What follows belongs to an exercise in optimizing a design on an open flow for small area; a production flow would make more cautious choices.
The RTL was checked by simulation tests, not by an equivalence proof against the original design.
Not every run is shown, and edits may drop behaviour that the tests do not exercise.
Power and IR drop assume default switching activity.

Figure 1. Signal wires by layer (run 1).
The bar under the picture is 100 um long. Only two layers are drawn.
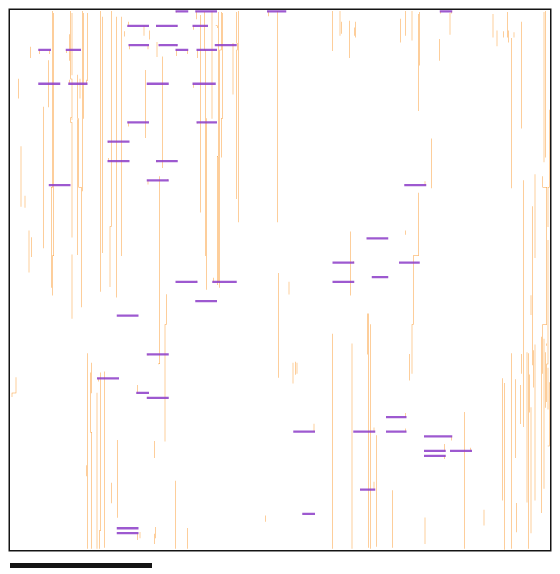
Figure 2. Cells by drive strength (run 1).
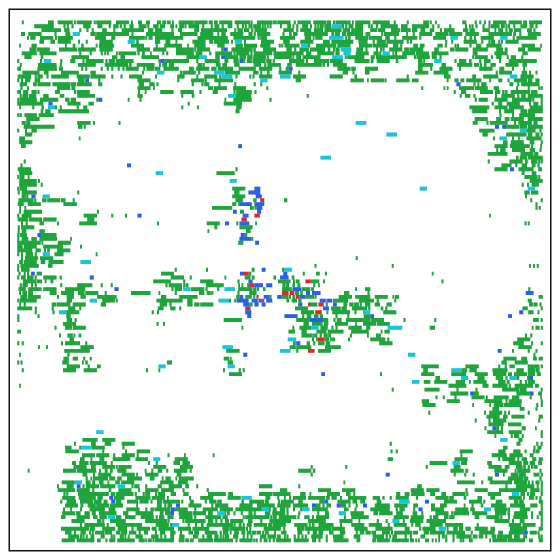
Figure 3. IR drop over the die (run 1).
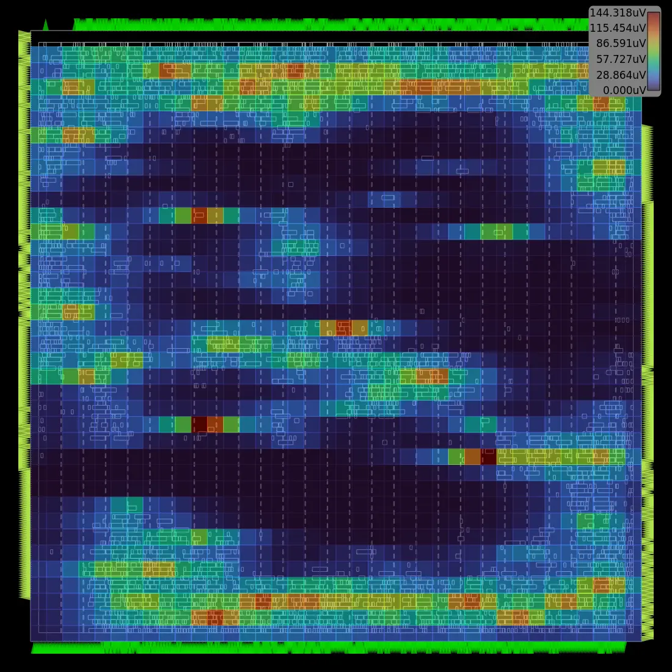
<file path="flow/config.mk">
export PLATFORM = sky130hd
export DESIGN_NAME = LMC
export DESIGN_NICKNAME = LMC
export VERILOG_FILES = /design/flow/design.v
export SDC_FILE = /design/flow/constraint.sdc
export NUM_CORES = 4
export LEC_CHECK = 0
export CAP_MARGIN = 20
export CORE_AREA = 5 5 375 375
export DIE_AREA = 0 0 380 380
export PLACE_DENSITY = 0.75
export SLEW_MARGIN = 20
export SYNTH_HIERARCHICAL = 1
</file>
<file path="flow/flow/run.sh">
#!/bin/bash
# Layout: the standard flow (standard synthesis included), with the smallest
# buffer on each port and a clock tree of smaller buffers without dummy loads.
set -euo pipefail
export BUFFER_PORTS_ARGS="-buffer_cell sky130_fd_sc_hd__buf_1"
export CTS_ARGS="-sink_clustering_enable -repair_clock_nets -dont_use_dummy_load -sink_clustering_size 15 -sink_clustering_max_diameter 80 -buf_list {sky130_fd_sc_hd__clkbuf_8}"
bash standard.sh > standard_flow.log 2>&1
</file>
<file path="flow/constraint.sdc">
create_clock -name core_clock -period 5.0 [get_ports {pclk}]
set_input_delay 1.0000 -clock core_clock [delete_from_list [all_inputs] [get_ports {pclk}]]
set_output_delay 1.0000 -clock core_clock [all_outputs]
set_load 0.01 [all_outputs]
</file>
<file path="flow/design.v">
module LMC (reset_n, pclk, generation, data_valid, data, d_k_in, MUXSyncHeader, PIPEWIDTH, data_valid_out_1, data_valid_out_2, data_valid_out_3, data_valid_out_4, data_valid_out_5, data_valid_out_6, data_valid_out_7, data_valid_out_8, data_valid_out_9, data_valid_out_10, data_valid_out_11, data_valid_out_12, data_valid_out_13, data_valid_out_14, data_valid_out_15, data_valid_out_16, d_k_out_1, d_k_out_2, d_k_out_3, d_k_out_4, d_k_out_5, d_k_out_6, d_k_out_7, d_k_out_8, d_k_out_9, d_k_out_10, d_k_out_11, d_k_out_12, d_k_out_13, d_k_out_14, d_k_out_15, d_k_out_16, dataout_1, dataout_2, dataout_3, dataout_4, dataout_5, dataout_6, dataout_7, dataout_8, dataout_9, dataout_10, dataout_11, dataout_12, dataout_13, dataout_14, dataout_15, dataout_16, LMCSyncHeader_1, LMCSyncHeader_2, LMCSyncHeader_3, LMCSyncHeader_4, LMCSyncHeader_5, LMCSyncHeader_6, LMCSyncHeader_7, LMCSyncHeader_8, LMCSyncHeader_9, LMCSyncHeader_10, LMCSyncHeader_11, LMCSyncHeader_12, LMCSyncHeader_13, LMCSyncHeader_14, LMCSyncHeader_15, LMCSyncHeader_16);
input reset_n, pclk;
input [2:0] generation;
input [63:0] data_valid;
input [511:0] data;
input [63:0] d_k_in;
input MUXSyncHeader;
output data_valid_out_1, data_valid_out_2, data_valid_out_3, data_valid_out_4, data_valid_out_5, data_valid_out_6, data_valid_out_7, data_valid_out_8, data_valid_out_9, data_valid_out_10, data_valid_out_11, data_valid_out_12, data_valid_out_13, data_valid_out_14, data_valid_out_15, data_valid_out_16;
output [31:0] dataout_1, dataout_2, dataout_3, dataout_4, dataout_5, dataout_6, dataout_7, dataout_8, dataout_9, dataout_10, dataout_11, dataout_12, dataout_13, dataout_14, dataout_15, dataout_16;
output [3:0] d_k_out_1, d_k_out_2, d_k_out_3, d_k_out_4, d_k_out_5, d_k_out_6, d_k_out_7, d_k_out_8, d_k_out_9, d_k_out_10, d_k_out_11, d_k_out_12, d_k_out_13, d_k_out_14, d_k_out_15, d_k_out_16;
output [5:0] PIPEWIDTH;
output [1:0] LMCSyncHeader_1, LMCSyncHeader_2, LMCSyncHeader_3, LMCSyncHeader_4, LMCSyncHeader_5, LMCSyncHeader_6, LMCSyncHeader_7, LMCSyncHeader_8, LMCSyncHeader_9, LMCSyncHeader_10, LMCSyncHeader_11, LMCSyncHeader_12, LMCSyncHeader_13, LMCSyncHeader_14, LMCSyncHeader_15, LMCSyncHeader_16;
wire w16 = ~generation[2] & generation[1];
wire w32 = generation[2] & ~generation[1];
wire w8  = ~w16 & ~w32;
assign PIPEWIDTH = {w32, w16, w8, 3'b000};
wire g3 = generation[2] | (generation[1] & generation[0]);
wire dv0 = data_valid[0];
wire [15:0] pre;
assign pre[0] = 1'b1;
genvar g;
generate
  for (g = 1; g < 16; g = g + 1) begin : gpre
    assign pre[g] = pre[g-1] & data_valid[4*g];
  end
endgenerate
wire full = w8 ? data_valid[15] : w16 ? data_valid[31] : data_valid[63];
wire part = w8 ? ~pre[3] : w16 ? ~pre[7] : ~pre[15];
wire load = dv0 & (full | part);
wire hold = dv0 & ~load;
wire l8 = load & w8;
wire l16 = load & w16;
wire l32 = load & w32;
wire [15:0] vg = pre | {16{full}};
wire [15:0] iv8 = {16{l8}} & vg;
wire [15:0] ip8 = {16{l8}} & ~vg;
wire [15:0] iv16 = {16{l16}} & vg;
wire [15:0] ip16 = {16{l16}} & ~vg;
wire [15:0] iv32 = {16{l32}} & vg;
wire [15:0] ip32 = {16{l32}} & ~vg;
wire [15:0] dp8 = ip8 & {16{~g3}};
wire [15:0] dp16 = ip16 & {16{~g3}};
reg [4:0] count;
reg [1:0] hdr;
wire [4:0] lim = w8 ? 5'd16 : w16 ? 5'd8 : 5'd4;
wire wrap = (count == 5'd0) | ((count == lim) & (MUXSyncHeader | ~w32));
always @(posedge pclk or negedge reset_n) begin
  if (~reset_n) begin
    count <= 5'd0;
    hdr <= 2'b00;
  end else if (~dv0) begin
    count <= 5'd0;
    hdr <= 2'b00;
  end else if (g3) begin
    if (wrap) begin
      count <= 5'd1;
      hdr <= {MUXSyncHeader, ~MUXSyncHeader};
    end else begin
      count <= count + 5'd1;
      hdr <= 2'b00;
    end
  end
end
reg dvo;
always @(posedge pclk or negedge reset_n) begin
  if (~reset_n) dvo <= 1'b0;
  else dvo <= dv0;
end
reg [511:0] dout;
reg [63:0] dk;
wire [511:0] dout_n;
wire [63:0] dk_n;
always @(posedge pclk or negedge reset_n) begin
  if (~reset_n) begin
    dout <= 512'd0;
    dk <= 64'd0;
  end else begin
    dout <= dout_n;
    dk <= dk_n;
  end
end
sel3p u0_0_0 (dout_n[0], hold, dout[0], iv8[0], data[0], iv16[4], data[128], iv32[12], data[384], dp16[4]);
sel3p u0_0_1 (dout_n[1], hold, dout[1], iv8[0], data[1], iv16[4], data[129], iv32[12], data[385], dp16[4]);
sel3p u0_0_2 (dout_n[2], hold, dout[2], iv8[0], data[2], iv16[4], data[130], iv32[12], data[386], dp16[4]);
sel3 u0_0_3 (dout_n[3], hold, dout[3], iv8[0], data[3], iv16[4], data[131], iv32[12], data[387]);
sel3p u0_0_4 (dout_n[4], hold, dout[4], iv8[0], data[4], iv16[4], data[132], iv32[12], data[388], dp16[4]);
sel3p u0_0_5 (dout_n[5], hold, dout[5], iv8[0], data[5], iv16[4], data[133], iv32[12], data[389], dp16[4]);
sel3p u0_0_6 (dout_n[6], hold, dout[6], iv8[0], data[6], iv16[4], data[134], iv32[12], data[390], dp16[4]);
sel3p u0_0_7 (dout_n[7], hold, dout[7], iv8[0], data[7], iv16[4], data[135], iv32[12], data[391], dp16[4]);
sel3p u0_0_8 (dk_n[0], hold, dk[0], iv8[0], d_k_in[0], iv16[4], d_k_in[16], iv32[12], d_k_in[48], (ip16[4] | ip32[12]));
sel2 u0_1_0 (dout_n[8], hold, dout[8], iv16[0], data[0], iv32[8], data[256]);
sel2 u0_1_1 (dout_n[9], hold, dout[9], iv16[0], data[1], iv32[8], data[257]);
sel2 u0_1_2 (dout_n[10], hold, dout[10], iv16[0], data[2], iv32[8], data[258]);
sel2 u0_1_3 (dout_n[11], hold, dout[11], iv16[0], data[3], iv32[8], data[259]);
sel2 u0_1_4 (dout_n[12], hold, dout[12], iv16[0], data[4], iv32[8], data[260]);
sel2 u0_1_5 (dout_n[13], hold, dout[13], iv16[0], data[5], iv32[8], data[261]);
sel2 u0_1_6 (dout_n[14], hold, dout[14], iv16[0], data[6], iv32[8], data[262]);
sel2 u0_1_7 (dout_n[15], hold, dout[15], iv16[0], data[7], iv32[8], data[263]);
sel2p u0_1_8 (dk_n[1], hold, dk[1], iv16[0], d_k_in[0], iv32[8], d_k_in[32], ~ip32[8]);
sel1 u0_2_0 (dout_n[16], hold, dout[16], iv32[4], data[128]);
sel1 u0_2_1 (dout_n[17], hold, dout[17], iv32[4], data[129]);
sel1 u0_2_2 (dout_n[18], hold, dout[18], iv32[4], data[130]);
sel1 u0_2_3 (dout_n[19], hold, dout[19], iv32[4], data[131]);
sel1 u0_2_4 (dout_n[20], hold, dout[20], iv32[4], data[132]);
sel1 u0_2_5 (dout_n[21], hold, dout[21], iv32[4], data[133]);
sel1 u0_2_6 (dout_n[22], hold, dout[22], iv32[4], data[134]);
sel1 u0_2_7 (dout_n[23], hold, dout[23], iv32[4], data[135]);
sel1p u0_2_8 (dk_n[2], hold, dk[2], iv32[4], d_k_in[16], ip32[4]);
sel1 u0_3_0 (dout_n[24], hold, dout[24], iv32[0], data[0]);
sel1 u0_3_1 (dout_n[25], hold, dout[25], iv32[0], data[1]);
sel1 u0_3_2 (dout_n[26], hold, dout[26], iv32[0], data[2]);
sel1 u0_3_3 (dout_n[27], hold, dout[27], iv32[0], data[3]);
sel1 u0_3_4 (dout_n[28], hold, dout[28], iv32[0], data[4]);
sel1 u0_3_5 (dout_n[29], hold, dout[29], iv32[0], data[5]);
sel1 u0_3_6 (dout_n[30], hold, dout[30], iv32[0], data[6]);
sel1 u0_3_7 (dout_n[31], hold, dout[31], iv32[0], data[7]);
sel1 u0_3_8 (dk_n[3], hold, dk[3], iv32[0], d_k_in[0]);
sel3p u1_0_0 (dout_n[32], hold, dout[32], iv8[0], data[8], iv16[4], data[136], iv32[12], data[392], dp16[4]);
sel3p u1_0_1 (dout_n[33], hold, dout[33], iv8[0], data[9], iv16[4], data[137], iv32[12], data[393], dp16[4]);
sel3p u1_0_2 (dout_n[34], hold, dout[34], iv8[0], data[10], iv16[4], data[138], iv32[12], data[394], dp16[4]);
sel3 u1_0_3 (dout_n[35], hold, dout[35], iv8[0], data[11], iv16[4], data[139], iv32[12], data[395]);
sel3p u1_0_4 (dout_n[36], hold, dout[36], iv8[0], data[12], iv16[4], data[140], iv32[12], data[396], dp16[4]);
sel3p u1_0_5 (dout_n[37], hold, dout[37], iv8[0], data[13], iv16[4], data[141], iv32[12], data[397], dp16[4]);
sel3p u1_0_6 (dout_n[38], hold, dout[38], iv8[0], data[14], iv16[4], data[142], iv32[12], data[398], dp16[4]);
sel3p u1_0_7 (dout_n[39], hold, dout[39], iv8[0], data[15], iv16[4], data[143], iv32[12], data[399], dp16[4]);
sel3p u1_0_8 (dk_n[4], hold, dk[4], iv8[0], d_k_in[1], iv16[4], d_k_in[17], iv32[12], d_k_in[49], (ip16[4] | ip32[12]));
sel2 u1_1_0 (dout_n[40], hold, dout[40], iv16[0], data[8], iv32[8], data[264]);
sel2 u1_1_1 (dout_n[41], hold, dout[41], iv16[0], data[9], iv32[8], data[265]);
sel2 u1_1_2 (dout_n[42], hold, dout[42], iv16[0], data[10], iv32[8], data[266]);
sel2 u1_1_3 (dout_n[43], hold, dout[43], iv16[0], data[11], iv32[8], data[267]);
sel2 u1_1_4 (dout_n[44], hold, dout[44], iv16[0], data[12], iv32[8], data[268]);
sel2 u1_1_5 (dout_n[45], hold, dout[45], iv16[0], data[13], iv32[8], data[269]);
sel2 u1_1_6 (dout_n[46], hold, dout[46], iv16[0], data[14], iv32[8], data[270]);
sel2 u1_1_7 (dout_n[47], hold, dout[47], iv16[0], data[15], iv32[8], data[271]);
sel2p u1_1_8 (dk_n[5], hold, dk[5], iv16[0], d_k_in[1], iv32[8], d_k_in[33], ~ip32[8]);
sel1 u1_2_0 (dout_n[48], hold, dout[48], iv32[4], data[136]);
sel1 u1_2_1 (dout_n[49], hold, dout[49], iv32[4], data[137]);
sel1 u1_2_2 (dout_n[50], hold, dout[50], iv32[4], data[138]);
sel1 u1_2_3 (dout_n[51], hold, dout[51], iv32[4], data[139]);
sel1 u1_2_4 (dout_n[52], hold, dout[52], iv32[4], data[140]);
sel1 u1_2_5 (dout_n[53], hold, dout[53], iv32[4], data[141]);
sel1 u1_2_6 (dout_n[54], hold, dout[54], iv32[4], data[142]);
sel1 u1_2_7 (dout_n[55], hold, dout[55], iv32[4], data[143]);
sel1p u1_2_8 (dk_n[6], hold, dk[6], iv32[4], d_k_in[17], ip32[4]);
sel1 u1_3_0 (dout_n[56], hold, dout[56], iv32[0], data[8]);
sel1 u1_3_1 (dout_n[57], hold, dout[57], iv32[0], data[9]);
sel1 u1_3_2 (dout_n[58], hold, dout[58], iv32[0], data[10]);
sel1 u1_3_3 (dout_n[59], hold, dout[59], iv32[0], data[11]);
sel1 u1_3_4 (dout_n[60], hold, dout[60], iv32[0], data[12]);
sel1 u1_3_5 (dout_n[61], hold, dout[61], iv32[0], data[13]);
sel1 u1_3_6 (dout_n[62], hold, dout[62], iv32[0], data[14]);
sel1 u1_3_7 (dout_n[63], hold, dout[63], iv32[0], data[15]);
sel1 u1_3_8 (dk_n[7], hold, dk[7], iv32[0], d_k_in[1]);
sel3p u2_0_0 (dout_n[64], hold, dout[64], iv8[0], data[16], iv16[4], data[144], iv32[12], data[400], dp16[4]);
sel3p u2_0_1 (dout_n[65], hold, dout[65], iv8[0], data[17], iv16[4], data[145], iv32[12], data[401], dp16[4]);
sel3p u2_0_2 (dout_n[66], hold, dout[66], iv8[0], data[18], iv16[4], data[146], iv32[12], data[402], dp16[4]);
sel3 u2_0_3 (dout_n[67], hold, dout[67], iv8[0], data[19], iv16[4], data[147], iv32[12], data[403]);
sel3p u2_0_4 (dout_n[68], hold, dout[68], iv8[0], data[20], iv16[4], data[148], iv32[12], data[404], dp16[4]);
sel3p u2_0_5 (dout_n[69], hold, dout[69], iv8[0], data[21], iv16[4], data[149], iv32[12], data[405], dp16[4]);
sel3p u2_0_6 (dout_n[70], hold, dout[70], iv8[0], data[22], iv16[4], data[150], iv32[12], data[406], dp16[4]);
sel3p u2_0_7 (dout_n[71], hold, dout[71], iv8[0], data[23], iv16[4], data[151], iv32[12], data[407], dp16[4]);
sel3p u2_0_8 (dk_n[8], hold, dk[8], iv8[0], d_k_in[2], iv16[4], d_k_in[18], iv32[12], d_k_in[50], (ip16[4] | ip32[12]));
sel2 u2_1_0 (dout_n[72], hold, dout[72], iv16[0], data[16], iv32[8], data[272]);
sel2 u2_1_1 (dout_n[73], hold, dout[73], iv16[0], data[17], iv32[8], data[273]);
sel2 u2_1_2 (dout_n[74], hold, dout[74], iv16[0], data[18], iv32[8], data[274]);
sel2 u2_1_3 (dout_n[75], hold, dout[75], iv16[0], data[19], iv32[8], data[275]);
sel2 u2_1_4 (dout_n[76], hold, dout[76], iv16[0], data[20], iv32[8], data[276]);
sel2 u2_1_5 (dout_n[77], hold, dout[77], iv16[0], data[21], iv32[8], data[277]);
sel2 u2_1_6 (dout_n[78], hold, dout[78], iv16[0], data[22], iv32[8], data[278]);
sel2 u2_1_7 (dout_n[79], hold, dout[79], iv16[0], data[23], iv32[8], data[279]);
sel2p u2_1_8 (dk_n[9], hold, dk[9], iv16[0], d_k_in[2], iv32[8], d_k_in[34], ~ip32[8]);
sel1 u2_2_0 (dout_n[80], hold, dout[80], iv32[4], data[144]);
sel1 u2_2_1 (dout_n[81], hold, dout[81], iv32[4], data[145]);
sel1 u2_2_2 (dout_n[82], hold, dout[82], iv32[4], data[146]);
sel1 u2_2_3 (dout_n[83], hold, dout[83], iv32[4], data[147]);
sel1 u2_2_4 (dout_n[84], hold, dout[84], iv32[4], data[148]);
sel1 u2_2_5 (dout_n[85], hold, dout[85], iv32[4], data[149]);
sel1 u2_2_6 (dout_n[86], hold, dout[86], iv32[4], data[150]);
sel1 u2_2_7 (dout_n[87], hold, dout[87], iv32[4], data[151]);
sel1p u2_2_8 (dk_n[10], hold, dk[10], iv32[4], d_k_in[18], ip32[4]);
sel1 u2_3_0 (dout_n[88], hold, dout[88], iv32[0], data[16]);
sel1 u2_3_1 (dout_n[89], hold, dout[89], iv32[0], data[17]);
sel1 u2_3_2 (dout_n[90], hold, dout[90], iv32[0], data[18]);
sel1 u2_3_3 (dout_n[91], hold, dout[91], iv32[0], data[19]);
sel1 u2_3_4 (dout_n[92], hold, dout[92], iv32[0], data[20]);
sel1 u2_3_5 (dout_n[93], hold, dout[93], iv32[0], data[21]);
sel1 u2_3_6 (dout_n[94], hold, dout[94], iv32[0], data[22]);
sel1 u2_3_7 (dout_n[95], hold, dout[95], iv32[0], data[23]);
sel1 u2_3_8 (dk_n[11], hold, dk[11], iv32[0], d_k_in[2]);
sel3p u3_0_0 (dout_n[96], hold, dout[96], iv8[0], data[24], iv16[4], data[152], iv32[12], data[408], dp16[4]);
sel3p u3_0_1 (dout_n[97], hold, dout[97], iv8[0], data[25], iv16[4], data[153], iv32[12], data[409], dp16[4]);
sel3p u3_0_2 (dout_n[98], hold, dout[98], iv8[0], data[26], iv16[4], data[154], iv32[12], data[410], dp16[4]);
sel3 u3_0_3 (dout_n[99], hold, dout[99], iv8[0], data[27], iv16[4], data[155], iv32[12], data[411]);
sel3p u3_0_4 (dout_n[100], hold, dout[100], iv8[0], data[28], iv16[4], data[156], iv32[12], data[412], dp16[4]);
sel3p u3_0_5 (dout_n[101], hold, dout[101], iv8[0], data[29], iv16[4], data[157], iv32[12], data[413], dp16[4]);
sel3p u3_0_6 (dout_n[102], hold, dout[102], iv8[0], data[30], iv16[4], data[158], iv32[12], data[414], dp16[4]);
sel3p u3_0_7 (dout_n[103], hold, dout[103], iv8[0], data[31], iv16[4], data[159], iv32[12], data[415], dp16[4]);
sel3p u3_0_8 (dk_n[12], hold, dk[12], iv8[0], d_k_in[3], iv16[4], d_k_in[19], iv32[12], d_k_in[51], (ip16[4] | ip32[12]));
sel2 u3_1_0 (dout_n[104], hold, dout[104], iv16[0], data[24], iv32[8], data[280]);
sel2 u3_1_1 (dout_n[105], hold, dout[105], iv16[0], data[25], iv32[8], data[281]);
sel2 u3_1_2 (dout_n[106], hold, dout[106], iv16[0], data[26], iv32[8], data[282]);
sel2 u3_1_3 (dout_n[107], hold, dout[107], iv16[0], data[27], iv32[8], data[283]);
sel2 u3_1_4 (dout_n[108], hold, dout[108], iv16[0], data[28], iv32[8], data[284]);
sel2 u3_1_5 (dout_n[109], hold, dout[109], iv16[0], data[29], iv32[8], data[285]);
sel2 u3_1_6 (dout_n[110], hold, dout[110], iv16[0], data[30], iv32[8], data[286]);
sel2 u3_1_7 (dout_n[111], hold, dout[111], iv16[0], data[31], iv32[8], data[287]);
sel2p u3_1_8 (dk_n[13], hold, dk[13], iv16[0], d_k_in[3], iv32[8], d_k_in[35], ~ip32[8]);
sel1 u3_2_0 (dout_n[112], hold, dout[112], iv32[4], data[152]);
sel1 u3_2_1 (dout_n[113], hold, dout[113], iv32[4], data[153]);
sel1 u3_2_2 (dout_n[114], hold, dout[114], iv32[4], data[154]);
sel1 u3_2_3 (dout_n[115], hold, dout[115], iv32[4], data[155]);
sel1 u3_2_4 (dout_n[116], hold, dout[116], iv32[4], data[156]);
sel1 u3_2_5 (dout_n[117], hold, dout[117], iv32[4], data[157]);
sel1 u3_2_6 (dout_n[118], hold, dout[118], iv32[4], data[158]);
sel1 u3_2_7 (dout_n[119], hold, dout[119], iv32[4], data[159]);
sel1p u3_2_8 (dk_n[14], hold, dk[14], iv32[4], d_k_in[19], ip32[4]);
sel1 u3_3_0 (dout_n[120], hold, dout[120], iv32[0], data[24]);
sel1 u3_3_1 (dout_n[121], hold, dout[121], iv32[0], data[25]);
sel1 u3_3_2 (dout_n[122], hold, dout[122], iv32[0], data[26]);
sel1 u3_3_3 (dout_n[123], hold, dout[123], iv32[0], data[27]);
sel1 u3_3_4 (dout_n[124], hold, dout[124], iv32[0], data[28]);
sel1 u3_3_5 (dout_n[125], hold, dout[125], iv32[0], data[29]);
sel1 u3_3_6 (dout_n[126], hold, dout[126], iv32[0], data[30]);
sel1 u3_3_7 (dout_n[127], hold, dout[127], iv32[0], data[31]);
sel1 u3_3_8 (dk_n[15], hold, dk[15], iv32[0], d_k_in[3]);
sel3p u4_0_0 (dout_n[128], hold, dout[128], iv8[1], data[32], iv16[5], data[160], iv32[13], data[416], (dp8[1] | dp16[5]));
sel3p u4_0_1 (dout_n[129], hold, dout[129], iv8[1], data[33], iv16[5], data[161], iv32[13], data[417], (dp8[1] | dp16[5]));
sel3p u4_0_2 (dout_n[130], hold, dout[130], iv8[1], data[34], iv16[5], data[162], iv32[13], data[418], (dp8[1] | dp16[5]));
sel3 u4_0_3 (dout_n[131], hold, dout[131], iv8[1], data[35], iv16[5], data[163], iv32[13], data[419]);
sel3p u4_0_4 (dout_n[132], hold, dout[132], iv8[1], data[36], iv16[5], data[164], iv32[13], data[420], (dp8[1] | dp16[5]));
sel3p u4_0_5 (dout_n[133], hold, dout[133], iv8[1], data[37], iv16[5], data[165], iv32[13], data[421], (dp8[1] | dp16[5]));
sel3p u4_0_6 (dout_n[134], hold, dout[134], iv8[1], data[38], iv16[5], data[166], iv32[13], data[422], (dp8[1] | dp16[5]));
sel3p u4_0_7 (dout_n[135], hold, dout[135], iv8[1], data[39], iv16[5], data[167], iv32[13], data[423], (dp8[1] | dp16[5]));
sel3p u4_0_8 (dk_n[16], hold, dk[16], iv8[1], d_k_in[4], iv16[5], d_k_in[20], iv32[13], d_k_in[52], (ip8[1] | ip16[5] | ip32[13]));
sel2p u4_1_0 (dout_n[136], hold, dout[136], iv16[1], data[32], iv32[9], data[288], ~dp16[1]);
sel2p u4_1_1 (dout_n[137], hold, dout[137], iv16[1], data[33], iv32[9], data[289], ~dp16[1]);
sel2p u4_1_2 (dout_n[138], hold, dout[138], iv16[1], data[34], iv32[9], data[290], ~dp16[1]);
sel2 u4_1_3 (dout_n[139], hold, dout[139], iv16[1], data[35], iv32[9], data[291]);
sel2p u4_1_4 (dout_n[140], hold, dout[140], iv16[1], data[36], iv32[9], data[292], ~dp16[1]);
sel2p u4_1_5 (dout_n[141], hold, dout[141], iv16[1], data[37], iv32[9], data[293], ~dp16[1]);
sel2p u4_1_6 (dout_n[142], hold, dout[142], iv16[1], data[38], iv32[9], data[294], ~dp16[1]);
sel2p u4_1_7 (dout_n[143], hold, dout[143], iv16[1], data[39], iv32[9], data[295], ~dp16[1]);
sel2p u4_1_8 (dk_n[17], hold, dk[17], iv16[1], d_k_in[4], iv32[9], d_k_in[36], ~(ip16[1] | ip32[9]));
sel1 u4_2_0 (dout_n[144], hold, dout[144], iv32[5], data[160]);
sel1 u4_2_1 (dout_n[145], hold, dout[145], iv32[5], data[161]);
sel1 u4_2_2 (dout_n[146], hold, dout[146], iv32[5], data[162]);
sel1 u4_2_3 (dout_n[147], hold, dout[147], iv32[5], data[163]);
sel1 u4_2_4 (dout_n[148], hold, dout[148], iv32[5], data[164]);
sel1 u4_2_5 (dout_n[149], hold, dout[149], iv32[5], data[165]);
sel1 u4_2_6 (dout_n[150], hold, dout[150], iv32[5], data[166]);
sel1 u4_2_7 (dout_n[151], hold, dout[151], iv32[5], data[167]);
sel1p u4_2_8 (dk_n[18], hold, dk[18], iv32[5], d_k_in[20], ip32[5]);
sel1 u4_3_0 (dout_n[152], hold, dout[152], iv32[1], data[32]);
sel1 u4_3_1 (dout_n[153], hold, dout[153], iv32[1], data[33]);
sel1 u4_3_2 (dout_n[154], hold, dout[154], iv32[1], data[34]);
sel1 u4_3_3 (dout_n[155], hold, dout[155], iv32[1], data[35]);
sel1 u4_3_4 (dout_n[156], hold, dout[156], iv32[1], data[36]);
sel1 u4_3_5 (dout_n[157], hold, dout[157], iv32[1], data[37]);
sel1 u4_3_6 (dout_n[158], hold, dout[158], iv32[1], data[38]);
sel1 u4_3_7 (dout_n[159], hold, dout[159], iv32[1], data[39]);
sel1p u4_3_8 (dk_n[19], hold, dk[19], iv32[1], d_k_in[4], ip32[1]);
sel3p u5_0_0 (dout_n[160], hold, dout[160], iv8[1], data[40], iv16[5], data[168], iv32[13], data[424], (dp8[1] | dp16[5]));
sel3p u5_0_1 (dout_n[161], hold, dout[161], iv8[1], data[41], iv16[5], data[169], iv32[13], data[425], (dp8[1] | dp16[5]));
sel3p u5_0_2 (dout_n[162], hold, dout[162], iv8[1], data[42], iv16[5], data[170], iv32[13], data[426], (dp8[1] | dp16[5]));
sel3 u5_0_3 (dout_n[163], hold, dout[163], iv8[1], data[43], iv16[5], data[171], iv32[13], data[427]);
sel3p u5_0_4 (dout_n[164], hold, dout[164], iv8[1], data[44], iv16[5], data[172], iv32[13], data[428], (dp8[1] | dp16[5]));
sel3p u5_0_5 (dout_n[165], hold, dout[165], iv8[1], data[45], iv16[5], data[173], iv32[13], data[429], (dp8[1] | dp16[5]));
sel3p u5_0_6 (dout_n[166], hold, dout[166], iv8[1], data[46], iv16[5], data[174], iv32[13], data[430], (dp8[1] | dp16[5]));
sel3p u5_0_7 (dout_n[167], hold, dout[167], iv8[1], data[47], iv16[5], data[175], iv32[13], data[431], (dp8[1] | dp16[5]));
sel3p u5_0_8 (dk_n[20], hold, dk[20], iv8[1], d_k_in[5], iv16[5], d_k_in[21], iv32[13], d_k_in[53], (ip8[1] | ip16[5] | ip32[13]));
sel2p u5_1_0 (dout_n[168], hold, dout[168], iv16[1], data[40], iv32[9], data[296], ~dp16[1]);
sel2p u5_1_1 (dout_n[169], hold, dout[169], iv16[1], data[41], iv32[9], data[297], ~dp16[1]);
sel2p u5_1_2 (dout_n[170], hold, dout[170], iv16[1], data[42], iv32[9], data[298], ~dp16[1]);
sel2 u5_1_3 (dout_n[171], hold, dout[171], iv16[1], data[43], iv32[9], data[299]);
sel2p u5_1_4 (dout_n[172], hold, dout[172], iv16[1], data[44], iv32[9], data[300], ~dp16[1]);
sel2p u5_1_5 (dout_n[173], hold, dout[173], iv16[1], data[45], iv32[9], data[301], ~dp16[1]);
sel2p u5_1_6 (dout_n[174], hold, dout[174], iv16[1], data[46], iv32[9], data[302], ~dp16[1]);
sel2p u5_1_7 (dout_n[175], hold, dout[175], iv16[1], data[47], iv32[9], data[303], ~dp16[1]);
sel2p u5_1_8 (dk_n[21], hold, dk[21], iv16[1], d_k_in[5], iv32[9], d_k_in[37], ~(ip16[1] | ip32[9]));
sel1 u5_2_0 (dout_n[176], hold, dout[176], iv32[5], data[168]);
sel1 u5_2_1 (dout_n[177], hold, dout[177], iv32[5], data[169]);
sel1 u5_2_2 (dout_n[178], hold, dout[178], iv32[5], data[170]);
sel1 u5_2_3 (dout_n[179], hold, dout[179], iv32[5], data[171]);
sel1 u5_2_4 (dout_n[180], hold, dout[180], iv32[5], data[172]);
sel1 u5_2_5 (dout_n[181], hold, dout[181], iv32[5], data[173]);
sel1 u5_2_6 (dout_n[182], hold, dout[182], iv32[5], data[174]);
sel1 u5_2_7 (dout_n[183], hold, dout[183], iv32[5], data[175]);
sel1p u5_2_8 (dk_n[22], hold, dk[22], iv32[5], d_k_in[21], ip32[5]);
sel1 u5_3_0 (dout_n[184], hold, dout[184], iv32[1], data[40]);
sel1 u5_3_1 (dout_n[185], hold, dout[185], iv32[1], data[41]);
sel1 u5_3_2 (dout_n[186], hold, dout[186], iv32[1], data[42]);
sel1 u5_3_3 (dout_n[187], hold, dout[187], iv32[1], data[43]);
sel1 u5_3_4 (dout_n[188], hold, dout[188], iv32[1], data[44]);
sel1 u5_3_5 (dout_n[189], hold, dout[189], iv32[1], data[45]);
sel1 u5_3_6 (dout_n[190], hold, dout[190], iv32[1], data[46]);
sel1 u5_3_7 (dout_n[191], hold, dout[191], iv32[1], data[47]);
sel1p u5_3_8 (dk_n[23], hold, dk[23], iv32[1], d_k_in[5], ip32[1]);
sel3p u6_0_0 (dout_n[192], hold, dout[192], iv8[1], data[48], iv16[5], data[176], iv32[13], data[432], (dp8[1] | dp16[5]));
sel3p u6_0_1 (dout_n[193], hold, dout[193], iv8[1], data[49], iv16[5], data[177], iv32[13], data[433], (dp8[1] | dp16[5]));
sel3p u6_0_2 (dout_n[194], hold, dout[194], iv8[1], data[50], iv16[5], data[178], iv32[13], data[434], (dp8[1] | dp16[5]));
sel3 u6_0_3 (dout_n[195], hold, dout[195], iv8[1], data[51], iv16[5], data[179], iv32[13], data[435]);
sel3p u6_0_4 (dout_n[196], hold, dout[196], iv8[1], data[52], iv16[5], data[180], iv32[13], data[436], (dp8[1] | dp16[5]));
sel3p u6_0_5 (dout_n[197], hold, dout[197], iv8[1], data[53], iv16[5], data[181], iv32[13], data[437], (dp8[1] | dp16[5]));
sel3p u6_0_6 (dout_n[198], hold, dout[198], iv8[1], data[54], iv16[5], data[182], iv32[13], data[438], (dp8[1] | dp16[5]));
sel3p u6_0_7 (dout_n[199], hold, dout[199], iv8[1], data[55], iv16[5], data[183], iv32[13], data[439], (dp8[1] | dp16[5]));
sel3p u6_0_8 (dk_n[24], hold, dk[24], iv8[1], d_k_in[6], iv16[5], d_k_in[22], iv32[13], d_k_in[54], (ip8[1] | ip16[5] | ip32[13]));
sel2p u6_1_0 (dout_n[200], hold, dout[200], iv16[1], data[48], iv32[9], data[304], ~dp16[1]);
sel2p u6_1_1 (dout_n[201], hold, dout[201], iv16[1], data[49], iv32[9], data[305], ~dp16[1]);
sel2p u6_1_2 (dout_n[202], hold, dout[202], iv16[1], data[50], iv32[9], data[306], ~dp16[1]);
sel2 u6_1_3 (dout_n[203], hold, dout[203], iv16[1], data[51], iv32[9], data[307]);
sel2p u6_1_4 (dout_n[204], hold, dout[204], iv16[1], data[52], iv32[9], data[308], ~dp16[1]);
sel2p u6_1_5 (dout_n[205], hold, dout[205], iv16[1], data[53], iv32[9], data[309], ~dp16[1]);
sel2p u6_1_6 (dout_n[206], hold, dout[206], iv16[1], data[54], iv32[9], data[310], ~dp16[1]);
sel2p u6_1_7 (dout_n[207], hold, dout[207], iv16[1], data[55], iv32[9], data[311], ~dp16[1]);
sel2p u6_1_8 (dk_n[25], hold, dk[25], iv16[1], d_k_in[6], iv32[9], d_k_in[38], ~(ip16[1] | ip32[9]));
sel1 u6_2_0 (dout_n[208], hold, dout[208], iv32[5], data[176]);
sel1 u6_2_1 (dout_n[209], hold, dout[209], iv32[5], data[177]);
sel1 u6_2_2 (dout_n[210], hold, dout[210], iv32[5], data[178]);
sel1 u6_2_3 (dout_n[211], hold, dout[211], iv32[5], data[179]);
sel1 u6_2_4 (dout_n[212], hold, dout[212], iv32[5], data[180]);
sel1 u6_2_5 (dout_n[213], hold, dout[213], iv32[5], data[181]);
sel1 u6_2_6 (dout_n[214], hold, dout[214], iv32[5], data[182]);
sel1 u6_2_7 (dout_n[215], hold, dout[215], iv32[5], data[183]);
sel1p u6_2_8 (dk_n[26], hold, dk[26], iv32[5], d_k_in[22], ip32[5]);
sel1 u6_3_0 (dout_n[216], hold, dout[216], iv32[1], data[48]);
sel1 u6_3_1 (dout_n[217], hold, dout[217], iv32[1], data[49]);
sel1 u6_3_2 (dout_n[218], hold, dout[218], iv32[1], data[50]);
sel1 u6_3_3 (dout_n[219], hold, dout[219], iv32[1], data[51]);
sel1 u6_3_4 (dout_n[220], hold, dout[220], iv32[1], data[52]);
sel1 u6_3_5 (dout_n[221], hold, dout[221], iv32[1], data[53]);
sel1 u6_3_6 (dout_n[222], hold, dout[222], iv32[1], data[54]);
sel1 u6_3_7 (dout_n[223], hold, dout[223], iv32[1], data[55]);
sel1p u6_3_8 (dk_n[27], hold, dk[27], iv32[1], d_k_in[6], ip32[1]);
sel3p u7_0_0 (dout_n[224], hold, dout[224], iv8[1], data[56], iv16[5], data[184], iv32[13], data[440], (dp8[1] | dp16[5]));
sel3p u7_0_1 (dout_n[225], hold, dout[225], iv8[1], data[57], iv16[5], data[185], iv32[13], data[441], (dp8[1] | dp16[5]));
sel3p u7_0_2 (dout_n[226], hold, dout[226], iv8[1], data[58], iv16[5], data[186], iv32[13], data[442], (dp8[1] | dp16[5]));
sel3 u7_0_3 (dout_n[227], hold, dout[227], iv8[1], data[59], iv16[5], data[187], iv32[13], data[443]);
sel3p u7_0_4 (dout_n[228], hold, dout[228], iv8[1], data[60], iv16[5], data[188], iv32[13], data[444], (dp8[1] | dp16[5]));
sel3p u7_0_5 (dout_n[229], hold, dout[229], iv8[1], data[61], iv16[5], data[189], iv32[13], data[445], (dp8[1] | dp16[5]));
sel3p u7_0_6 (dout_n[230], hold, dout[230], iv8[1], data[62], iv16[5], data[190], iv32[13], data[446], (dp8[1] | dp16[5]));
sel3p u7_0_7 (dout_n[231], hold, dout[231], iv8[1], data[63], iv16[5], data[191], iv32[13], data[447], (dp8[1] | dp16[5]));
sel3p u7_0_8 (dk_n[28], hold, dk[28], iv8[1], d_k_in[7], iv16[5], d_k_in[23], iv32[13], d_k_in[55], (ip8[1] | ip16[5] | ip32[13]));
sel2p u7_1_0 (dout_n[232], hold, dout[232], iv16[1], data[56], iv32[9], data[312], ~dp16[1]);
sel2p u7_1_1 (dout_n[233], hold, dout[233], iv16[1], data[57], iv32[9], data[313], ~dp16[1]);
sel2p u7_1_2 (dout_n[234], hold, dout[234], iv16[1], data[58], iv32[9], data[314], ~dp16[1]);
sel2 u7_1_3 (dout_n[235], hold, dout[235], iv16[1], data[59], iv32[9], data[315]);
sel2p u7_1_4 (dout_n[236], hold, dout[236], iv16[1], data[60], iv32[9], data[316], ~dp16[1]);
sel2p u7_1_5 (dout_n[237], hold, dout[237], iv16[1], data[61], iv32[9], data[317], ~dp16[1]);
sel2p u7_1_6 (dout_n[238], hold, dout[238], iv16[1], data[62], iv32[9], data[318], ~dp16[1]);
sel2p u7_1_7 (dout_n[239], hold, dout[239], iv16[1], data[63], iv32[9], data[319], ~dp16[1]);
sel2p u7_1_8 (dk_n[29], hold, dk[29], iv16[1], d_k_in[7], iv32[9], d_k_in[39], ~(ip16[1] | ip32[9]));
sel1 u7_2_0 (dout_n[240], hold, dout[240], iv32[5], data[184]);
sel1 u7_2_1 (dout_n[241], hold, dout[241], iv32[5], data[185]);
sel1 u7_2_2 (dout_n[242], hold, dout[242], iv32[5], data[186]);
sel1 u7_2_3 (dout_n[243], hold, dout[243], iv32[5], data[187]);
sel1 u7_2_4 (dout_n[244], hold, dout[244], iv32[5], data[188]);
sel1 u7_2_5 (dout_n[245], hold, dout[245], iv32[5], data[189]);
sel1 u7_2_6 (dout_n[246], hold, dout[246], iv32[5], data[190]);
sel1 u7_2_7 (dout_n[247], hold, dout[247], iv32[5], data[191]);
sel1p u7_2_8 (dk_n[30], hold, dk[30], iv32[5], d_k_in[23], ip32[5]);
sel1 u7_3_0 (dout_n[248], hold, dout[248], iv32[1], data[56]);
sel1 u7_3_1 (dout_n[249], hold, dout[249], iv32[1], data[57]);
sel1 u7_3_2 (dout_n[250], hold, dout[250], iv32[1], data[58]);
sel1 u7_3_3 (dout_n[251], hold, dout[251], iv32[1], data[59]);
sel1 u7_3_4 (dout_n[252], hold, dout[252], iv32[1], data[60]);
sel1 u7_3_5 (dout_n[253], hold, dout[253], iv32[1], data[61]);
sel1 u7_3_6 (dout_n[254], hold, dout[254], iv32[1], data[62]);
sel1 u7_3_7 (dout_n[255], hold, dout[255], iv32[1], data[63]);
sel1p u7_3_8 (dk_n[31], hold, dk[31], iv32[1], d_k_in[7], ip32[1]);
sel3p u8_0_0 (dout_n[256], hold, dout[256], iv8[2], data[64], iv16[6], data[192], iv32[14], data[448], (dp8[2] | dp16[6]));
sel3p u8_0_1 (dout_n[257], hold, dout[257], iv8[2], data[65], iv16[6], data[193], iv32[14], data[449], (dp8[2] | dp16[6]));
sel3p u8_0_2 (dout_n[258], hold, dout[258], iv8[2], data[66], iv16[6], data[194], iv32[14], data[450], (dp8[2] | dp16[6]));
sel3 u8_0_3 (dout_n[259], hold, dout[259], iv8[2], data[67], iv16[6], data[195], iv32[14], data[451]);
sel3p u8_0_4 (dout_n[260], hold, dout[260], iv8[2], data[68], iv16[6], data[196], iv32[14], data[452], (dp8[2] | dp16[6]));
sel3p u8_0_5 (dout_n[261], hold, dout[261], iv8[2], data[69], iv16[6], data[197], iv32[14], data[453], (dp8[2] | dp16[6]));
sel3p u8_0_6 (dout_n[262], hold, dout[262], iv8[2], data[70], iv16[6], data[198], iv32[14], data[454], (dp8[2] | dp16[6]));
sel3p u8_0_7 (dout_n[263], hold, dout[263], iv8[2], data[71], iv16[6], data[199], iv32[14], data[455], (dp8[2] | dp16[6]));
sel3p u8_0_8 (dk_n[32], hold, dk[32], iv8[2], d_k_in[8], iv16[6], d_k_in[24], iv32[14], d_k_in[56], (ip8[2] | ip16[6] | ip32[14]));
sel2p u8_1_0 (dout_n[264], hold, dout[264], iv16[2], data[64], iv32[10], data[320], ~dp16[2]);
sel2p u8_1_1 (dout_n[265], hold, dout[265], iv16[2], data[65], iv32[10], data[321], ~dp16[2]);
sel2p u8_1_2 (dout_n[266], hold, dout[266], iv16[2], data[66], iv32[10], data[322], ~dp16[2]);
sel2 u8_1_3 (dout_n[267], hold, dout[267], iv16[2], data[67], iv32[10], data[323]);
sel2p u8_1_4 (dout_n[268], hold, dout[268], iv16[2], data[68], iv32[10], data[324], ~dp16[2]);
sel2p u8_1_5 (dout_n[269], hold, dout[269], iv16[2], data[69], iv32[10], data[325], ~dp16[2]);
sel2p u8_1_6 (dout_n[270], hold, dout[270], iv16[2], data[70], iv32[10], data[326], ~dp16[2]);
sel2p u8_1_7 (dout_n[271], hold, dout[271], iv16[2], data[71], iv32[10], data[327], ~dp16[2]);
sel2p u8_1_8 (dk_n[33], hold, dk[33], iv16[2], d_k_in[8], iv32[10], d_k_in[40], ~(ip16[2] | ip32[10]));
sel1 u8_2_0 (dout_n[272], hold, dout[272], iv32[6], data[192]);
sel1 u8_2_1 (dout_n[273], hold, dout[273], iv32[6], data[193]);
sel1 u8_2_2 (dout_n[274], hold, dout[274], iv32[6], data[194]);
sel1 u8_2_3 (dout_n[275], hold, dout[275], iv32[6], data[195]);
sel1 u8_2_4 (dout_n[276], hold, dout[276], iv32[6], data[196]);
sel1 u8_2_5 (dout_n[277], hold, dout[277], iv32[6], data[197]);
sel1 u8_2_6 (dout_n[278], hold, dout[278], iv32[6], data[198]);
sel1 u8_2_7 (dout_n[279], hold, dout[279], iv32[6], data[199]);
sel1p u8_2_8 (dk_n[34], hold, dk[34], iv32[6], d_k_in[24], ip32[6]);
sel1 u8_3_0 (dout_n[280], hold, dout[280], iv32[2], data[64]);
sel1 u8_3_1 (dout_n[281], hold, dout[281], iv32[2], data[65]);
sel1 u8_3_2 (dout_n[282], hold, dout[282], iv32[2], data[66]);
sel1 u8_3_3 (dout_n[283], hold, dout[283], iv32[2], data[67]);
sel1 u8_3_4 (dout_n[284], hold, dout[284], iv32[2], data[68]);
sel1 u8_3_5 (dout_n[285], hold, dout[285], iv32[2], data[69]);
sel1 u8_3_6 (dout_n[286], hold, dout[286], iv32[2], data[70]);
sel1 u8_3_7 (dout_n[287], hold, dout[287], iv32[2], data[71]);
sel1p u8_3_8 (dk_n[35], hold, dk[35], iv32[2], d_k_in[8], ip32[2]);
sel3p u9_0_0 (dout_n[288], hold, dout[288], iv8[2], data[72], iv16[6], data[200], iv32[14], data[456], (dp8[2] | dp16[6]));
sel3p u9_0_1 (dout_n[289], hold, dout[289], iv8[2], data[73], iv16[6], data[201], iv32[14], data[457], (dp8[2] | dp16[6]));
sel3p u9_0_2 (dout_n[290], hold, dout[290], iv8[2], data[74], iv16[6], data[202], iv32[14], data[458], (dp8[2] | dp16[6]));
sel3 u9_0_3 (dout_n[291], hold, dout[291], iv8[2], data[75], iv16[6], data[203], iv32[14], data[459]);
sel3p u9_0_4 (dout_n[292], hold, dout[292], iv8[2], data[76], iv16[6], data[204], iv32[14], data[460], (dp8[2] | dp16[6]));
sel3p u9_0_5 (dout_n[293], hold, dout[293], iv8[2], data[77], iv16[6], data[205], iv32[14], data[461], (dp8[2] | dp16[6]));
sel3p u9_0_6 (dout_n[294], hold, dout[294], iv8[2], data[78], iv16[6], data[206], iv32[14], data[462], (dp8[2] | dp16[6]));
sel3p u9_0_7 (dout_n[295], hold, dout[295], iv8[2], data[79], iv16[6], data[207], iv32[14], data[463], (dp8[2] | dp16[6]));
sel3p u9_0_8 (dk_n[36], hold, dk[36], iv8[2], d_k_in[9], iv16[6], d_k_in[25], iv32[14], d_k_in[57], (ip8[2] | ip16[6] | ip32[14]));
sel2p u9_1_0 (dout_n[296], hold, dout[296], iv16[2], data[72], iv32[10], data[328], ~dp16[2]);
sel2p u9_1_1 (dout_n[297], hold, dout[297], iv16[2], data[73], iv32[10], data[329], ~dp16[2]);
sel2p u9_1_2 (dout_n[298], hold, dout[298], iv16[2], data[74], iv32[10], data[330], ~dp16[2]);
sel2 u9_1_3 (dout_n[299], hold, dout[299], iv16[2], data[75], iv32[10], data[331]);
sel2p u9_1_4 (dout_n[300], hold, dout[300], iv16[2], data[76], iv32[10], data[332], ~dp16[2]);
sel2p u9_1_5 (dout_n[301], hold, dout[301], iv16[2], data[77], iv32[10], data[333], ~dp16[2]);
sel2p u9_1_6 (dout_n[302], hold, dout[302], iv16[2], data[78], iv32[10], data[334], ~dp16[2]);
sel2p u9_1_7 (dout_n[303], hold, dout[303], iv16[2], data[79], iv32[10], data[335], ~dp16[2]);
sel2p u9_1_8 (dk_n[37], hold, dk[37], iv16[2], d_k_in[9], iv32[10], d_k_in[41], ~(ip16[2] | ip32[10]));
sel1 u9_2_0 (dout_n[304], hold, dout[304], iv32[6], data[200]);
sel1 u9_2_1 (dout_n[305], hold, dout[305], iv32[6], data[201]);
sel1 u9_2_2 (dout_n[306], hold, dout[306], iv32[6], data[202]);
sel1 u9_2_3 (dout_n[307], hold, dout[307], iv32[6], data[203]);
sel1 u9_2_4 (dout_n[308], hold, dout[308], iv32[6], data[204]);
sel1 u9_2_5 (dout_n[309], hold, dout[309], iv32[6], data[205]);
sel1 u9_2_6 (dout_n[310], hold, dout[310], iv32[6], data[206]);
sel1 u9_2_7 (dout_n[311], hold, dout[311], iv32[6], data[207]);
sel1p u9_2_8 (dk_n[38], hold, dk[38], iv32[6], d_k_in[25], ip32[6]);
sel1 u9_3_0 (dout_n[312], hold, dout[312], iv32[2], data[72]);
sel1 u9_3_1 (dout_n[313], hold, dout[313], iv32[2], data[73]);
sel1 u9_3_2 (dout_n[314], hold, dout[314], iv32[2], data[74]);
sel1 u9_3_3 (dout_n[315], hold, dout[315], iv32[2], data[75]);
sel1 u9_3_4 (dout_n[316], hold, dout[316], iv32[2], data[76]);
sel1 u9_3_5 (dout_n[317], hold, dout[317], iv32[2], data[77]);
sel1 u9_3_6 (dout_n[318], hold, dout[318], iv32[2], data[78]);
sel1 u9_3_7 (dout_n[319], hold, dout[319], iv32[2], data[79]);
sel1p u9_3_8 (dk_n[39], hold, dk[39], iv32[2], d_k_in[9], ip32[2]);
sel3p u10_0_0 (dout_n[320], hold, dout[320], iv8[2], data[80], iv16[6], data[208], iv32[14], data[464], (dp8[2] | dp16[6]));
sel3p u10_0_1 (dout_n[321], hold, dout[321], iv8[2], data[81], iv16[6], data[209], iv32[14], data[465], (dp8[2] | dp16[6]));
sel3p u10_0_2 (dout_n[322], hold, dout[322], iv8[2], data[82], iv16[6], data[210], iv32[14], data[466], (dp8[2] | dp16[6]));
sel3 u10_0_3 (dout_n[323], hold, dout[323], iv8[2], data[83], iv16[6], data[211], iv32[14], data[467]);
sel3p u10_0_4 (dout_n[324], hold, dout[324], iv8[2], data[84], iv16[6], data[212], iv32[14], data[468], (dp8[2] | dp16[6]));
sel3p u10_0_5 (dout_n[325], hold, dout[325], iv8[2], data[85], iv16[6], data[213], iv32[14], data[469], (dp8[2] | dp16[6]));
sel3p u10_0_6 (dout_n[326], hold, dout[326], iv8[2], data[86], iv16[6], data[214], iv32[14], data[470], (dp8[2] | dp16[6]));
sel3p u10_0_7 (dout_n[327], hold, dout[327], iv8[2], data[87], iv16[6], data[215], iv32[14], data[471], (dp8[2] | dp16[6]));
sel3p u10_0_8 (dk_n[40], hold, dk[40], iv8[2], d_k_in[10], iv16[6], d_k_in[26], iv32[14], d_k_in[58], (ip8[2] | ip16[6] | ip32[14]));
sel2p u10_1_0 (dout_n[328], hold, dout[328], iv16[2], data[80], iv32[10], data[336], ~dp16[2]);
sel2p u10_1_1 (dout_n[329], hold, dout[329], iv16[2], data[81], iv32[10], data[337], ~dp16[2]);
sel2p u10_1_2 (dout_n[330], hold, dout[330], iv16[2], data[82], iv32[10], data[338], ~dp16[2]);
sel2 u10_1_3 (dout_n[331], hold, dout[331], iv16[2], data[83], iv32[10], data[339]);
sel2p u10_1_4 (dout_n[332], hold, dout[332], iv16[2], data[84], iv32[10], data[340], ~dp16[2]);
sel2p u10_1_5 (dout_n[333], hold, dout[333], iv16[2], data[85], iv32[10], data[341], ~dp16[2]);
sel2p u10_1_6 (dout_n[334], hold, dout[334], iv16[2], data[86], iv32[10], data[342], ~dp16[2]);
sel2p u10_1_7 (dout_n[335], hold, dout[335], iv16[2], data[87], iv32[10], data[343], ~dp16[2]);
sel2p u10_1_8 (dk_n[41], hold, dk[41], iv16[2], d_k_in[10], iv32[10], d_k_in[42], ~(ip16[2] | ip32[10]));
sel1 u10_2_0 (dout_n[336], hold, dout[336], iv32[6], data[208]);
sel1 u10_2_1 (dout_n[337], hold, dout[337], iv32[6], data[209]);
sel1 u10_2_2 (dout_n[338], hold, dout[338], iv32[6], data[210]);
sel1 u10_2_3 (dout_n[339], hold, dout[339], iv32[6], data[211]);
sel1 u10_2_4 (dout_n[340], hold, dout[340], iv32[6], data[212]);
sel1 u10_2_5 (dout_n[341], hold, dout[341], iv32[6], data[213]);
sel1 u10_2_6 (dout_n[342], hold, dout[342], iv32[6], data[214]);
sel1 u10_2_7 (dout_n[343], hold, dout[343], iv32[6], data[215]);
sel1p u10_2_8 (dk_n[42], hold, dk[42], iv32[6], d_k_in[26], ip32[6]);
sel1 u10_3_0 (dout_n[344], hold, dout[344], iv32[2], data[80]);
sel1 u10_3_1 (dout_n[345], hold, dout[345], iv32[2], data[81]);
sel1 u10_3_2 (dout_n[346], hold, dout[346], iv32[2], data[82]);
sel1 u10_3_3 (dout_n[347], hold, dout[347], iv32[2], data[83]);
sel1 u10_3_4 (dout_n[348], hold, dout[348], iv32[2], data[84]);
sel1 u10_3_5 (dout_n[349], hold, dout[349], iv32[2], data[85]);
sel1 u10_3_6 (dout_n[350], hold, dout[350], iv32[2], data[86]);
sel1 u10_3_7 (dout_n[351], hold, dout[351], iv32[2], data[87]);
sel1p u10_3_8 (dk_n[43], hold, dk[43], iv32[2], d_k_in[10], ip32[2]);
sel3p u11_0_0 (dout_n[352], hold, dout[352], iv8[2], data[88], iv16[6], data[216], iv32[14], data[472], (dp8[2] | dp16[6]));
sel3p u11_0_1 (dout_n[353], hold, dout[353], iv8[2], data[89], iv16[6], data[217], iv32[14], data[473], (dp8[2] | dp16[6]));
sel3p u11_0_2 (dout_n[354], hold, dout[354], iv8[2], data[90], iv16[6], data[218], iv32[14], data[474], (dp8[2] | dp16[6]));
sel3 u11_0_3 (dout_n[355], hold, dout[355], iv8[2], data[91], iv16[6], data[219], iv32[14], data[475]);
sel3p u11_0_4 (dout_n[356], hold, dout[356], iv8[2], data[92], iv16[6], data[220], iv32[14], data[476], (dp8[2] | dp16[6]));
sel3p u11_0_5 (dout_n[357], hold, dout[357], iv8[2], data[93], iv16[6], data[221], iv32[14], data[477], (dp8[2] | dp16[6]));
sel3p u11_0_6 (dout_n[358], hold, dout[358], iv8[2], data[94], iv16[6], data[222], iv32[14], data[478], (dp8[2] | dp16[6]));
sel3p u11_0_7 (dout_n[359], hold, dout[359], iv8[2], data[95], iv16[6], data[223], iv32[14], data[479], (dp8[2] | dp16[6]));
sel3p u11_0_8 (dk_n[44], hold, dk[44], iv8[2], d_k_in[11], iv16[6], d_k_in[27], iv32[14], d_k_in[59], (ip8[2] | ip16[6] | ip32[14]));
sel2p u11_1_0 (dout_n[360], hold, dout[360], iv16[2], data[88], iv32[10], data[344], ~dp16[2]);
sel2p u11_1_1 (dout_n[361], hold, dout[361], iv16[2], data[89], iv32[10], data[345], ~dp16[2]);
sel2p u11_1_2 (dout_n[362], hold, dout[362], iv16[2], data[90], iv32[10], data[346], ~dp16[2]);
sel2 u11_1_3 (dout_n[363], hold, dout[363], iv16[2], data[91], iv32[10], data[347]);
sel2p u11_1_4 (dout_n[364], hold, dout[364], iv16[2], data[92], iv32[10], data[348], ~dp16[2]);
sel2p u11_1_5 (dout_n[365], hold, dout[365], iv16[2], data[93], iv32[10], data[349], ~dp16[2]);
sel2p u11_1_6 (dout_n[366], hold, dout[366], iv16[2], data[94], iv32[10], data[350], ~dp16[2]);
sel2p u11_1_7 (dout_n[367], hold, dout[367], iv16[2], data[95], iv32[10], data[351], ~dp16[2]);
sel2p u11_1_8 (dk_n[45], hold, dk[45], iv16[2], d_k_in[11], iv32[10], d_k_in[43], ~(ip16[2] | ip32[10]));
sel1 u11_2_0 (dout_n[368], hold, dout[368], iv32[6], data[216]);
sel1 u11_2_1 (dout_n[369], hold, dout[369], iv32[6], data[217]);
sel1 u11_2_2 (dout_n[370], hold, dout[370], iv32[6], data[218]);
sel1 u11_2_3 (dout_n[371], hold, dout[371], iv32[6], data[219]);
sel1 u11_2_4 (dout_n[372], hold, dout[372], iv32[6], data[220]);
sel1 u11_2_5 (dout_n[373], hold, dout[373], iv32[6], data[221]);
sel1 u11_2_6 (dout_n[374], hold, dout[374], iv32[6], data[222]);
sel1 u11_2_7 (dout_n[375], hold, dout[375], iv32[6], data[223]);
sel1p u11_2_8 (dk_n[46], hold, dk[46], iv32[6], d_k_in[27], ip32[6]);
sel1 u11_3_0 (dout_n[376], hold, dout[376], iv32[2], data[88]);
sel1 u11_3_1 (dout_n[377], hold, dout[377], iv32[2], data[89]);
sel1 u11_3_2 (dout_n[378], hold, dout[378], iv32[2], data[90]);
sel1 u11_3_3 (dout_n[379], hold, dout[379], iv32[2], data[91]);
sel1 u11_3_4 (dout_n[380], hold, dout[380], iv32[2], data[92]);
sel1 u11_3_5 (dout_n[381], hold, dout[381], iv32[2], data[93]);
sel1 u11_3_6 (dout_n[382], hold, dout[382], iv32[2], data[94]);
sel1 u11_3_7 (dout_n[383], hold, dout[383], iv32[2], data[95]);
sel1p u11_3_8 (dk_n[47], hold, dk[47], iv32[2], d_k_in[11], ip32[2]);
sel3p u12_0_0 (dout_n[384], hold, dout[384], iv8[3], data[96], iv16[7], data[224], iv32[15], data[480], (dp8[3] | dp16[7]));
sel3p u12_0_1 (dout_n[385], hold, dout[385], iv8[3], data[97], iv16[7], data[225], iv32[15], data[481], (dp8[3] | dp16[7]));
sel3p u12_0_2 (dout_n[386], hold, dout[386], iv8[3], data[98], iv16[7], data[226], iv32[15], data[482], (dp8[3] | dp16[7]));
sel3 u12_0_3 (dout_n[387], hold, dout[387], iv8[3], data[99], iv16[7], data[227], iv32[15], data[483]);
sel3p u12_0_4 (dout_n[388], hold, dout[388], iv8[3], data[100], iv16[7], data[228], iv32[15], data[484], (dp8[3] | dp16[7]));
sel3p u12_0_5 (dout_n[389], hold, dout[389], iv8[3], data[101], iv16[7], data[229], iv32[15], data[485], (dp8[3] | dp16[7]));
sel3p u12_0_6 (dout_n[390], hold, dout[390], iv8[3], data[102], iv16[7], data[230], iv32[15], data[486], (dp8[3] | dp16[7]));
sel3p u12_0_7 (dout_n[391], hold, dout[391], iv8[3], data[103], iv16[7], data[231], iv32[15], data[487], (dp8[3] | dp16[7]));
sel3p u12_0_8 (dk_n[48], hold, dk[48], iv8[3], d_k_in[12], iv16[7], d_k_in[28], iv32[15], d_k_in[60], (ip8[3] | ip16[7] | ip32[15]));
sel2p u12_1_0 (dout_n[392], hold, dout[392], iv16[3], data[96], iv32[11], data[352], ~dp16[3]);
sel2p u12_1_1 (dout_n[393], hold, dout[393], iv16[3], data[97], iv32[11], data[353], ~dp16[3]);
sel2p u12_1_2 (dout_n[394], hold, dout[394], iv16[3], data[98], iv32[11], data[354], ~dp16[3]);
sel2 u12_1_3 (dout_n[395], hold, dout[395], iv16[3], data[99], iv32[11], data[355]);
sel2p u12_1_4 (dout_n[396], hold, dout[396], iv16[3], data[100], iv32[11], data[356], ~dp16[3]);
sel2p u12_1_5 (dout_n[397], hold, dout[397], iv16[3], data[101], iv32[11], data[357], ~dp16[3]);
sel2p u12_1_6 (dout_n[398], hold, dout[398], iv16[3], data[102], iv32[11], data[358], ~dp16[3]);
sel2p u12_1_7 (dout_n[399], hold, dout[399], iv16[3], data[103], iv32[11], data[359], ~dp16[3]);
sel2p u12_1_8 (dk_n[49], hold, dk[49], iv16[3], d_k_in[12], iv32[11], d_k_in[44], ~(ip16[3] | ip32[11]));
sel1 u12_2_0 (dout_n[400], hold, dout[400], iv32[7], data[224]);
sel1 u12_2_1 (dout_n[401], hold, dout[401], iv32[7], data[225]);
sel1 u12_2_2 (dout_n[402], hold, dout[402], iv32[7], data[226]);
sel1 u12_2_3 (dout_n[403], hold, dout[403], iv32[7], data[227]);
sel1 u12_2_4 (dout_n[404], hold, dout[404], iv32[7], data[228]);
sel1 u12_2_5 (dout_n[405], hold, dout[405], iv32[7], data[229]);
sel1 u12_2_6 (dout_n[406], hold, dout[406], iv32[7], data[230]);
sel1 u12_2_7 (dout_n[407], hold, dout[407], iv32[7], data[231]);
sel1p u12_2_8 (dk_n[50], hold, dk[50], iv32[7], d_k_in[28], ip32[7]);
sel1 u12_3_0 (dout_n[408], hold, dout[408], iv32[3], data[96]);
sel1 u12_3_1 (dout_n[409], hold, dout[409], iv32[3], data[97]);
sel1 u12_3_2 (dout_n[410], hold, dout[410], iv32[3], data[98]);
sel1 u12_3_3 (dout_n[411], hold, dout[411], iv32[3], data[99]);
sel1 u12_3_4 (dout_n[412], hold, dout[412], iv32[3], data[100]);
sel1 u12_3_5 (dout_n[413], hold, dout[413], iv32[3], data[101]);
sel1 u12_3_6 (dout_n[414], hold, dout[414], iv32[3], data[102]);
sel1 u12_3_7 (dout_n[415], hold, dout[415], iv32[3], data[103]);
sel1p u12_3_8 (dk_n[51], hold, dk[51], iv32[3], d_k_in[12], ip32[3]);
sel3p u13_0_0 (dout_n[416], hold, dout[416], iv8[3], data[104], iv16[7], data[232], iv32[15], data[488], (dp8[3] | dp16[7]));
sel3p u13_0_1 (dout_n[417], hold, dout[417], iv8[3], data[105], iv16[7], data[233], iv32[15], data[489], (dp8[3] | dp16[7]));
sel3p u13_0_2 (dout_n[418], hold, dout[418], iv8[3], data[106], iv16[7], data[234], iv32[15], data[490], (dp8[3] | dp16[7]));
sel3 u13_0_3 (dout_n[419], hold, dout[419], iv8[3], data[107], iv16[7], data[235], iv32[15], data[491]);
sel3p u13_0_4 (dout_n[420], hold, dout[420], iv8[3], data[108], iv16[7], data[236], iv32[15], data[492], (dp8[3] | dp16[7]));
sel3p u13_0_5 (dout_n[421], hold, dout[421], iv8[3], data[109], iv16[7], data[237], iv32[15], data[493], (dp8[3] | dp16[7]));
sel3p u13_0_6 (dout_n[422], hold, dout[422], iv8[3], data[110], iv16[7], data[238], iv32[15], data[494], (dp8[3] | dp16[7]));
sel3p u13_0_7 (dout_n[423], hold, dout[423], iv8[3], data[111], iv16[7], data[239], iv32[15], data[495], (dp8[3] | dp16[7]));
sel3p u13_0_8 (dk_n[52], hold, dk[52], iv8[3], d_k_in[13], iv16[7], d_k_in[29], iv32[15], d_k_in[61], (ip8[3] | ip16[7] | ip32[15]));
sel2p u13_1_0 (dout_n[424], hold, dout[424], iv16[3], data[104], iv32[11], data[360], ~dp16[3]);
sel2p u13_1_1 (dout_n[425], hold, dout[425], iv16[3], data[105], iv32[11], data[361], ~dp16[3]);
sel2p u13_1_2 (dout_n[426], hold, dout[426], iv16[3], data[106], iv32[11], data[362], ~dp16[3]);
sel2 u13_1_3 (dout_n[427], hold, dout[427], iv16[3], data[107], iv32[11], data[363]);
sel2p u13_1_4 (dout_n[428], hold, dout[428], iv16[3], data[108], iv32[11], data[364], ~dp16[3]);
sel2p u13_1_5 (dout_n[429], hold, dout[429], iv16[3], data[109], iv32[11], data[365], ~dp16[3]);
sel2p u13_1_6 (dout_n[430], hold, dout[430], iv16[3], data[110], iv32[11], data[366], ~dp16[3]);
sel2p u13_1_7 (dout_n[431], hold, dout[431], iv16[3], data[111], iv32[11], data[367], ~dp16[3]);
sel2p u13_1_8 (dk_n[53], hold, dk[53], iv16[3], d_k_in[13], iv32[11], d_k_in[45], ~(ip16[3] | ip32[11]));
sel1 u13_2_0 (dout_n[432], hold, dout[432], iv32[7], data[232]);
sel1 u13_2_1 (dout_n[433], hold, dout[433], iv32[7], data[233]);
sel1 u13_2_2 (dout_n[434], hold, dout[434], iv32[7], data[234]);
sel1 u13_2_3 (dout_n[435], hold, dout[435], iv32[7], data[235]);
sel1 u13_2_4 (dout_n[436], hold, dout[436], iv32[7], data[236]);
sel1 u13_2_5 (dout_n[437], hold, dout[437], iv32[7], data[237]);
sel1 u13_2_6 (dout_n[438], hold, dout[438], iv32[7], data[238]);
sel1 u13_2_7 (dout_n[439], hold, dout[439], iv32[7], data[239]);
sel1p u13_2_8 (dk_n[54], hold, dk[54], iv32[7], d_k_in[29], ip32[7]);
sel1 u13_3_0 (dout_n[440], hold, dout[440], iv32[3], data[104]);
sel1 u13_3_1 (dout_n[441], hold, dout[441], iv32[3], data[105]);
sel1 u13_3_2 (dout_n[442], hold, dout[442], iv32[3], data[106]);
sel1 u13_3_3 (dout_n[443], hold, dout[443], iv32[3], data[107]);
sel1 u13_3_4 (dout_n[444], hold, dout[444], iv32[3], data[108]);
sel1 u13_3_5 (dout_n[445], hold, dout[445], iv32[3], data[109]);
sel1 u13_3_6 (dout_n[446], hold, dout[446], iv32[3], data[110]);
sel1 u13_3_7 (dout_n[447], hold, dout[447], iv32[3], data[111]);
sel1p u13_3_8 (dk_n[55], hold, dk[55], iv32[3], d_k_in[13], ip32[3]);
sel3p u14_0_0 (dout_n[448], hold, dout[448], iv8[3], data[112], iv16[7], data[240], iv32[15], data[496], (dp8[3] | dp16[7]));
sel3p u14_0_1 (dout_n[449], hold, dout[449], iv8[3], data[113], iv16[7], data[241], iv32[15], data[497], (dp8[3] | dp16[7]));
sel3p u14_0_2 (dout_n[450], hold, dout[450], iv8[3], data[114], iv16[7], data[242], iv32[15], data[498], (dp8[3] | dp16[7]));
sel3 u14_0_3 (dout_n[451], hold, dout[451], iv8[3], data[115], iv16[7], data[243], iv32[15], data[499]);
sel3p u14_0_4 (dout_n[452], hold, dout[452], iv8[3], data[116], iv16[7], data[244], iv32[15], data[500], (dp8[3] | dp16[7]));
sel3p u14_0_5 (dout_n[453], hold, dout[453], iv8[3], data[117], iv16[7], data[245], iv32[15], data[501], (dp8[3] | dp16[7]));
sel3p u14_0_6 (dout_n[454], hold, dout[454], iv8[3], data[118], iv16[7], data[246], iv32[15], data[502], (dp8[3] | dp16[7]));
sel3p u14_0_7 (dout_n[455], hold, dout[455], iv8[3], data[119], iv16[7], data[247], iv32[15], data[503], (dp8[3] | dp16[7]));
sel3p u14_0_8 (dk_n[56], hold, dk[56], iv8[3], d_k_in[14], iv16[7], d_k_in[30], iv32[15], d_k_in[62], (ip8[3] | ip16[7] | ip32[15]));
sel2p u14_1_0 (dout_n[456], hold, dout[456], iv16[3], data[112], iv32[11], data[368], ~dp16[3]);
sel2p u14_1_1 (dout_n[457], hold, dout[457], iv16[3], data[113], iv32[11], data[369], ~dp16[3]);
sel2p u14_1_2 (dout_n[458], hold, dout[458], iv16[3], data[114], iv32[11], data[370], ~dp16[3]);
sel2 u14_1_3 (dout_n[459], hold, dout[459], iv16[3], data[115], iv32[11], data[371]);
sel2p u14_1_4 (dout_n[460], hold, dout[460], iv16[3], data[116], iv32[11], data[372], ~dp16[3]);
sel2p u14_1_5 (dout_n[461], hold, dout[461], iv16[3], data[117], iv32[11], data[373], ~dp16[3]);
sel2p u14_1_6 (dout_n[462], hold, dout[462], iv16[3], data[118], iv32[11], data[374], ~dp16[3]);
sel2p u14_1_7 (dout_n[463], hold, dout[463], iv16[3], data[119], iv32[11], data[375], ~dp16[3]);
sel2p u14_1_8 (dk_n[57], hold, dk[57], iv16[3], d_k_in[14], iv32[11], d_k_in[46], ~(ip16[3] | ip32[11]));
sel1 u14_2_0 (dout_n[464], hold, dout[464], iv32[7], data[240]);
sel1 u14_2_1 (dout_n[465], hold, dout[465], iv32[7], data[241]);
sel1 u14_2_2 (dout_n[466], hold, dout[466], iv32[7], data[242]);
sel1 u14_2_3 (dout_n[467], hold, dout[467], iv32[7], data[243]);
sel1 u14_2_4 (dout_n[468], hold, dout[468], iv32[7], data[244]);
sel1 u14_2_5 (dout_n[469], hold, dout[469], iv32[7], data[245]);
sel1 u14_2_6 (dout_n[470], hold, dout[470], iv32[7], data[246]);
sel1 u14_2_7 (dout_n[471], hold, dout[471], iv32[7], data[247]);
sel1p u14_2_8 (dk_n[58], hold, dk[58], iv32[7], d_k_in[30], ip32[7]);
sel1 u14_3_0 (dout_n[472], hold, dout[472], iv32[3], data[112]);
sel1 u14_3_1 (dout_n[473], hold, dout[473], iv32[3], data[113]);
sel1 u14_3_2 (dout_n[474], hold, dout[474], iv32[3], data[114]);
sel1 u14_3_3 (dout_n[475], hold, dout[475], iv32[3], data[115]);
sel1 u14_3_4 (dout_n[476], hold, dout[476], iv32[3], data[116]);
sel1 u14_3_5 (dout_n[477], hold, dout[477], iv32[3], data[117]);
sel1 u14_3_6 (dout_n[478], hold, dout[478], iv32[3], data[118]);
sel1 u14_3_7 (dout_n[479], hold, dout[479], iv32[3], data[119]);
sel1p u14_3_8 (dk_n[59], hold, dk[59], iv32[3], d_k_in[14], ip32[3]);
sel3p u15_0_0 (dout_n[480], hold, dout[480], iv8[3], data[120], iv16[7], data[248], iv32[15], data[504], (dp8[3] | dp16[7]));
sel3p u15_0_1 (dout_n[481], hold, dout[481], iv8[3], data[121], iv16[7], data[249], iv32[15], data[505], (dp8[3] | dp16[7]));
sel3p u15_0_2 (dout_n[482], hold, dout[482], iv8[3], data[122], iv16[7], data[250], iv32[15], data[506], (dp8[3] | dp16[7]));
sel3 u15_0_3 (dout_n[483], hold, dout[483], iv8[3], data[123], iv16[7], data[251], iv32[15], data[507]);
sel3p u15_0_4 (dout_n[484], hold, dout[484], iv8[3], data[124], iv16[7], data[252], iv32[15], data[508], (dp8[3] | dp16[7]));
sel3p u15_0_5 (dout_n[485], hold, dout[485], iv8[3], data[125], iv16[7], data[253], iv32[15], data[509], (dp8[3] | dp16[7]));
sel3p u15_0_6 (dout_n[486], hold, dout[486], iv8[3], data[126], iv16[7], data[254], iv32[15], data[510], (dp8[3] | dp16[7]));
sel3p u15_0_7 (dout_n[487], hold, dout[487], iv8[3], data[127], iv16[7], data[255], iv32[15], data[511], (dp8[3] | dp16[7]));
sel3p u15_0_8 (dk_n[60], hold, dk[60], iv8[3], d_k_in[15], iv16[7], d_k_in[31], iv32[15], d_k_in[63], (ip8[3] | ip16[7] | ip32[15]));
sel2p u15_1_0 (dout_n[488], hold, dout[488], iv16[3], data[120], iv32[11], data[376], ~dp16[3]);
sel2p u15_1_1 (dout_n[489], hold, dout[489], iv16[3], data[121], iv32[11], data[377], ~dp16[3]);
sel2p u15_1_2 (dout_n[490], hold, dout[490], iv16[3], data[122], iv32[11], data[378], ~dp16[3]);
sel2 u15_1_3 (dout_n[491], hold, dout[491], iv16[3], data[123], iv32[11], data[379]);
sel2p u15_1_4 (dout_n[492], hold, dout[492], iv16[3], data[124], iv32[11], data[380], ~dp16[3]);
sel2p u15_1_5 (dout_n[493], hold, dout[493], iv16[3], data[125], iv32[11], data[381], ~dp16[3]);
sel2p u15_1_6 (dout_n[494], hold, dout[494], iv16[3], data[126], iv32[11], data[382], ~dp16[3]);
sel2p u15_1_7 (dout_n[495], hold, dout[495], iv16[3], data[127], iv32[11], data[383], ~dp16[3]);
sel2p u15_1_8 (dk_n[61], hold, dk[61], iv16[3], d_k_in[15], iv32[11], d_k_in[47], ~(ip16[3] | ip32[11]));
sel1 u15_2_0 (dout_n[496], hold, dout[496], iv32[7], data[248]);
sel1 u15_2_1 (dout_n[497], hold, dout[497], iv32[7], data[249]);
sel1 u15_2_2 (dout_n[498], hold, dout[498], iv32[7], data[250]);
sel1 u15_2_3 (dout_n[499], hold, dout[499], iv32[7], data[251]);
sel1 u15_2_4 (dout_n[500], hold, dout[500], iv32[7], data[252]);
sel1 u15_2_5 (dout_n[501], hold, dout[501], iv32[7], data[253]);
sel1 u15_2_6 (dout_n[502], hold, dout[502], iv32[7], data[254]);
sel1 u15_2_7 (dout_n[503], hold, dout[503], iv32[7], data[255]);
sel1p u15_2_8 (dk_n[62], hold, dk[62], iv32[7], d_k_in[31], ip32[7]);
sel1 u15_3_0 (dout_n[504], hold, dout[504], iv32[3], data[120]);
sel1 u15_3_1 (dout_n[505], hold, dout[505], iv32[3], data[121]);
sel1 u15_3_2 (dout_n[506], hold, dout[506], iv32[3], data[122]);
sel1 u15_3_3 (dout_n[507], hold, dout[507], iv32[3], data[123]);
sel1 u15_3_4 (dout_n[508], hold, dout[508], iv32[3], data[124]);
sel1 u15_3_5 (dout_n[509], hold, dout[509], iv32[3], data[125]);
sel1 u15_3_6 (dout_n[510], hold, dout[510], iv32[3], data[126]);
sel1 u15_3_7 (dout_n[511], hold, dout[511], iv32[3], data[127]);
sel1p u15_3_8 (dk_n[63], hold, dk[63], iv32[3], d_k_in[15], ip32[3]);
assign dataout_1 = dout[31:0];
assign dataout_2 = dout[63:32];
assign dataout_3 = dout[95:64];
assign dataout_4 = dout[127:96];
assign dataout_5 = dout[159:128];
assign dataout_6 = dout[191:160];
assign dataout_7 = dout[223:192];
assign dataout_8 = dout[255:224];
assign dataout_9 = dout[287:256];
assign dataout_10 = dout[319:288];
assign dataout_11 = dout[351:320];
assign dataout_12 = dout[383:352];
assign dataout_13 = dout[415:384];
assign dataout_14 = dout[447:416];
assign dataout_15 = dout[479:448];
assign dataout_16 = dout[511:480];
assign d_k_out_1 = dk[3:0];
assign d_k_out_2 = dk[7:4];
assign d_k_out_3 = dk[11:8];
assign d_k_out_4 = dk[15:12];
assign d_k_out_5 = dk[19:16];
assign d_k_out_6 = dk[23:20];
assign d_k_out_7 = dk[27:24];
assign d_k_out_8 = dk[31:28];
assign d_k_out_9 = dk[35:32];
assign d_k_out_10 = dk[39:36];
assign d_k_out_11 = dk[43:40];
assign d_k_out_12 = dk[47:44];
assign d_k_out_13 = dk[51:48];
assign d_k_out_14 = dk[55:52];
assign d_k_out_15 = dk[59:56];
assign d_k_out_16 = dk[63:60];
assign data_valid_out_1 = dvo;
assign data_valid_out_2 = dvo;
assign data_valid_out_3 = dvo;
assign data_valid_out_4 = dvo;
assign data_valid_out_5 = dvo;
assign data_valid_out_6 = dvo;
assign data_valid_out_7 = dvo;
assign data_valid_out_8 = dvo;
assign data_valid_out_9 = dvo;
assign data_valid_out_10 = dvo;
assign data_valid_out_11 = dvo;
assign data_valid_out_12 = dvo;
assign data_valid_out_13 = dvo;
assign data_valid_out_14 = dvo;
assign data_valid_out_15 = dvo;
assign data_valid_out_16 = dvo;
assign LMCSyncHeader_1 = hdr;
assign LMCSyncHeader_2 = hdr;
assign LMCSyncHeader_3 = hdr;
assign LMCSyncHeader_4 = hdr;
assign LMCSyncHeader_5 = hdr;
assign LMCSyncHeader_6 = hdr;
assign LMCSyncHeader_7 = hdr;
assign LMCSyncHeader_8 = hdr;
assign LMCSyncHeader_9 = hdr;
assign LMCSyncHeader_10 = hdr;
assign LMCSyncHeader_11 = hdr;
assign LMCSyncHeader_12 = hdr;
assign LMCSyncHeader_13 = hdr;
assign LMCSyncHeader_14 = hdr;
assign LMCSyncHeader_15 = hdr;
assign LMCSyncHeader_16 = hdr;
endmodule
module aoi222 (y, a0, a1, b0, b1, c0, c1);
output y;
input a0, a1, b0, b1, c0, c1;
assign y = ~((a0 & a1) | (b0 & b1) | (c0 & c1));
endmodule
module nand2 (y, a, b);
output y;
input a, b;
assign y = ~(a & b);
endmodule
module sel1 (y, h, q, s0, d0);
output y;
input h, q, s0, d0;
assign y = (h & q) | (s0 & d0);
endmodule
module sel1p (y, h, q, s0, d0, c);
output y;
input h, q, s0, d0, c;
assign y = (h & q) | (s0 & d0) | c;
endmodule
module sel2 (y, h, q, s0, d0, s1, d1);
output y;
input h, q, s0, d0, s1, d1;
assign y = (h & q) | (s0 & d0) | (s1 & d1);
endmodule
module sel2p (y, h, q, s0, d0, s1, d1, c);
output y;
input h, q, s0, d0, s1, d1, c;
wire t;
aoi222 g0 (t, h, q, s0, d0, s1, d1);
nand2 g1 (y, t, c);
endmodule
module sel3 (y, h, q, s0, d0, s1, d1, s2, d2);
output y;
input h, q, s0, d0, s1, d1, s2, d2;
assign y = (h & q) | (s0 & d0) | (s1 & d1) | (s2 & d2);
endmodule
module sel3p (y, h, q, s0, d0, s1, d1, s2, d2, c);
output y;
input h, q, s0, d0, s1, d1, s2, d2, c;
assign y = (h & q) | (s0 & d0) | (s1 & d1) | (s2 & d2) | c;
endmodule
</file>
<file path="flow/standard.sh">
#!/bin/bash
# synth_recipe.tcl (not shown) runs the flow's synth.tcl, then flattens the netlist and writes it again
# the make line also repeats each setting of config.mk as NAME=value (left out here)
make -C /OpenROAD-flow-scripts/flow DESIGN_CONFIG=/design/flow/config.mk WORK_HOME=/design/flow/orfs CLKGATE_MAP_FILE= SYNTH_SCRIPT=/design/flow/synth_recipe.tcl "${@:-finish}"
</file>
==> impl_results.md, run 1 <==
* Status: timing/DRC/antenna clean
* M2 GR Usage at 33.7%
* Max transition margin at 18.5%
* Clock network fraction of design power at 25.4%
* Reg2Reg Setup Slack at 3260 ps
* Post_cts resized at 0
* Finish-stage setup viols at 0
* Grt peak-use layer: met2
* Synth Area in Compound Gates at 28.1%
* Final WS setup at 968 ps
* Crit-path leading delay family: simple AND/OR/NAND/NOR gates
* H-tree levels at 2
* Met3 Use GR at 13.0%
* Sequential cell area at 0.0146 mm^2
* M1 GR Usage at 25.3%
* Worst slew pin tran at 1220 ps
* Cell Rows at 135
* Lkg Pwr at 0.0141 uW
* Grt total ovfl at 0
* DR vias/cell at 5.15
* ANT nets after route at 0
* Adder-cell area share of the yosys netlist at 0.215%
* Ports at 1276
* Syn. warnings at 7
* Slew Viols, Final at 0
* Synth area leaders: dfrtp_1, a222oi_1, a22o_1
* Area growth from synthesis to layout at 36.2%
* Reg-to-Reg End: count[2]
* Post-CTS setup buffers at 0
* Antenna violations before repair at 120
* Fmax at 0.248 GHz
* Global-route usage over all layers at 22.2%
* Post-synthesis mux area share at 0.0645%
* RSZ-0062 raised after global routing: false
* Tcrit/Tclk final at 80.6%
* Syn Inst Count at 1813
* Synthesized area per cell at 12.8 um^2
* Setup TNS at 0 ps
* Detailed Routing Iterations Pass 1 at 12
* Num CTS Buffers at 52
* Core area at 0.136 mm^2
* DRT Wirelength at 170000 um
* CTS max path bufs at 3
* FF+latch count, synth at 584
* Multi-input gate area at 0.00827 mm^2
* Die width at 380 um
* Post-synth ARST share at 100%
* Final critical-path required period at 4030 ps
* Worst min path class: in2async
* First-pass GRT wire length at 224000 um
* Crit-path max FO at 27
* Final GP Congestion at 0.986
## Picture notes: Figure 1
legend:
  purple:
    layer: metal 5
    wire_length: 644 um
  orange:
    layer: metal 4
    wire_length: 9200 um

## Picture notes: Figure 2
legend:
  blue:
    size: _3 and _4 cells
    cells: 97
    share: 3.1%
    most_used: buf_4
  red:
    size: _2 cells
    cells: 17
    share: 0.55%
    most_used: nand3_2
  green:
    size: _0 and _1 cells
    cells: 2931
    share: 94%
    most_used: buf_1
  cyan:
    size: _6 and larger
    cells: 73
    share: 2.3%
    most_used: clkbuf_8

## Picture notes: Figure 3
pwr dens: 325 mW/mm^2
Net Switching: 3600 uW

## run 1: synth_stat cells (all sizes together), types with 3 or more instances
cell and n:
nand4 7, xnor2 5, nor3 8, o211ai 4, o211a 3, and2 5, nand3 8, nand2 254
dfrtp 584, a22o 260, a211oi 3, and3 4, a21o 4, inv 54, buf 59, nor2 36
ha 4, o21ai 9, a21oi 143, a22oi 35, a221o 28, nand2b 3, a222oi 272
## run 1: state kept, by name (all words and copies together), names as in the netlist
| register | cells |
|---|---|
| dvo | 1 |
| dk | 64 |
| dout | 512 |
| hdr | 2 |
| count | 5 |
## run 1: power groups by stage
stage / logic (uW) / clock network, uW / registers (uW)
finish: 2320 / 2610 / 5370
global route: 2450 / 2840 / 5400
CTS: 2330 / 2710 / 5350
detailed placement: 2320 / 0 / 5440
global placement: 2300 / 0 / 5420
floorplan: 696 / 0 / 5600
## run 1: layer usage
| metal | vias up | routed length (um) |
|---|---|---|
| li1 | 10100 | - |
| met1 | 12900 | 59900 |
| met2 | 2030 | 73700 |
| met3 | 391 | 26800 |
| met4 | 102 | 9200 |
| met5 | - | 644 |
## run 1: stage by stage
stage	instance area, um^2	hold WS [ps]	util [%]	std cells
after global placement	30700	473	22.6	4842
after floorplan	23300	527	-	1815
after global routing	31600	345	23.3	4910
final	31700	356	23.3	4949
after CTS	31500	351	23.2	4896
after detailed placement	30800	475	22.7	4844
## run 1: cell type report
cell class	instances	share of cell area (%)
Sequential cell	584	46.1
Multi-Input combinational cell	1116	26.1
Timing Repair Buffer	1312	17.4
Tap cell	1781	7.03
Clock buffer	52	2.26
Inverter	54	0.679
Antenna cell	50	0.395
## run 1: per-module statistics from Yosys (local to each module, per instance), excerpt
module  area (um^2)  copies in the design
sel3p          18.8                   128
aoi222         10.0                   100
nand2          3.75                   100
sel3           18.8                    16
LMC           16000                     1
sel1p          10.0                    28
sel1           8.76                   260
sel2           13.8                    44
## run 1: layout by cell type, fill, tap and decap left out, types with 5 or more instances in the layout
cell type  netlist  final
dfrtp_1        584    584
xnor2_1          5      5
nor2_1          35     12
buf_1            0   1226
a22o_1         260    260
nand2_1        254    254
nor3_1           8      7
clkbuf_8         0     52
a221o_1         28     28
nand4_1          7      7
a22oi_1         35     35
buf_4           51     65
diode_2          0     50
o21ai_0          8      7
a21oi_1        143    139
nor2_4           0     24
buf_12           0     18
a222oi_1       272    272
inv_1           52     50
## run 1: worst max-delay path by stage
stage	end	slack, ps	cells past startpoint
2_1_floorplan	dk[13]	-4320	9
3_3_place_gp	dk[56]	230	9
3_5_place_dp	dk[56]	150	10
4_1_cts	dk[56]	980	10
5_1_grt	dk[56]	660	10
6_report	dk[56]	970	9
## run 1: cells by family (layout without fill, tap and decap cells)
kind of cell,count (synthesis),count (layout)
AND/OR/NAND/NOR,331,331
other,1,53
flip-flops,584,584
buffers and inverters,115,1418
AO/OA/AOI/OAI,772,772
adder cells (fa/ha/maj),4,4
XOR/XNOR,5,5
multiplexers,1,1
Figure 4. Sequential cells grouped by signal name (run 1).
Other sequential cells in the stronger gray, the rest of the logic in the fainter gray.
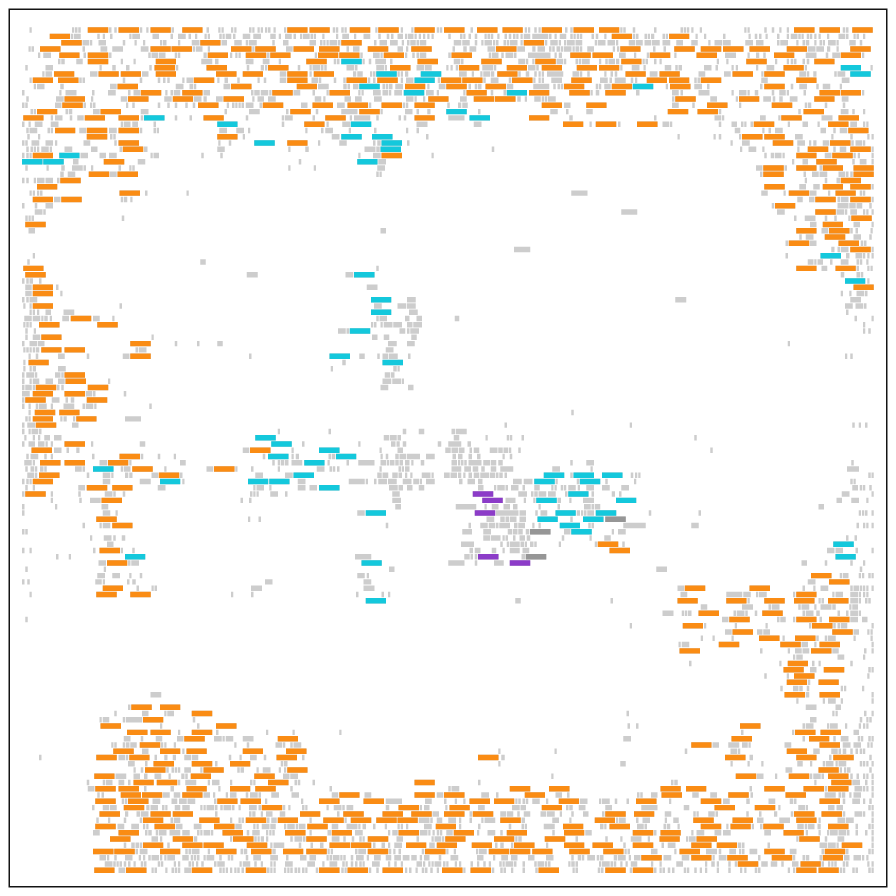

==> run 2: changes to the inputs <==
--- a/flow/config.mk
+++ b/flow/config.mk
@@ -10,3 +10,3 @@
 export DIE_AREA = 0 0 380 380
-export PLACE_DENSITY = 0.75
+export PLACE_DENSITY = 0.45
 export SLEW_MARGIN = 20
Figure 5. Sequential cells grouped by signal name (run 2).
Other sequential cells in the stronger gray, the rest of the logic in the fainter gray.
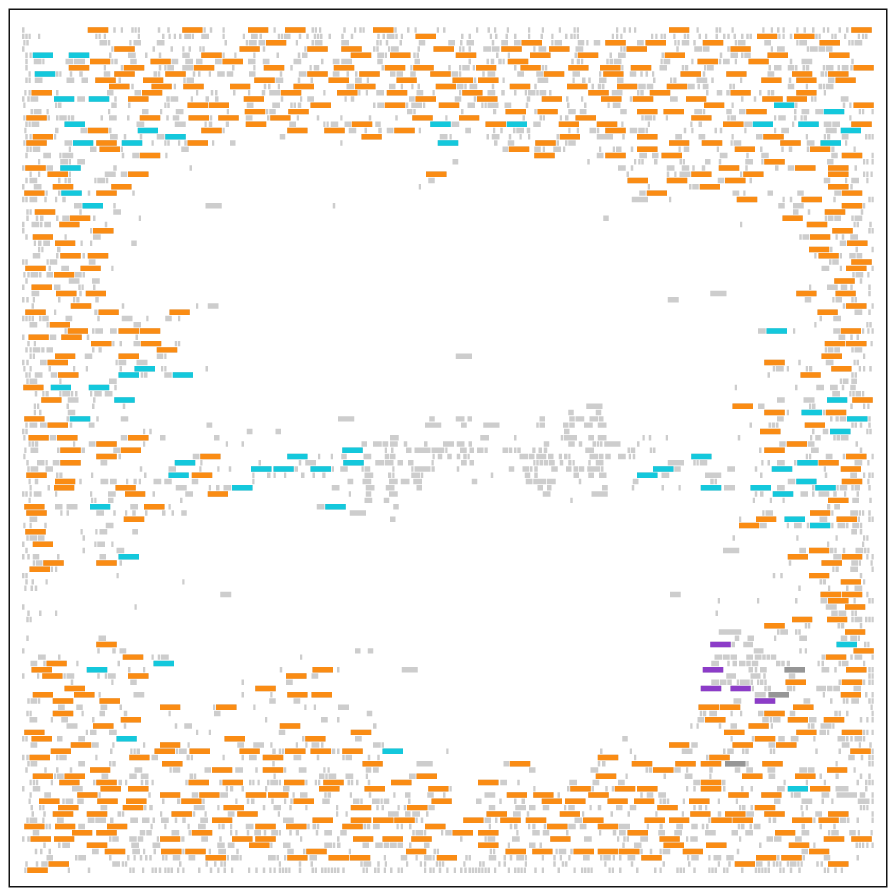
legend:
  cyan:
    name_in_the_netlist: dk
    placed_flops: 64
  purple:
    name_in_the_netlist: count
    placed_flops: 5
    where: bottom right
  orange:
    name_in_the_netlist: dout
    placed_flops: 512
    where: widely spread
not colored: 3

Figure 6. IR drop over the die (run 2).
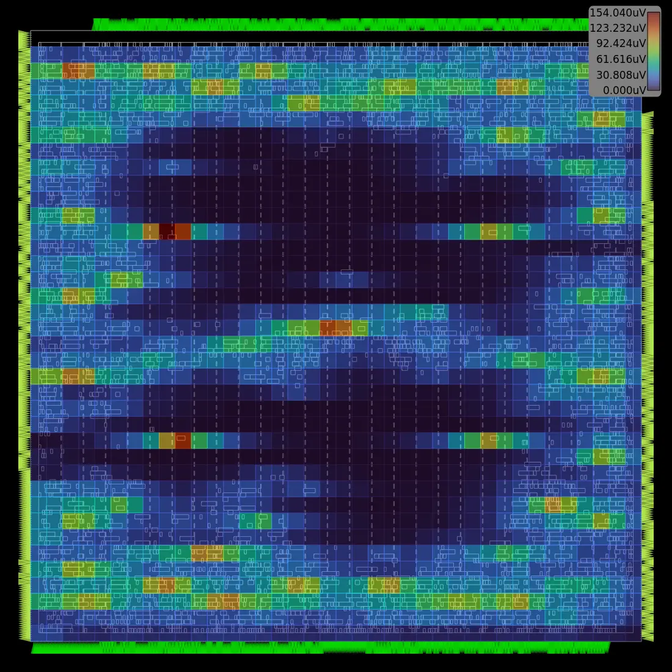
pwr dens: 324 mW/mm^2
final total power: 10200 uW
Net Switching: 3560 uW

==> impl_results.md, run 2 <==
* Reg2Reg Setup Slack at 3240 ps (-20 ps)
* Post_cts resized at 0 (unchanged)
* Commonest non-fill, non-tap cell in the layout: buf_1
* Core area at 0.136 mm^2 (unchanged)
* Sequential cell area at 0.0146 mm^2 (unchanged)
* Slew Viols, Final at 0 (unchanged)
* Commonest cells after routing, fill and taps aside: buf_1, dfrtp_1, a222oi_1, a22o_1, nand2_1
* RSZ-0062 raised after global routing: false
* Final hold viol count at 0
* Worst setup EP type: flip-flop
* Max FFs per register at 512 (unchanged)
* ANT nets after route at 0 (unchanged)
* Final critical-path required period at 4140 ps (+107 ps)
* Detailed Routing Iterations Pass 1 at 10 (-2)
* Grt total ovfl at 0 (unchanged)
* First-pass GRT wire length at 211000 um (-5.9%)
* Cell Rows at 135 (unchanged)
* Top cells by count, synth: dfrtp_1, a222oi_1, a22o_1, nand2_1, a21oi_1
* H-tree levels at 2 (unchanged)
* Status: timing/DRC/antenna clean
* Antenna violations before repair at 36 (-70%)
* Global-route usage over all layers at 20.4% (-1.9 points)
* Post-CTS setup buffers at 0 (unchanged)
* Clock network fraction of design power at 25.5% (about the same)
* Post-synth ARST share at 100% (unchanged)
* DR vias/cell at 4.91 (-4.6%)
* Syn Inst Count at 1813 (unchanged)
* Placed wire-length estimate at 120000 um
* Num CTS Buffers at 50 (-3.8%)
* Finish-stage setup viols at 0 (unchanged)
* Area growth from synthesis to layout at 35.8%
* Tcrit/Tclk final at 82.8% (+2.1 points)
* DRT Wirelength at 156000 um (-8.6%)
* Die width at 380 um (unchanged)
* Final GP Congestion at 0.879 (-11%)
* Crit-path max FO at 28 (+3.7%)
* Setup TNS at 0 ps (unchanged)
* Biggest register: dout
* Worst min path class: in2async
* Largest regs: dout (512), dk (64), count (5)
* Synthesized area per cell at 12.8 um^2 (unchanged)
* Most common cell in the netlist: dfrtp_1
* Lkg Pwr at 0.0141 uW (about the same)
* Root buffer cell: clkbuf_8
* Worst slew pin tran at 1080 ps (-139 ps)
* Syn. warnings at 7 (unchanged)
* Multi-input gate area at 0.00828 mm^2 (+0.12%)
* CTS max path bufs at 3 (unchanged)
* Ports at 1276 (unchanged)
==> run 2: cell count changes in the layout (fill, tap and decap cells not counted), sizes merged <==
cell    before   now
diode       50    16
clkbuf      53    52
buf       1311  1314
==> run 2: final cells by class <==
| type | count | share of cell area, % |
|---|---|---|
| Sequential cell | 584 | 46.3 |
| Antenna cell | 16 | 0.127 |
| Tap cell | 1781 | 7.06 |
| Multi-Input combinational cell | 1116 | 26.2 |
| Inverter | 54 | 0.681 |
| Clock buffer | 50 | 2.18 |
| Timing Repair Buffer | 1316 | 17.4 |
==> run 2: metrics by stage <==
step | utilization [%] | std cells | setup slack (ps) | hold slack (ps) | instance area, um^2
after detailed placement | 22.7 | 4850 | 132 | 475 | 30800
final | 23.3 | 4917 | 861 | 444 | 31600
after global routing | 23.2 | 4903 | 732 | 411 | 31500
after floorplan | - | 1815 | -4320 | 527 | 23300
after CTS | 23.2 | 4900 | 998 | 367 | 31500
after global placement | 22.7 | 4848 | 136 | 474 | 30800
==> run 2: per-module statistics from Yosys (local to each module, per instance), a selection <==
module / flip-flops and latches / cells inside / area, um^2
nand2: 0 / 1 / 3.75
aoi222: 0 / 1 / 10.0
sel1: 0 / 1 / 8.76
LMC: 584 / 805 / 16000
sel2: 0 / 2 / 13.8
sel3p: 0 / 3 / 18.8
sel3: 0 / 3 / 18.8
==> run 2: final timing paths <==
check / to / depth (start not counted)
max in group asynchronous: dout[495] / 2
hold / removal: dout[306] / 1
setup / recovery: dout[140] / 7
setup reg to reg: count[4] / 4
min in group core_clock: dout[235] / 3
hold reg to reg: dk[24] / 2
==> run 2: layer usage <==
layer / vias up / GRT usage (%) / part of all wire, %
met4: 22 / 5.40 / 3.0
met2: 1375 / 33.5 / 47
li1: 10000 / - / -
met1: 12500 / 25.6 / 40
met5: - / 0 / 0.082
met3: 174 / 6.84 / 10
==> run 2: logic make-up (layout without fill, tap and decap cells) <==
group                      after synthesis  in the layout  synth area share, %
AOI/OAI and AO/OA                      772            772                 28.1
xor gates and xnor gates                 5              5                0.188
adders and majority gates                4              4                0.215
buffers and inverters                  115           1420                 2.78
DFF                                    584            584                 62.8
muxes                                    1              1               0.0645
other                                    1             19               0.0161
and+or+nand+nor                        331            331                 5.78
==> run 2: power by group through the flow <==
stage,clock [uW],sequential [uW],combinational [uW]
6_report,2600,5360,2260
5_1_grt,2870,5410,2420
4_1_cts,2740,5360,2310
3_5_place_dp,0,5440,2310
3_3_place_gp,0,5440,2300
2_1_floorplan,0,5600,696
==> run 2: critical path, cell delays in order <==
cell      delay, ps
buf_1           430
ha_1            660
nand2b_1        300
o21a_1          410
nor2_1          640
nand3_2         940
nand2_1         330
Figure 7. Signal wires by layer (run 2).
The bar under the picture is 100 um long. Only two layers are drawn.
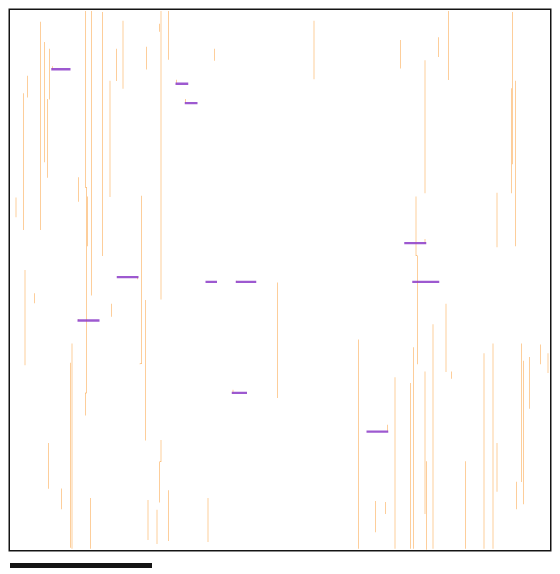

==> run 3: changes to the inputs <==
--- a/flow/config.mk
+++ b/flow/config.mk
@@ -10,3 +10,3 @@
 export DIE_AREA = 0 0 380 380
-export PLACE_DENSITY = 0.45
+export PLACE_DENSITY = 0.3
 export SLEW_MARGIN = 20
Figure 8. Signal wires by layer (run 3).
The bar under the picture is 100 um long. Only two layers are drawn.
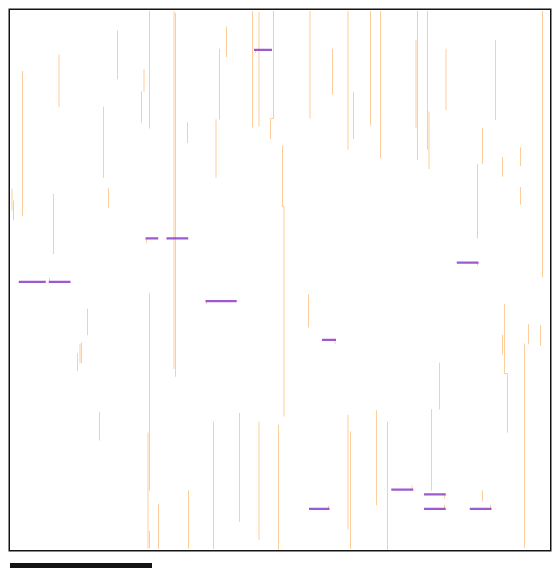
legend:
  purple:
    layer: metal 5
    wire_length: 174 um
  orange:
    layer: metal 4
    wire_length: 4100 um

Figure 9. Power grid (run 3).
Pins as bars on the die edge.
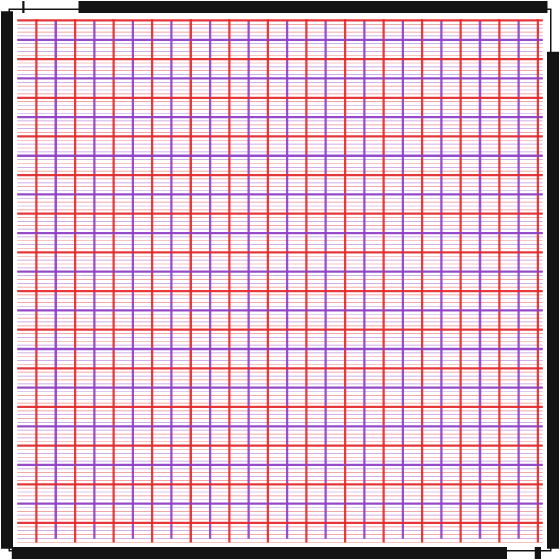
legend:
  purple:
    net: VDD
  red:
    net: VSS
met1 rails: 136
rows: 135
met5 straps: 27
signal pins: 1276
met4 straps: 27

==> impl_results.md, run 3 <==
* Biggest register: dout
* ANT nets after route at 0 (unchanged)
* Register area share after synthesis at 62.8%
* Commonest non-fill, non-tap cell in the layout: buf_1
* Lkg Pwr at 0.0141 uW (-0.16%)
* Post_cts resized at 0 (unchanged)
* Largest regs: dout (512), dk (64), count (5)
* First-pass GRT wire length at 215000 um (+1.8%)
* Die width at 380 um (unchanged)
* Synthesized area per cell at 12.8 um^2 (unchanged)
* Syn Inst Count at 1813 (unchanged)
* Finish-stage setup viols at 0 (unchanged)
* Status: timing/DRC/antenna clean
* Final hold viol count at 0 (unchanged)
* Final GP Congestion at 0.824 (-6.3%)
* Most common cell in the netlist: dfrtp_1
* RSZ-0062 raised after global routing: false
* Cell Rows at 135 (unchanged)
* Placed Instances at 4845 (-0.10%)
* Area growth from synthesis to layout at 35.4%
* Slew Viols, Final at 0 (unchanged)
* Antenna violations before repair at 52 (+44%)
* CTS clk-pin slew, worst paths at 100 ps
* Post-CTS setup buffers at 0 (unchanged)
* Final critical-path required period at 3930 ps (-207 ps)
* Global-route usage over all layers at 20.8% (+0.47 points)
* Max FFs per register at 512 (unchanged)
* Worst min path class: in2async
* Detailed Routing Iterations Pass 1 at 7 (-3)
* Ports at 1276 (unchanged)
* CTS max path bufs at 3 (unchanged)
* Final Non-Filler Cells at 4920 (+0.061%)
* Grt total ovfl at 0 (unchanged)
* Net Switching at 3590 uW (+0.84%)
* Worst slew pin tran at 1030 ps (-52.3 ps)
* Core area at 0.136 mm^2 (unchanged)
* Top cells by count, synth: dfrtp_1, a222oi_1, a22o_1, nand2_1, a21oi_1
* Crit-path max FO at 36 (+29%)
* Num CTS Buffers at 56 (+12%)
* Clock network fraction of design power at 27.0% (+1.5 points)
* Syn. warnings at 7 (unchanged)
* Root buffer cell: clkbuf_8
* Worst setup EP type: flip-flop
* DR vias/cell at 4.81 (-2.0%)
[run 3: area by class of cell]
cell class / count / area (um^2) / share of cell area (%)
Multi-Input combinational cell: 1116 / 8270 / 26.3
Tap cell: 1781 / 2230 / 7.08
Antenna cell: 19 / 47.5 / 0.151
Sequential cell: 584 / 14600 / 46.4
Clock buffer: 56 / 771 / 2.45
Timing Repair Buffer: 1310 / 5350 / 17.0
Inverter: 54 / 215 / 0.683
[run 3: cell families (layout without fill, tap and decap cells)]
kind of cell	Yosys count	count (layout)	synth area share (%)
muxes	1	1	0.0645
xor gates and xnor gates	5	5	0.188
adders and majority gates	4	4	0.215
and+or+nand+nor	331	331	5.78
buffers and inverters	115	1420	2.78
other	1	22	0.0161
AOI/OAI and AO/OA	772	772	28.1
DFF	584	584	62.8
[run 3: worst max-delay path: stages]
cell	delay (ps)
buf_1	220
inv_1	80
ha_1	410
buf_4	220
nor4bb_1	290
o21ai_0	130
and3_2	370
inv_2	500
and2_2	930
a222oi_1	220
nand2_1	100
[run 3: worst paths after layout]
kind                                     from   endpoint  slack (ps)  cells past startpoint
max in group asynchronous             reset_n     dk[47]        3240                      2
worst max-delay path            generation[1]  dout[295]        1070                     11
worst min-delay path                  reset_n  dout[331]         360                      1
worst min register to register      dout[423]  dout[423]         490                      2
worst max register to register       count[3]   count[4]        3150                      4
min in group core_clock             data[315]  dout[235]         460                      3
[run 3: per-layer routing]
layer  routed length (um)  GRT usage (%)  vias up
li1                     -              -    10000
met1                62000           24.8    12300
met2                80200           37.2     1096
met3                12100           5.76      181
met4                 4100           5.07       26
met5                  173              0        -
[run 3: stage by stage]
| stage | hold slack (ps) | power [uW] | instance area, um^2 | util, % | setup slack, ps |
|---|---|---|---|---|---|
| 2_1_floorplan | 527 | 6290 | 23300 | - | -4320 |
| 3_3_place_gp | 472 | 7710 | 30700 | 22.6 | 229 |
| 3_5_place_dp | 475 | 7690 | 30700 | 22.6 | 251 |
| 4_1_cts | 289 | 10600 | 31400 | 23.2 | 1050 |
| 5_1_grt | 319 | 10900 | 31500 | 23.2 | 873 |
| 6_report | 358 | 10300 | 31500 | 23.2 | 1070 |
[run 3: modules after synthesis (local to each module, per instance), a selection]
module / flops+latches / cells / copies in the design
LMC: 584 / 805 / 1
sel3: 0 / 3 / 16
sel3p: 0 / 3 / 128
sel2: 0 / 2 / 44
aoi222: 0 / 1 / 100
sel1p: 0 / 1 / 28
nand2: 0 / 1 / 100
[run 3: power groups by stage]
stage | Clock, uW | Sequential [uW] | Combinational (uW)
2_1_floorplan | 0 | 5600 | 696
3_3_place_gp | 0 | 5440 | 2270
3_5_place_dp | 0 | 5440 | 2250
4_1_cts | 2990 | 5350 | 2260
5_1_grt | 3130 | 5400 | 2370
6_report | 2800 | 5350 | 2190

[static timing again, ports no longer ideal]
Ports are ideal in the flow. The routed layouts listed here were re-timed in OpenROAD. Step 1, drivers: a clkbuf_16 drives pclk and a buf_2 each remaining input, both assumed. Step 2 adds t to the input delays and takes it off the output delays; t is the mean of the earliest and latest rising clock arrival at the registers after step 1. Input paths then give back, and output paths get back, about the clock's delay inside the block. Slacks: ideal / step 1 / step 2; pairs: ideal / step 1.
| run | t (ns) | setup WS [ns] | worst register clock-pin slew, ns | cell pins on the clock port's net |
|---|---|---|---|---|
| run 1 | 0.743 | 0.968 / 0.923 / 0.181 | 0.12 / 0.12 | 1 |
| run 2 | 0.756 | 0.861 / 0.877 / 0.121 | 0.11 / 0.11 | 1 |
| run 3 | 0.793 | 1.068 / 1.030 / 0.236 | 0.11 / 0.11 | 1 |
After both steps setup and hold are still met in every run listed. The setup slack of run 3, which loses most, moves by -0.038 ns with the drivers and by -0.832 ns with both steps.
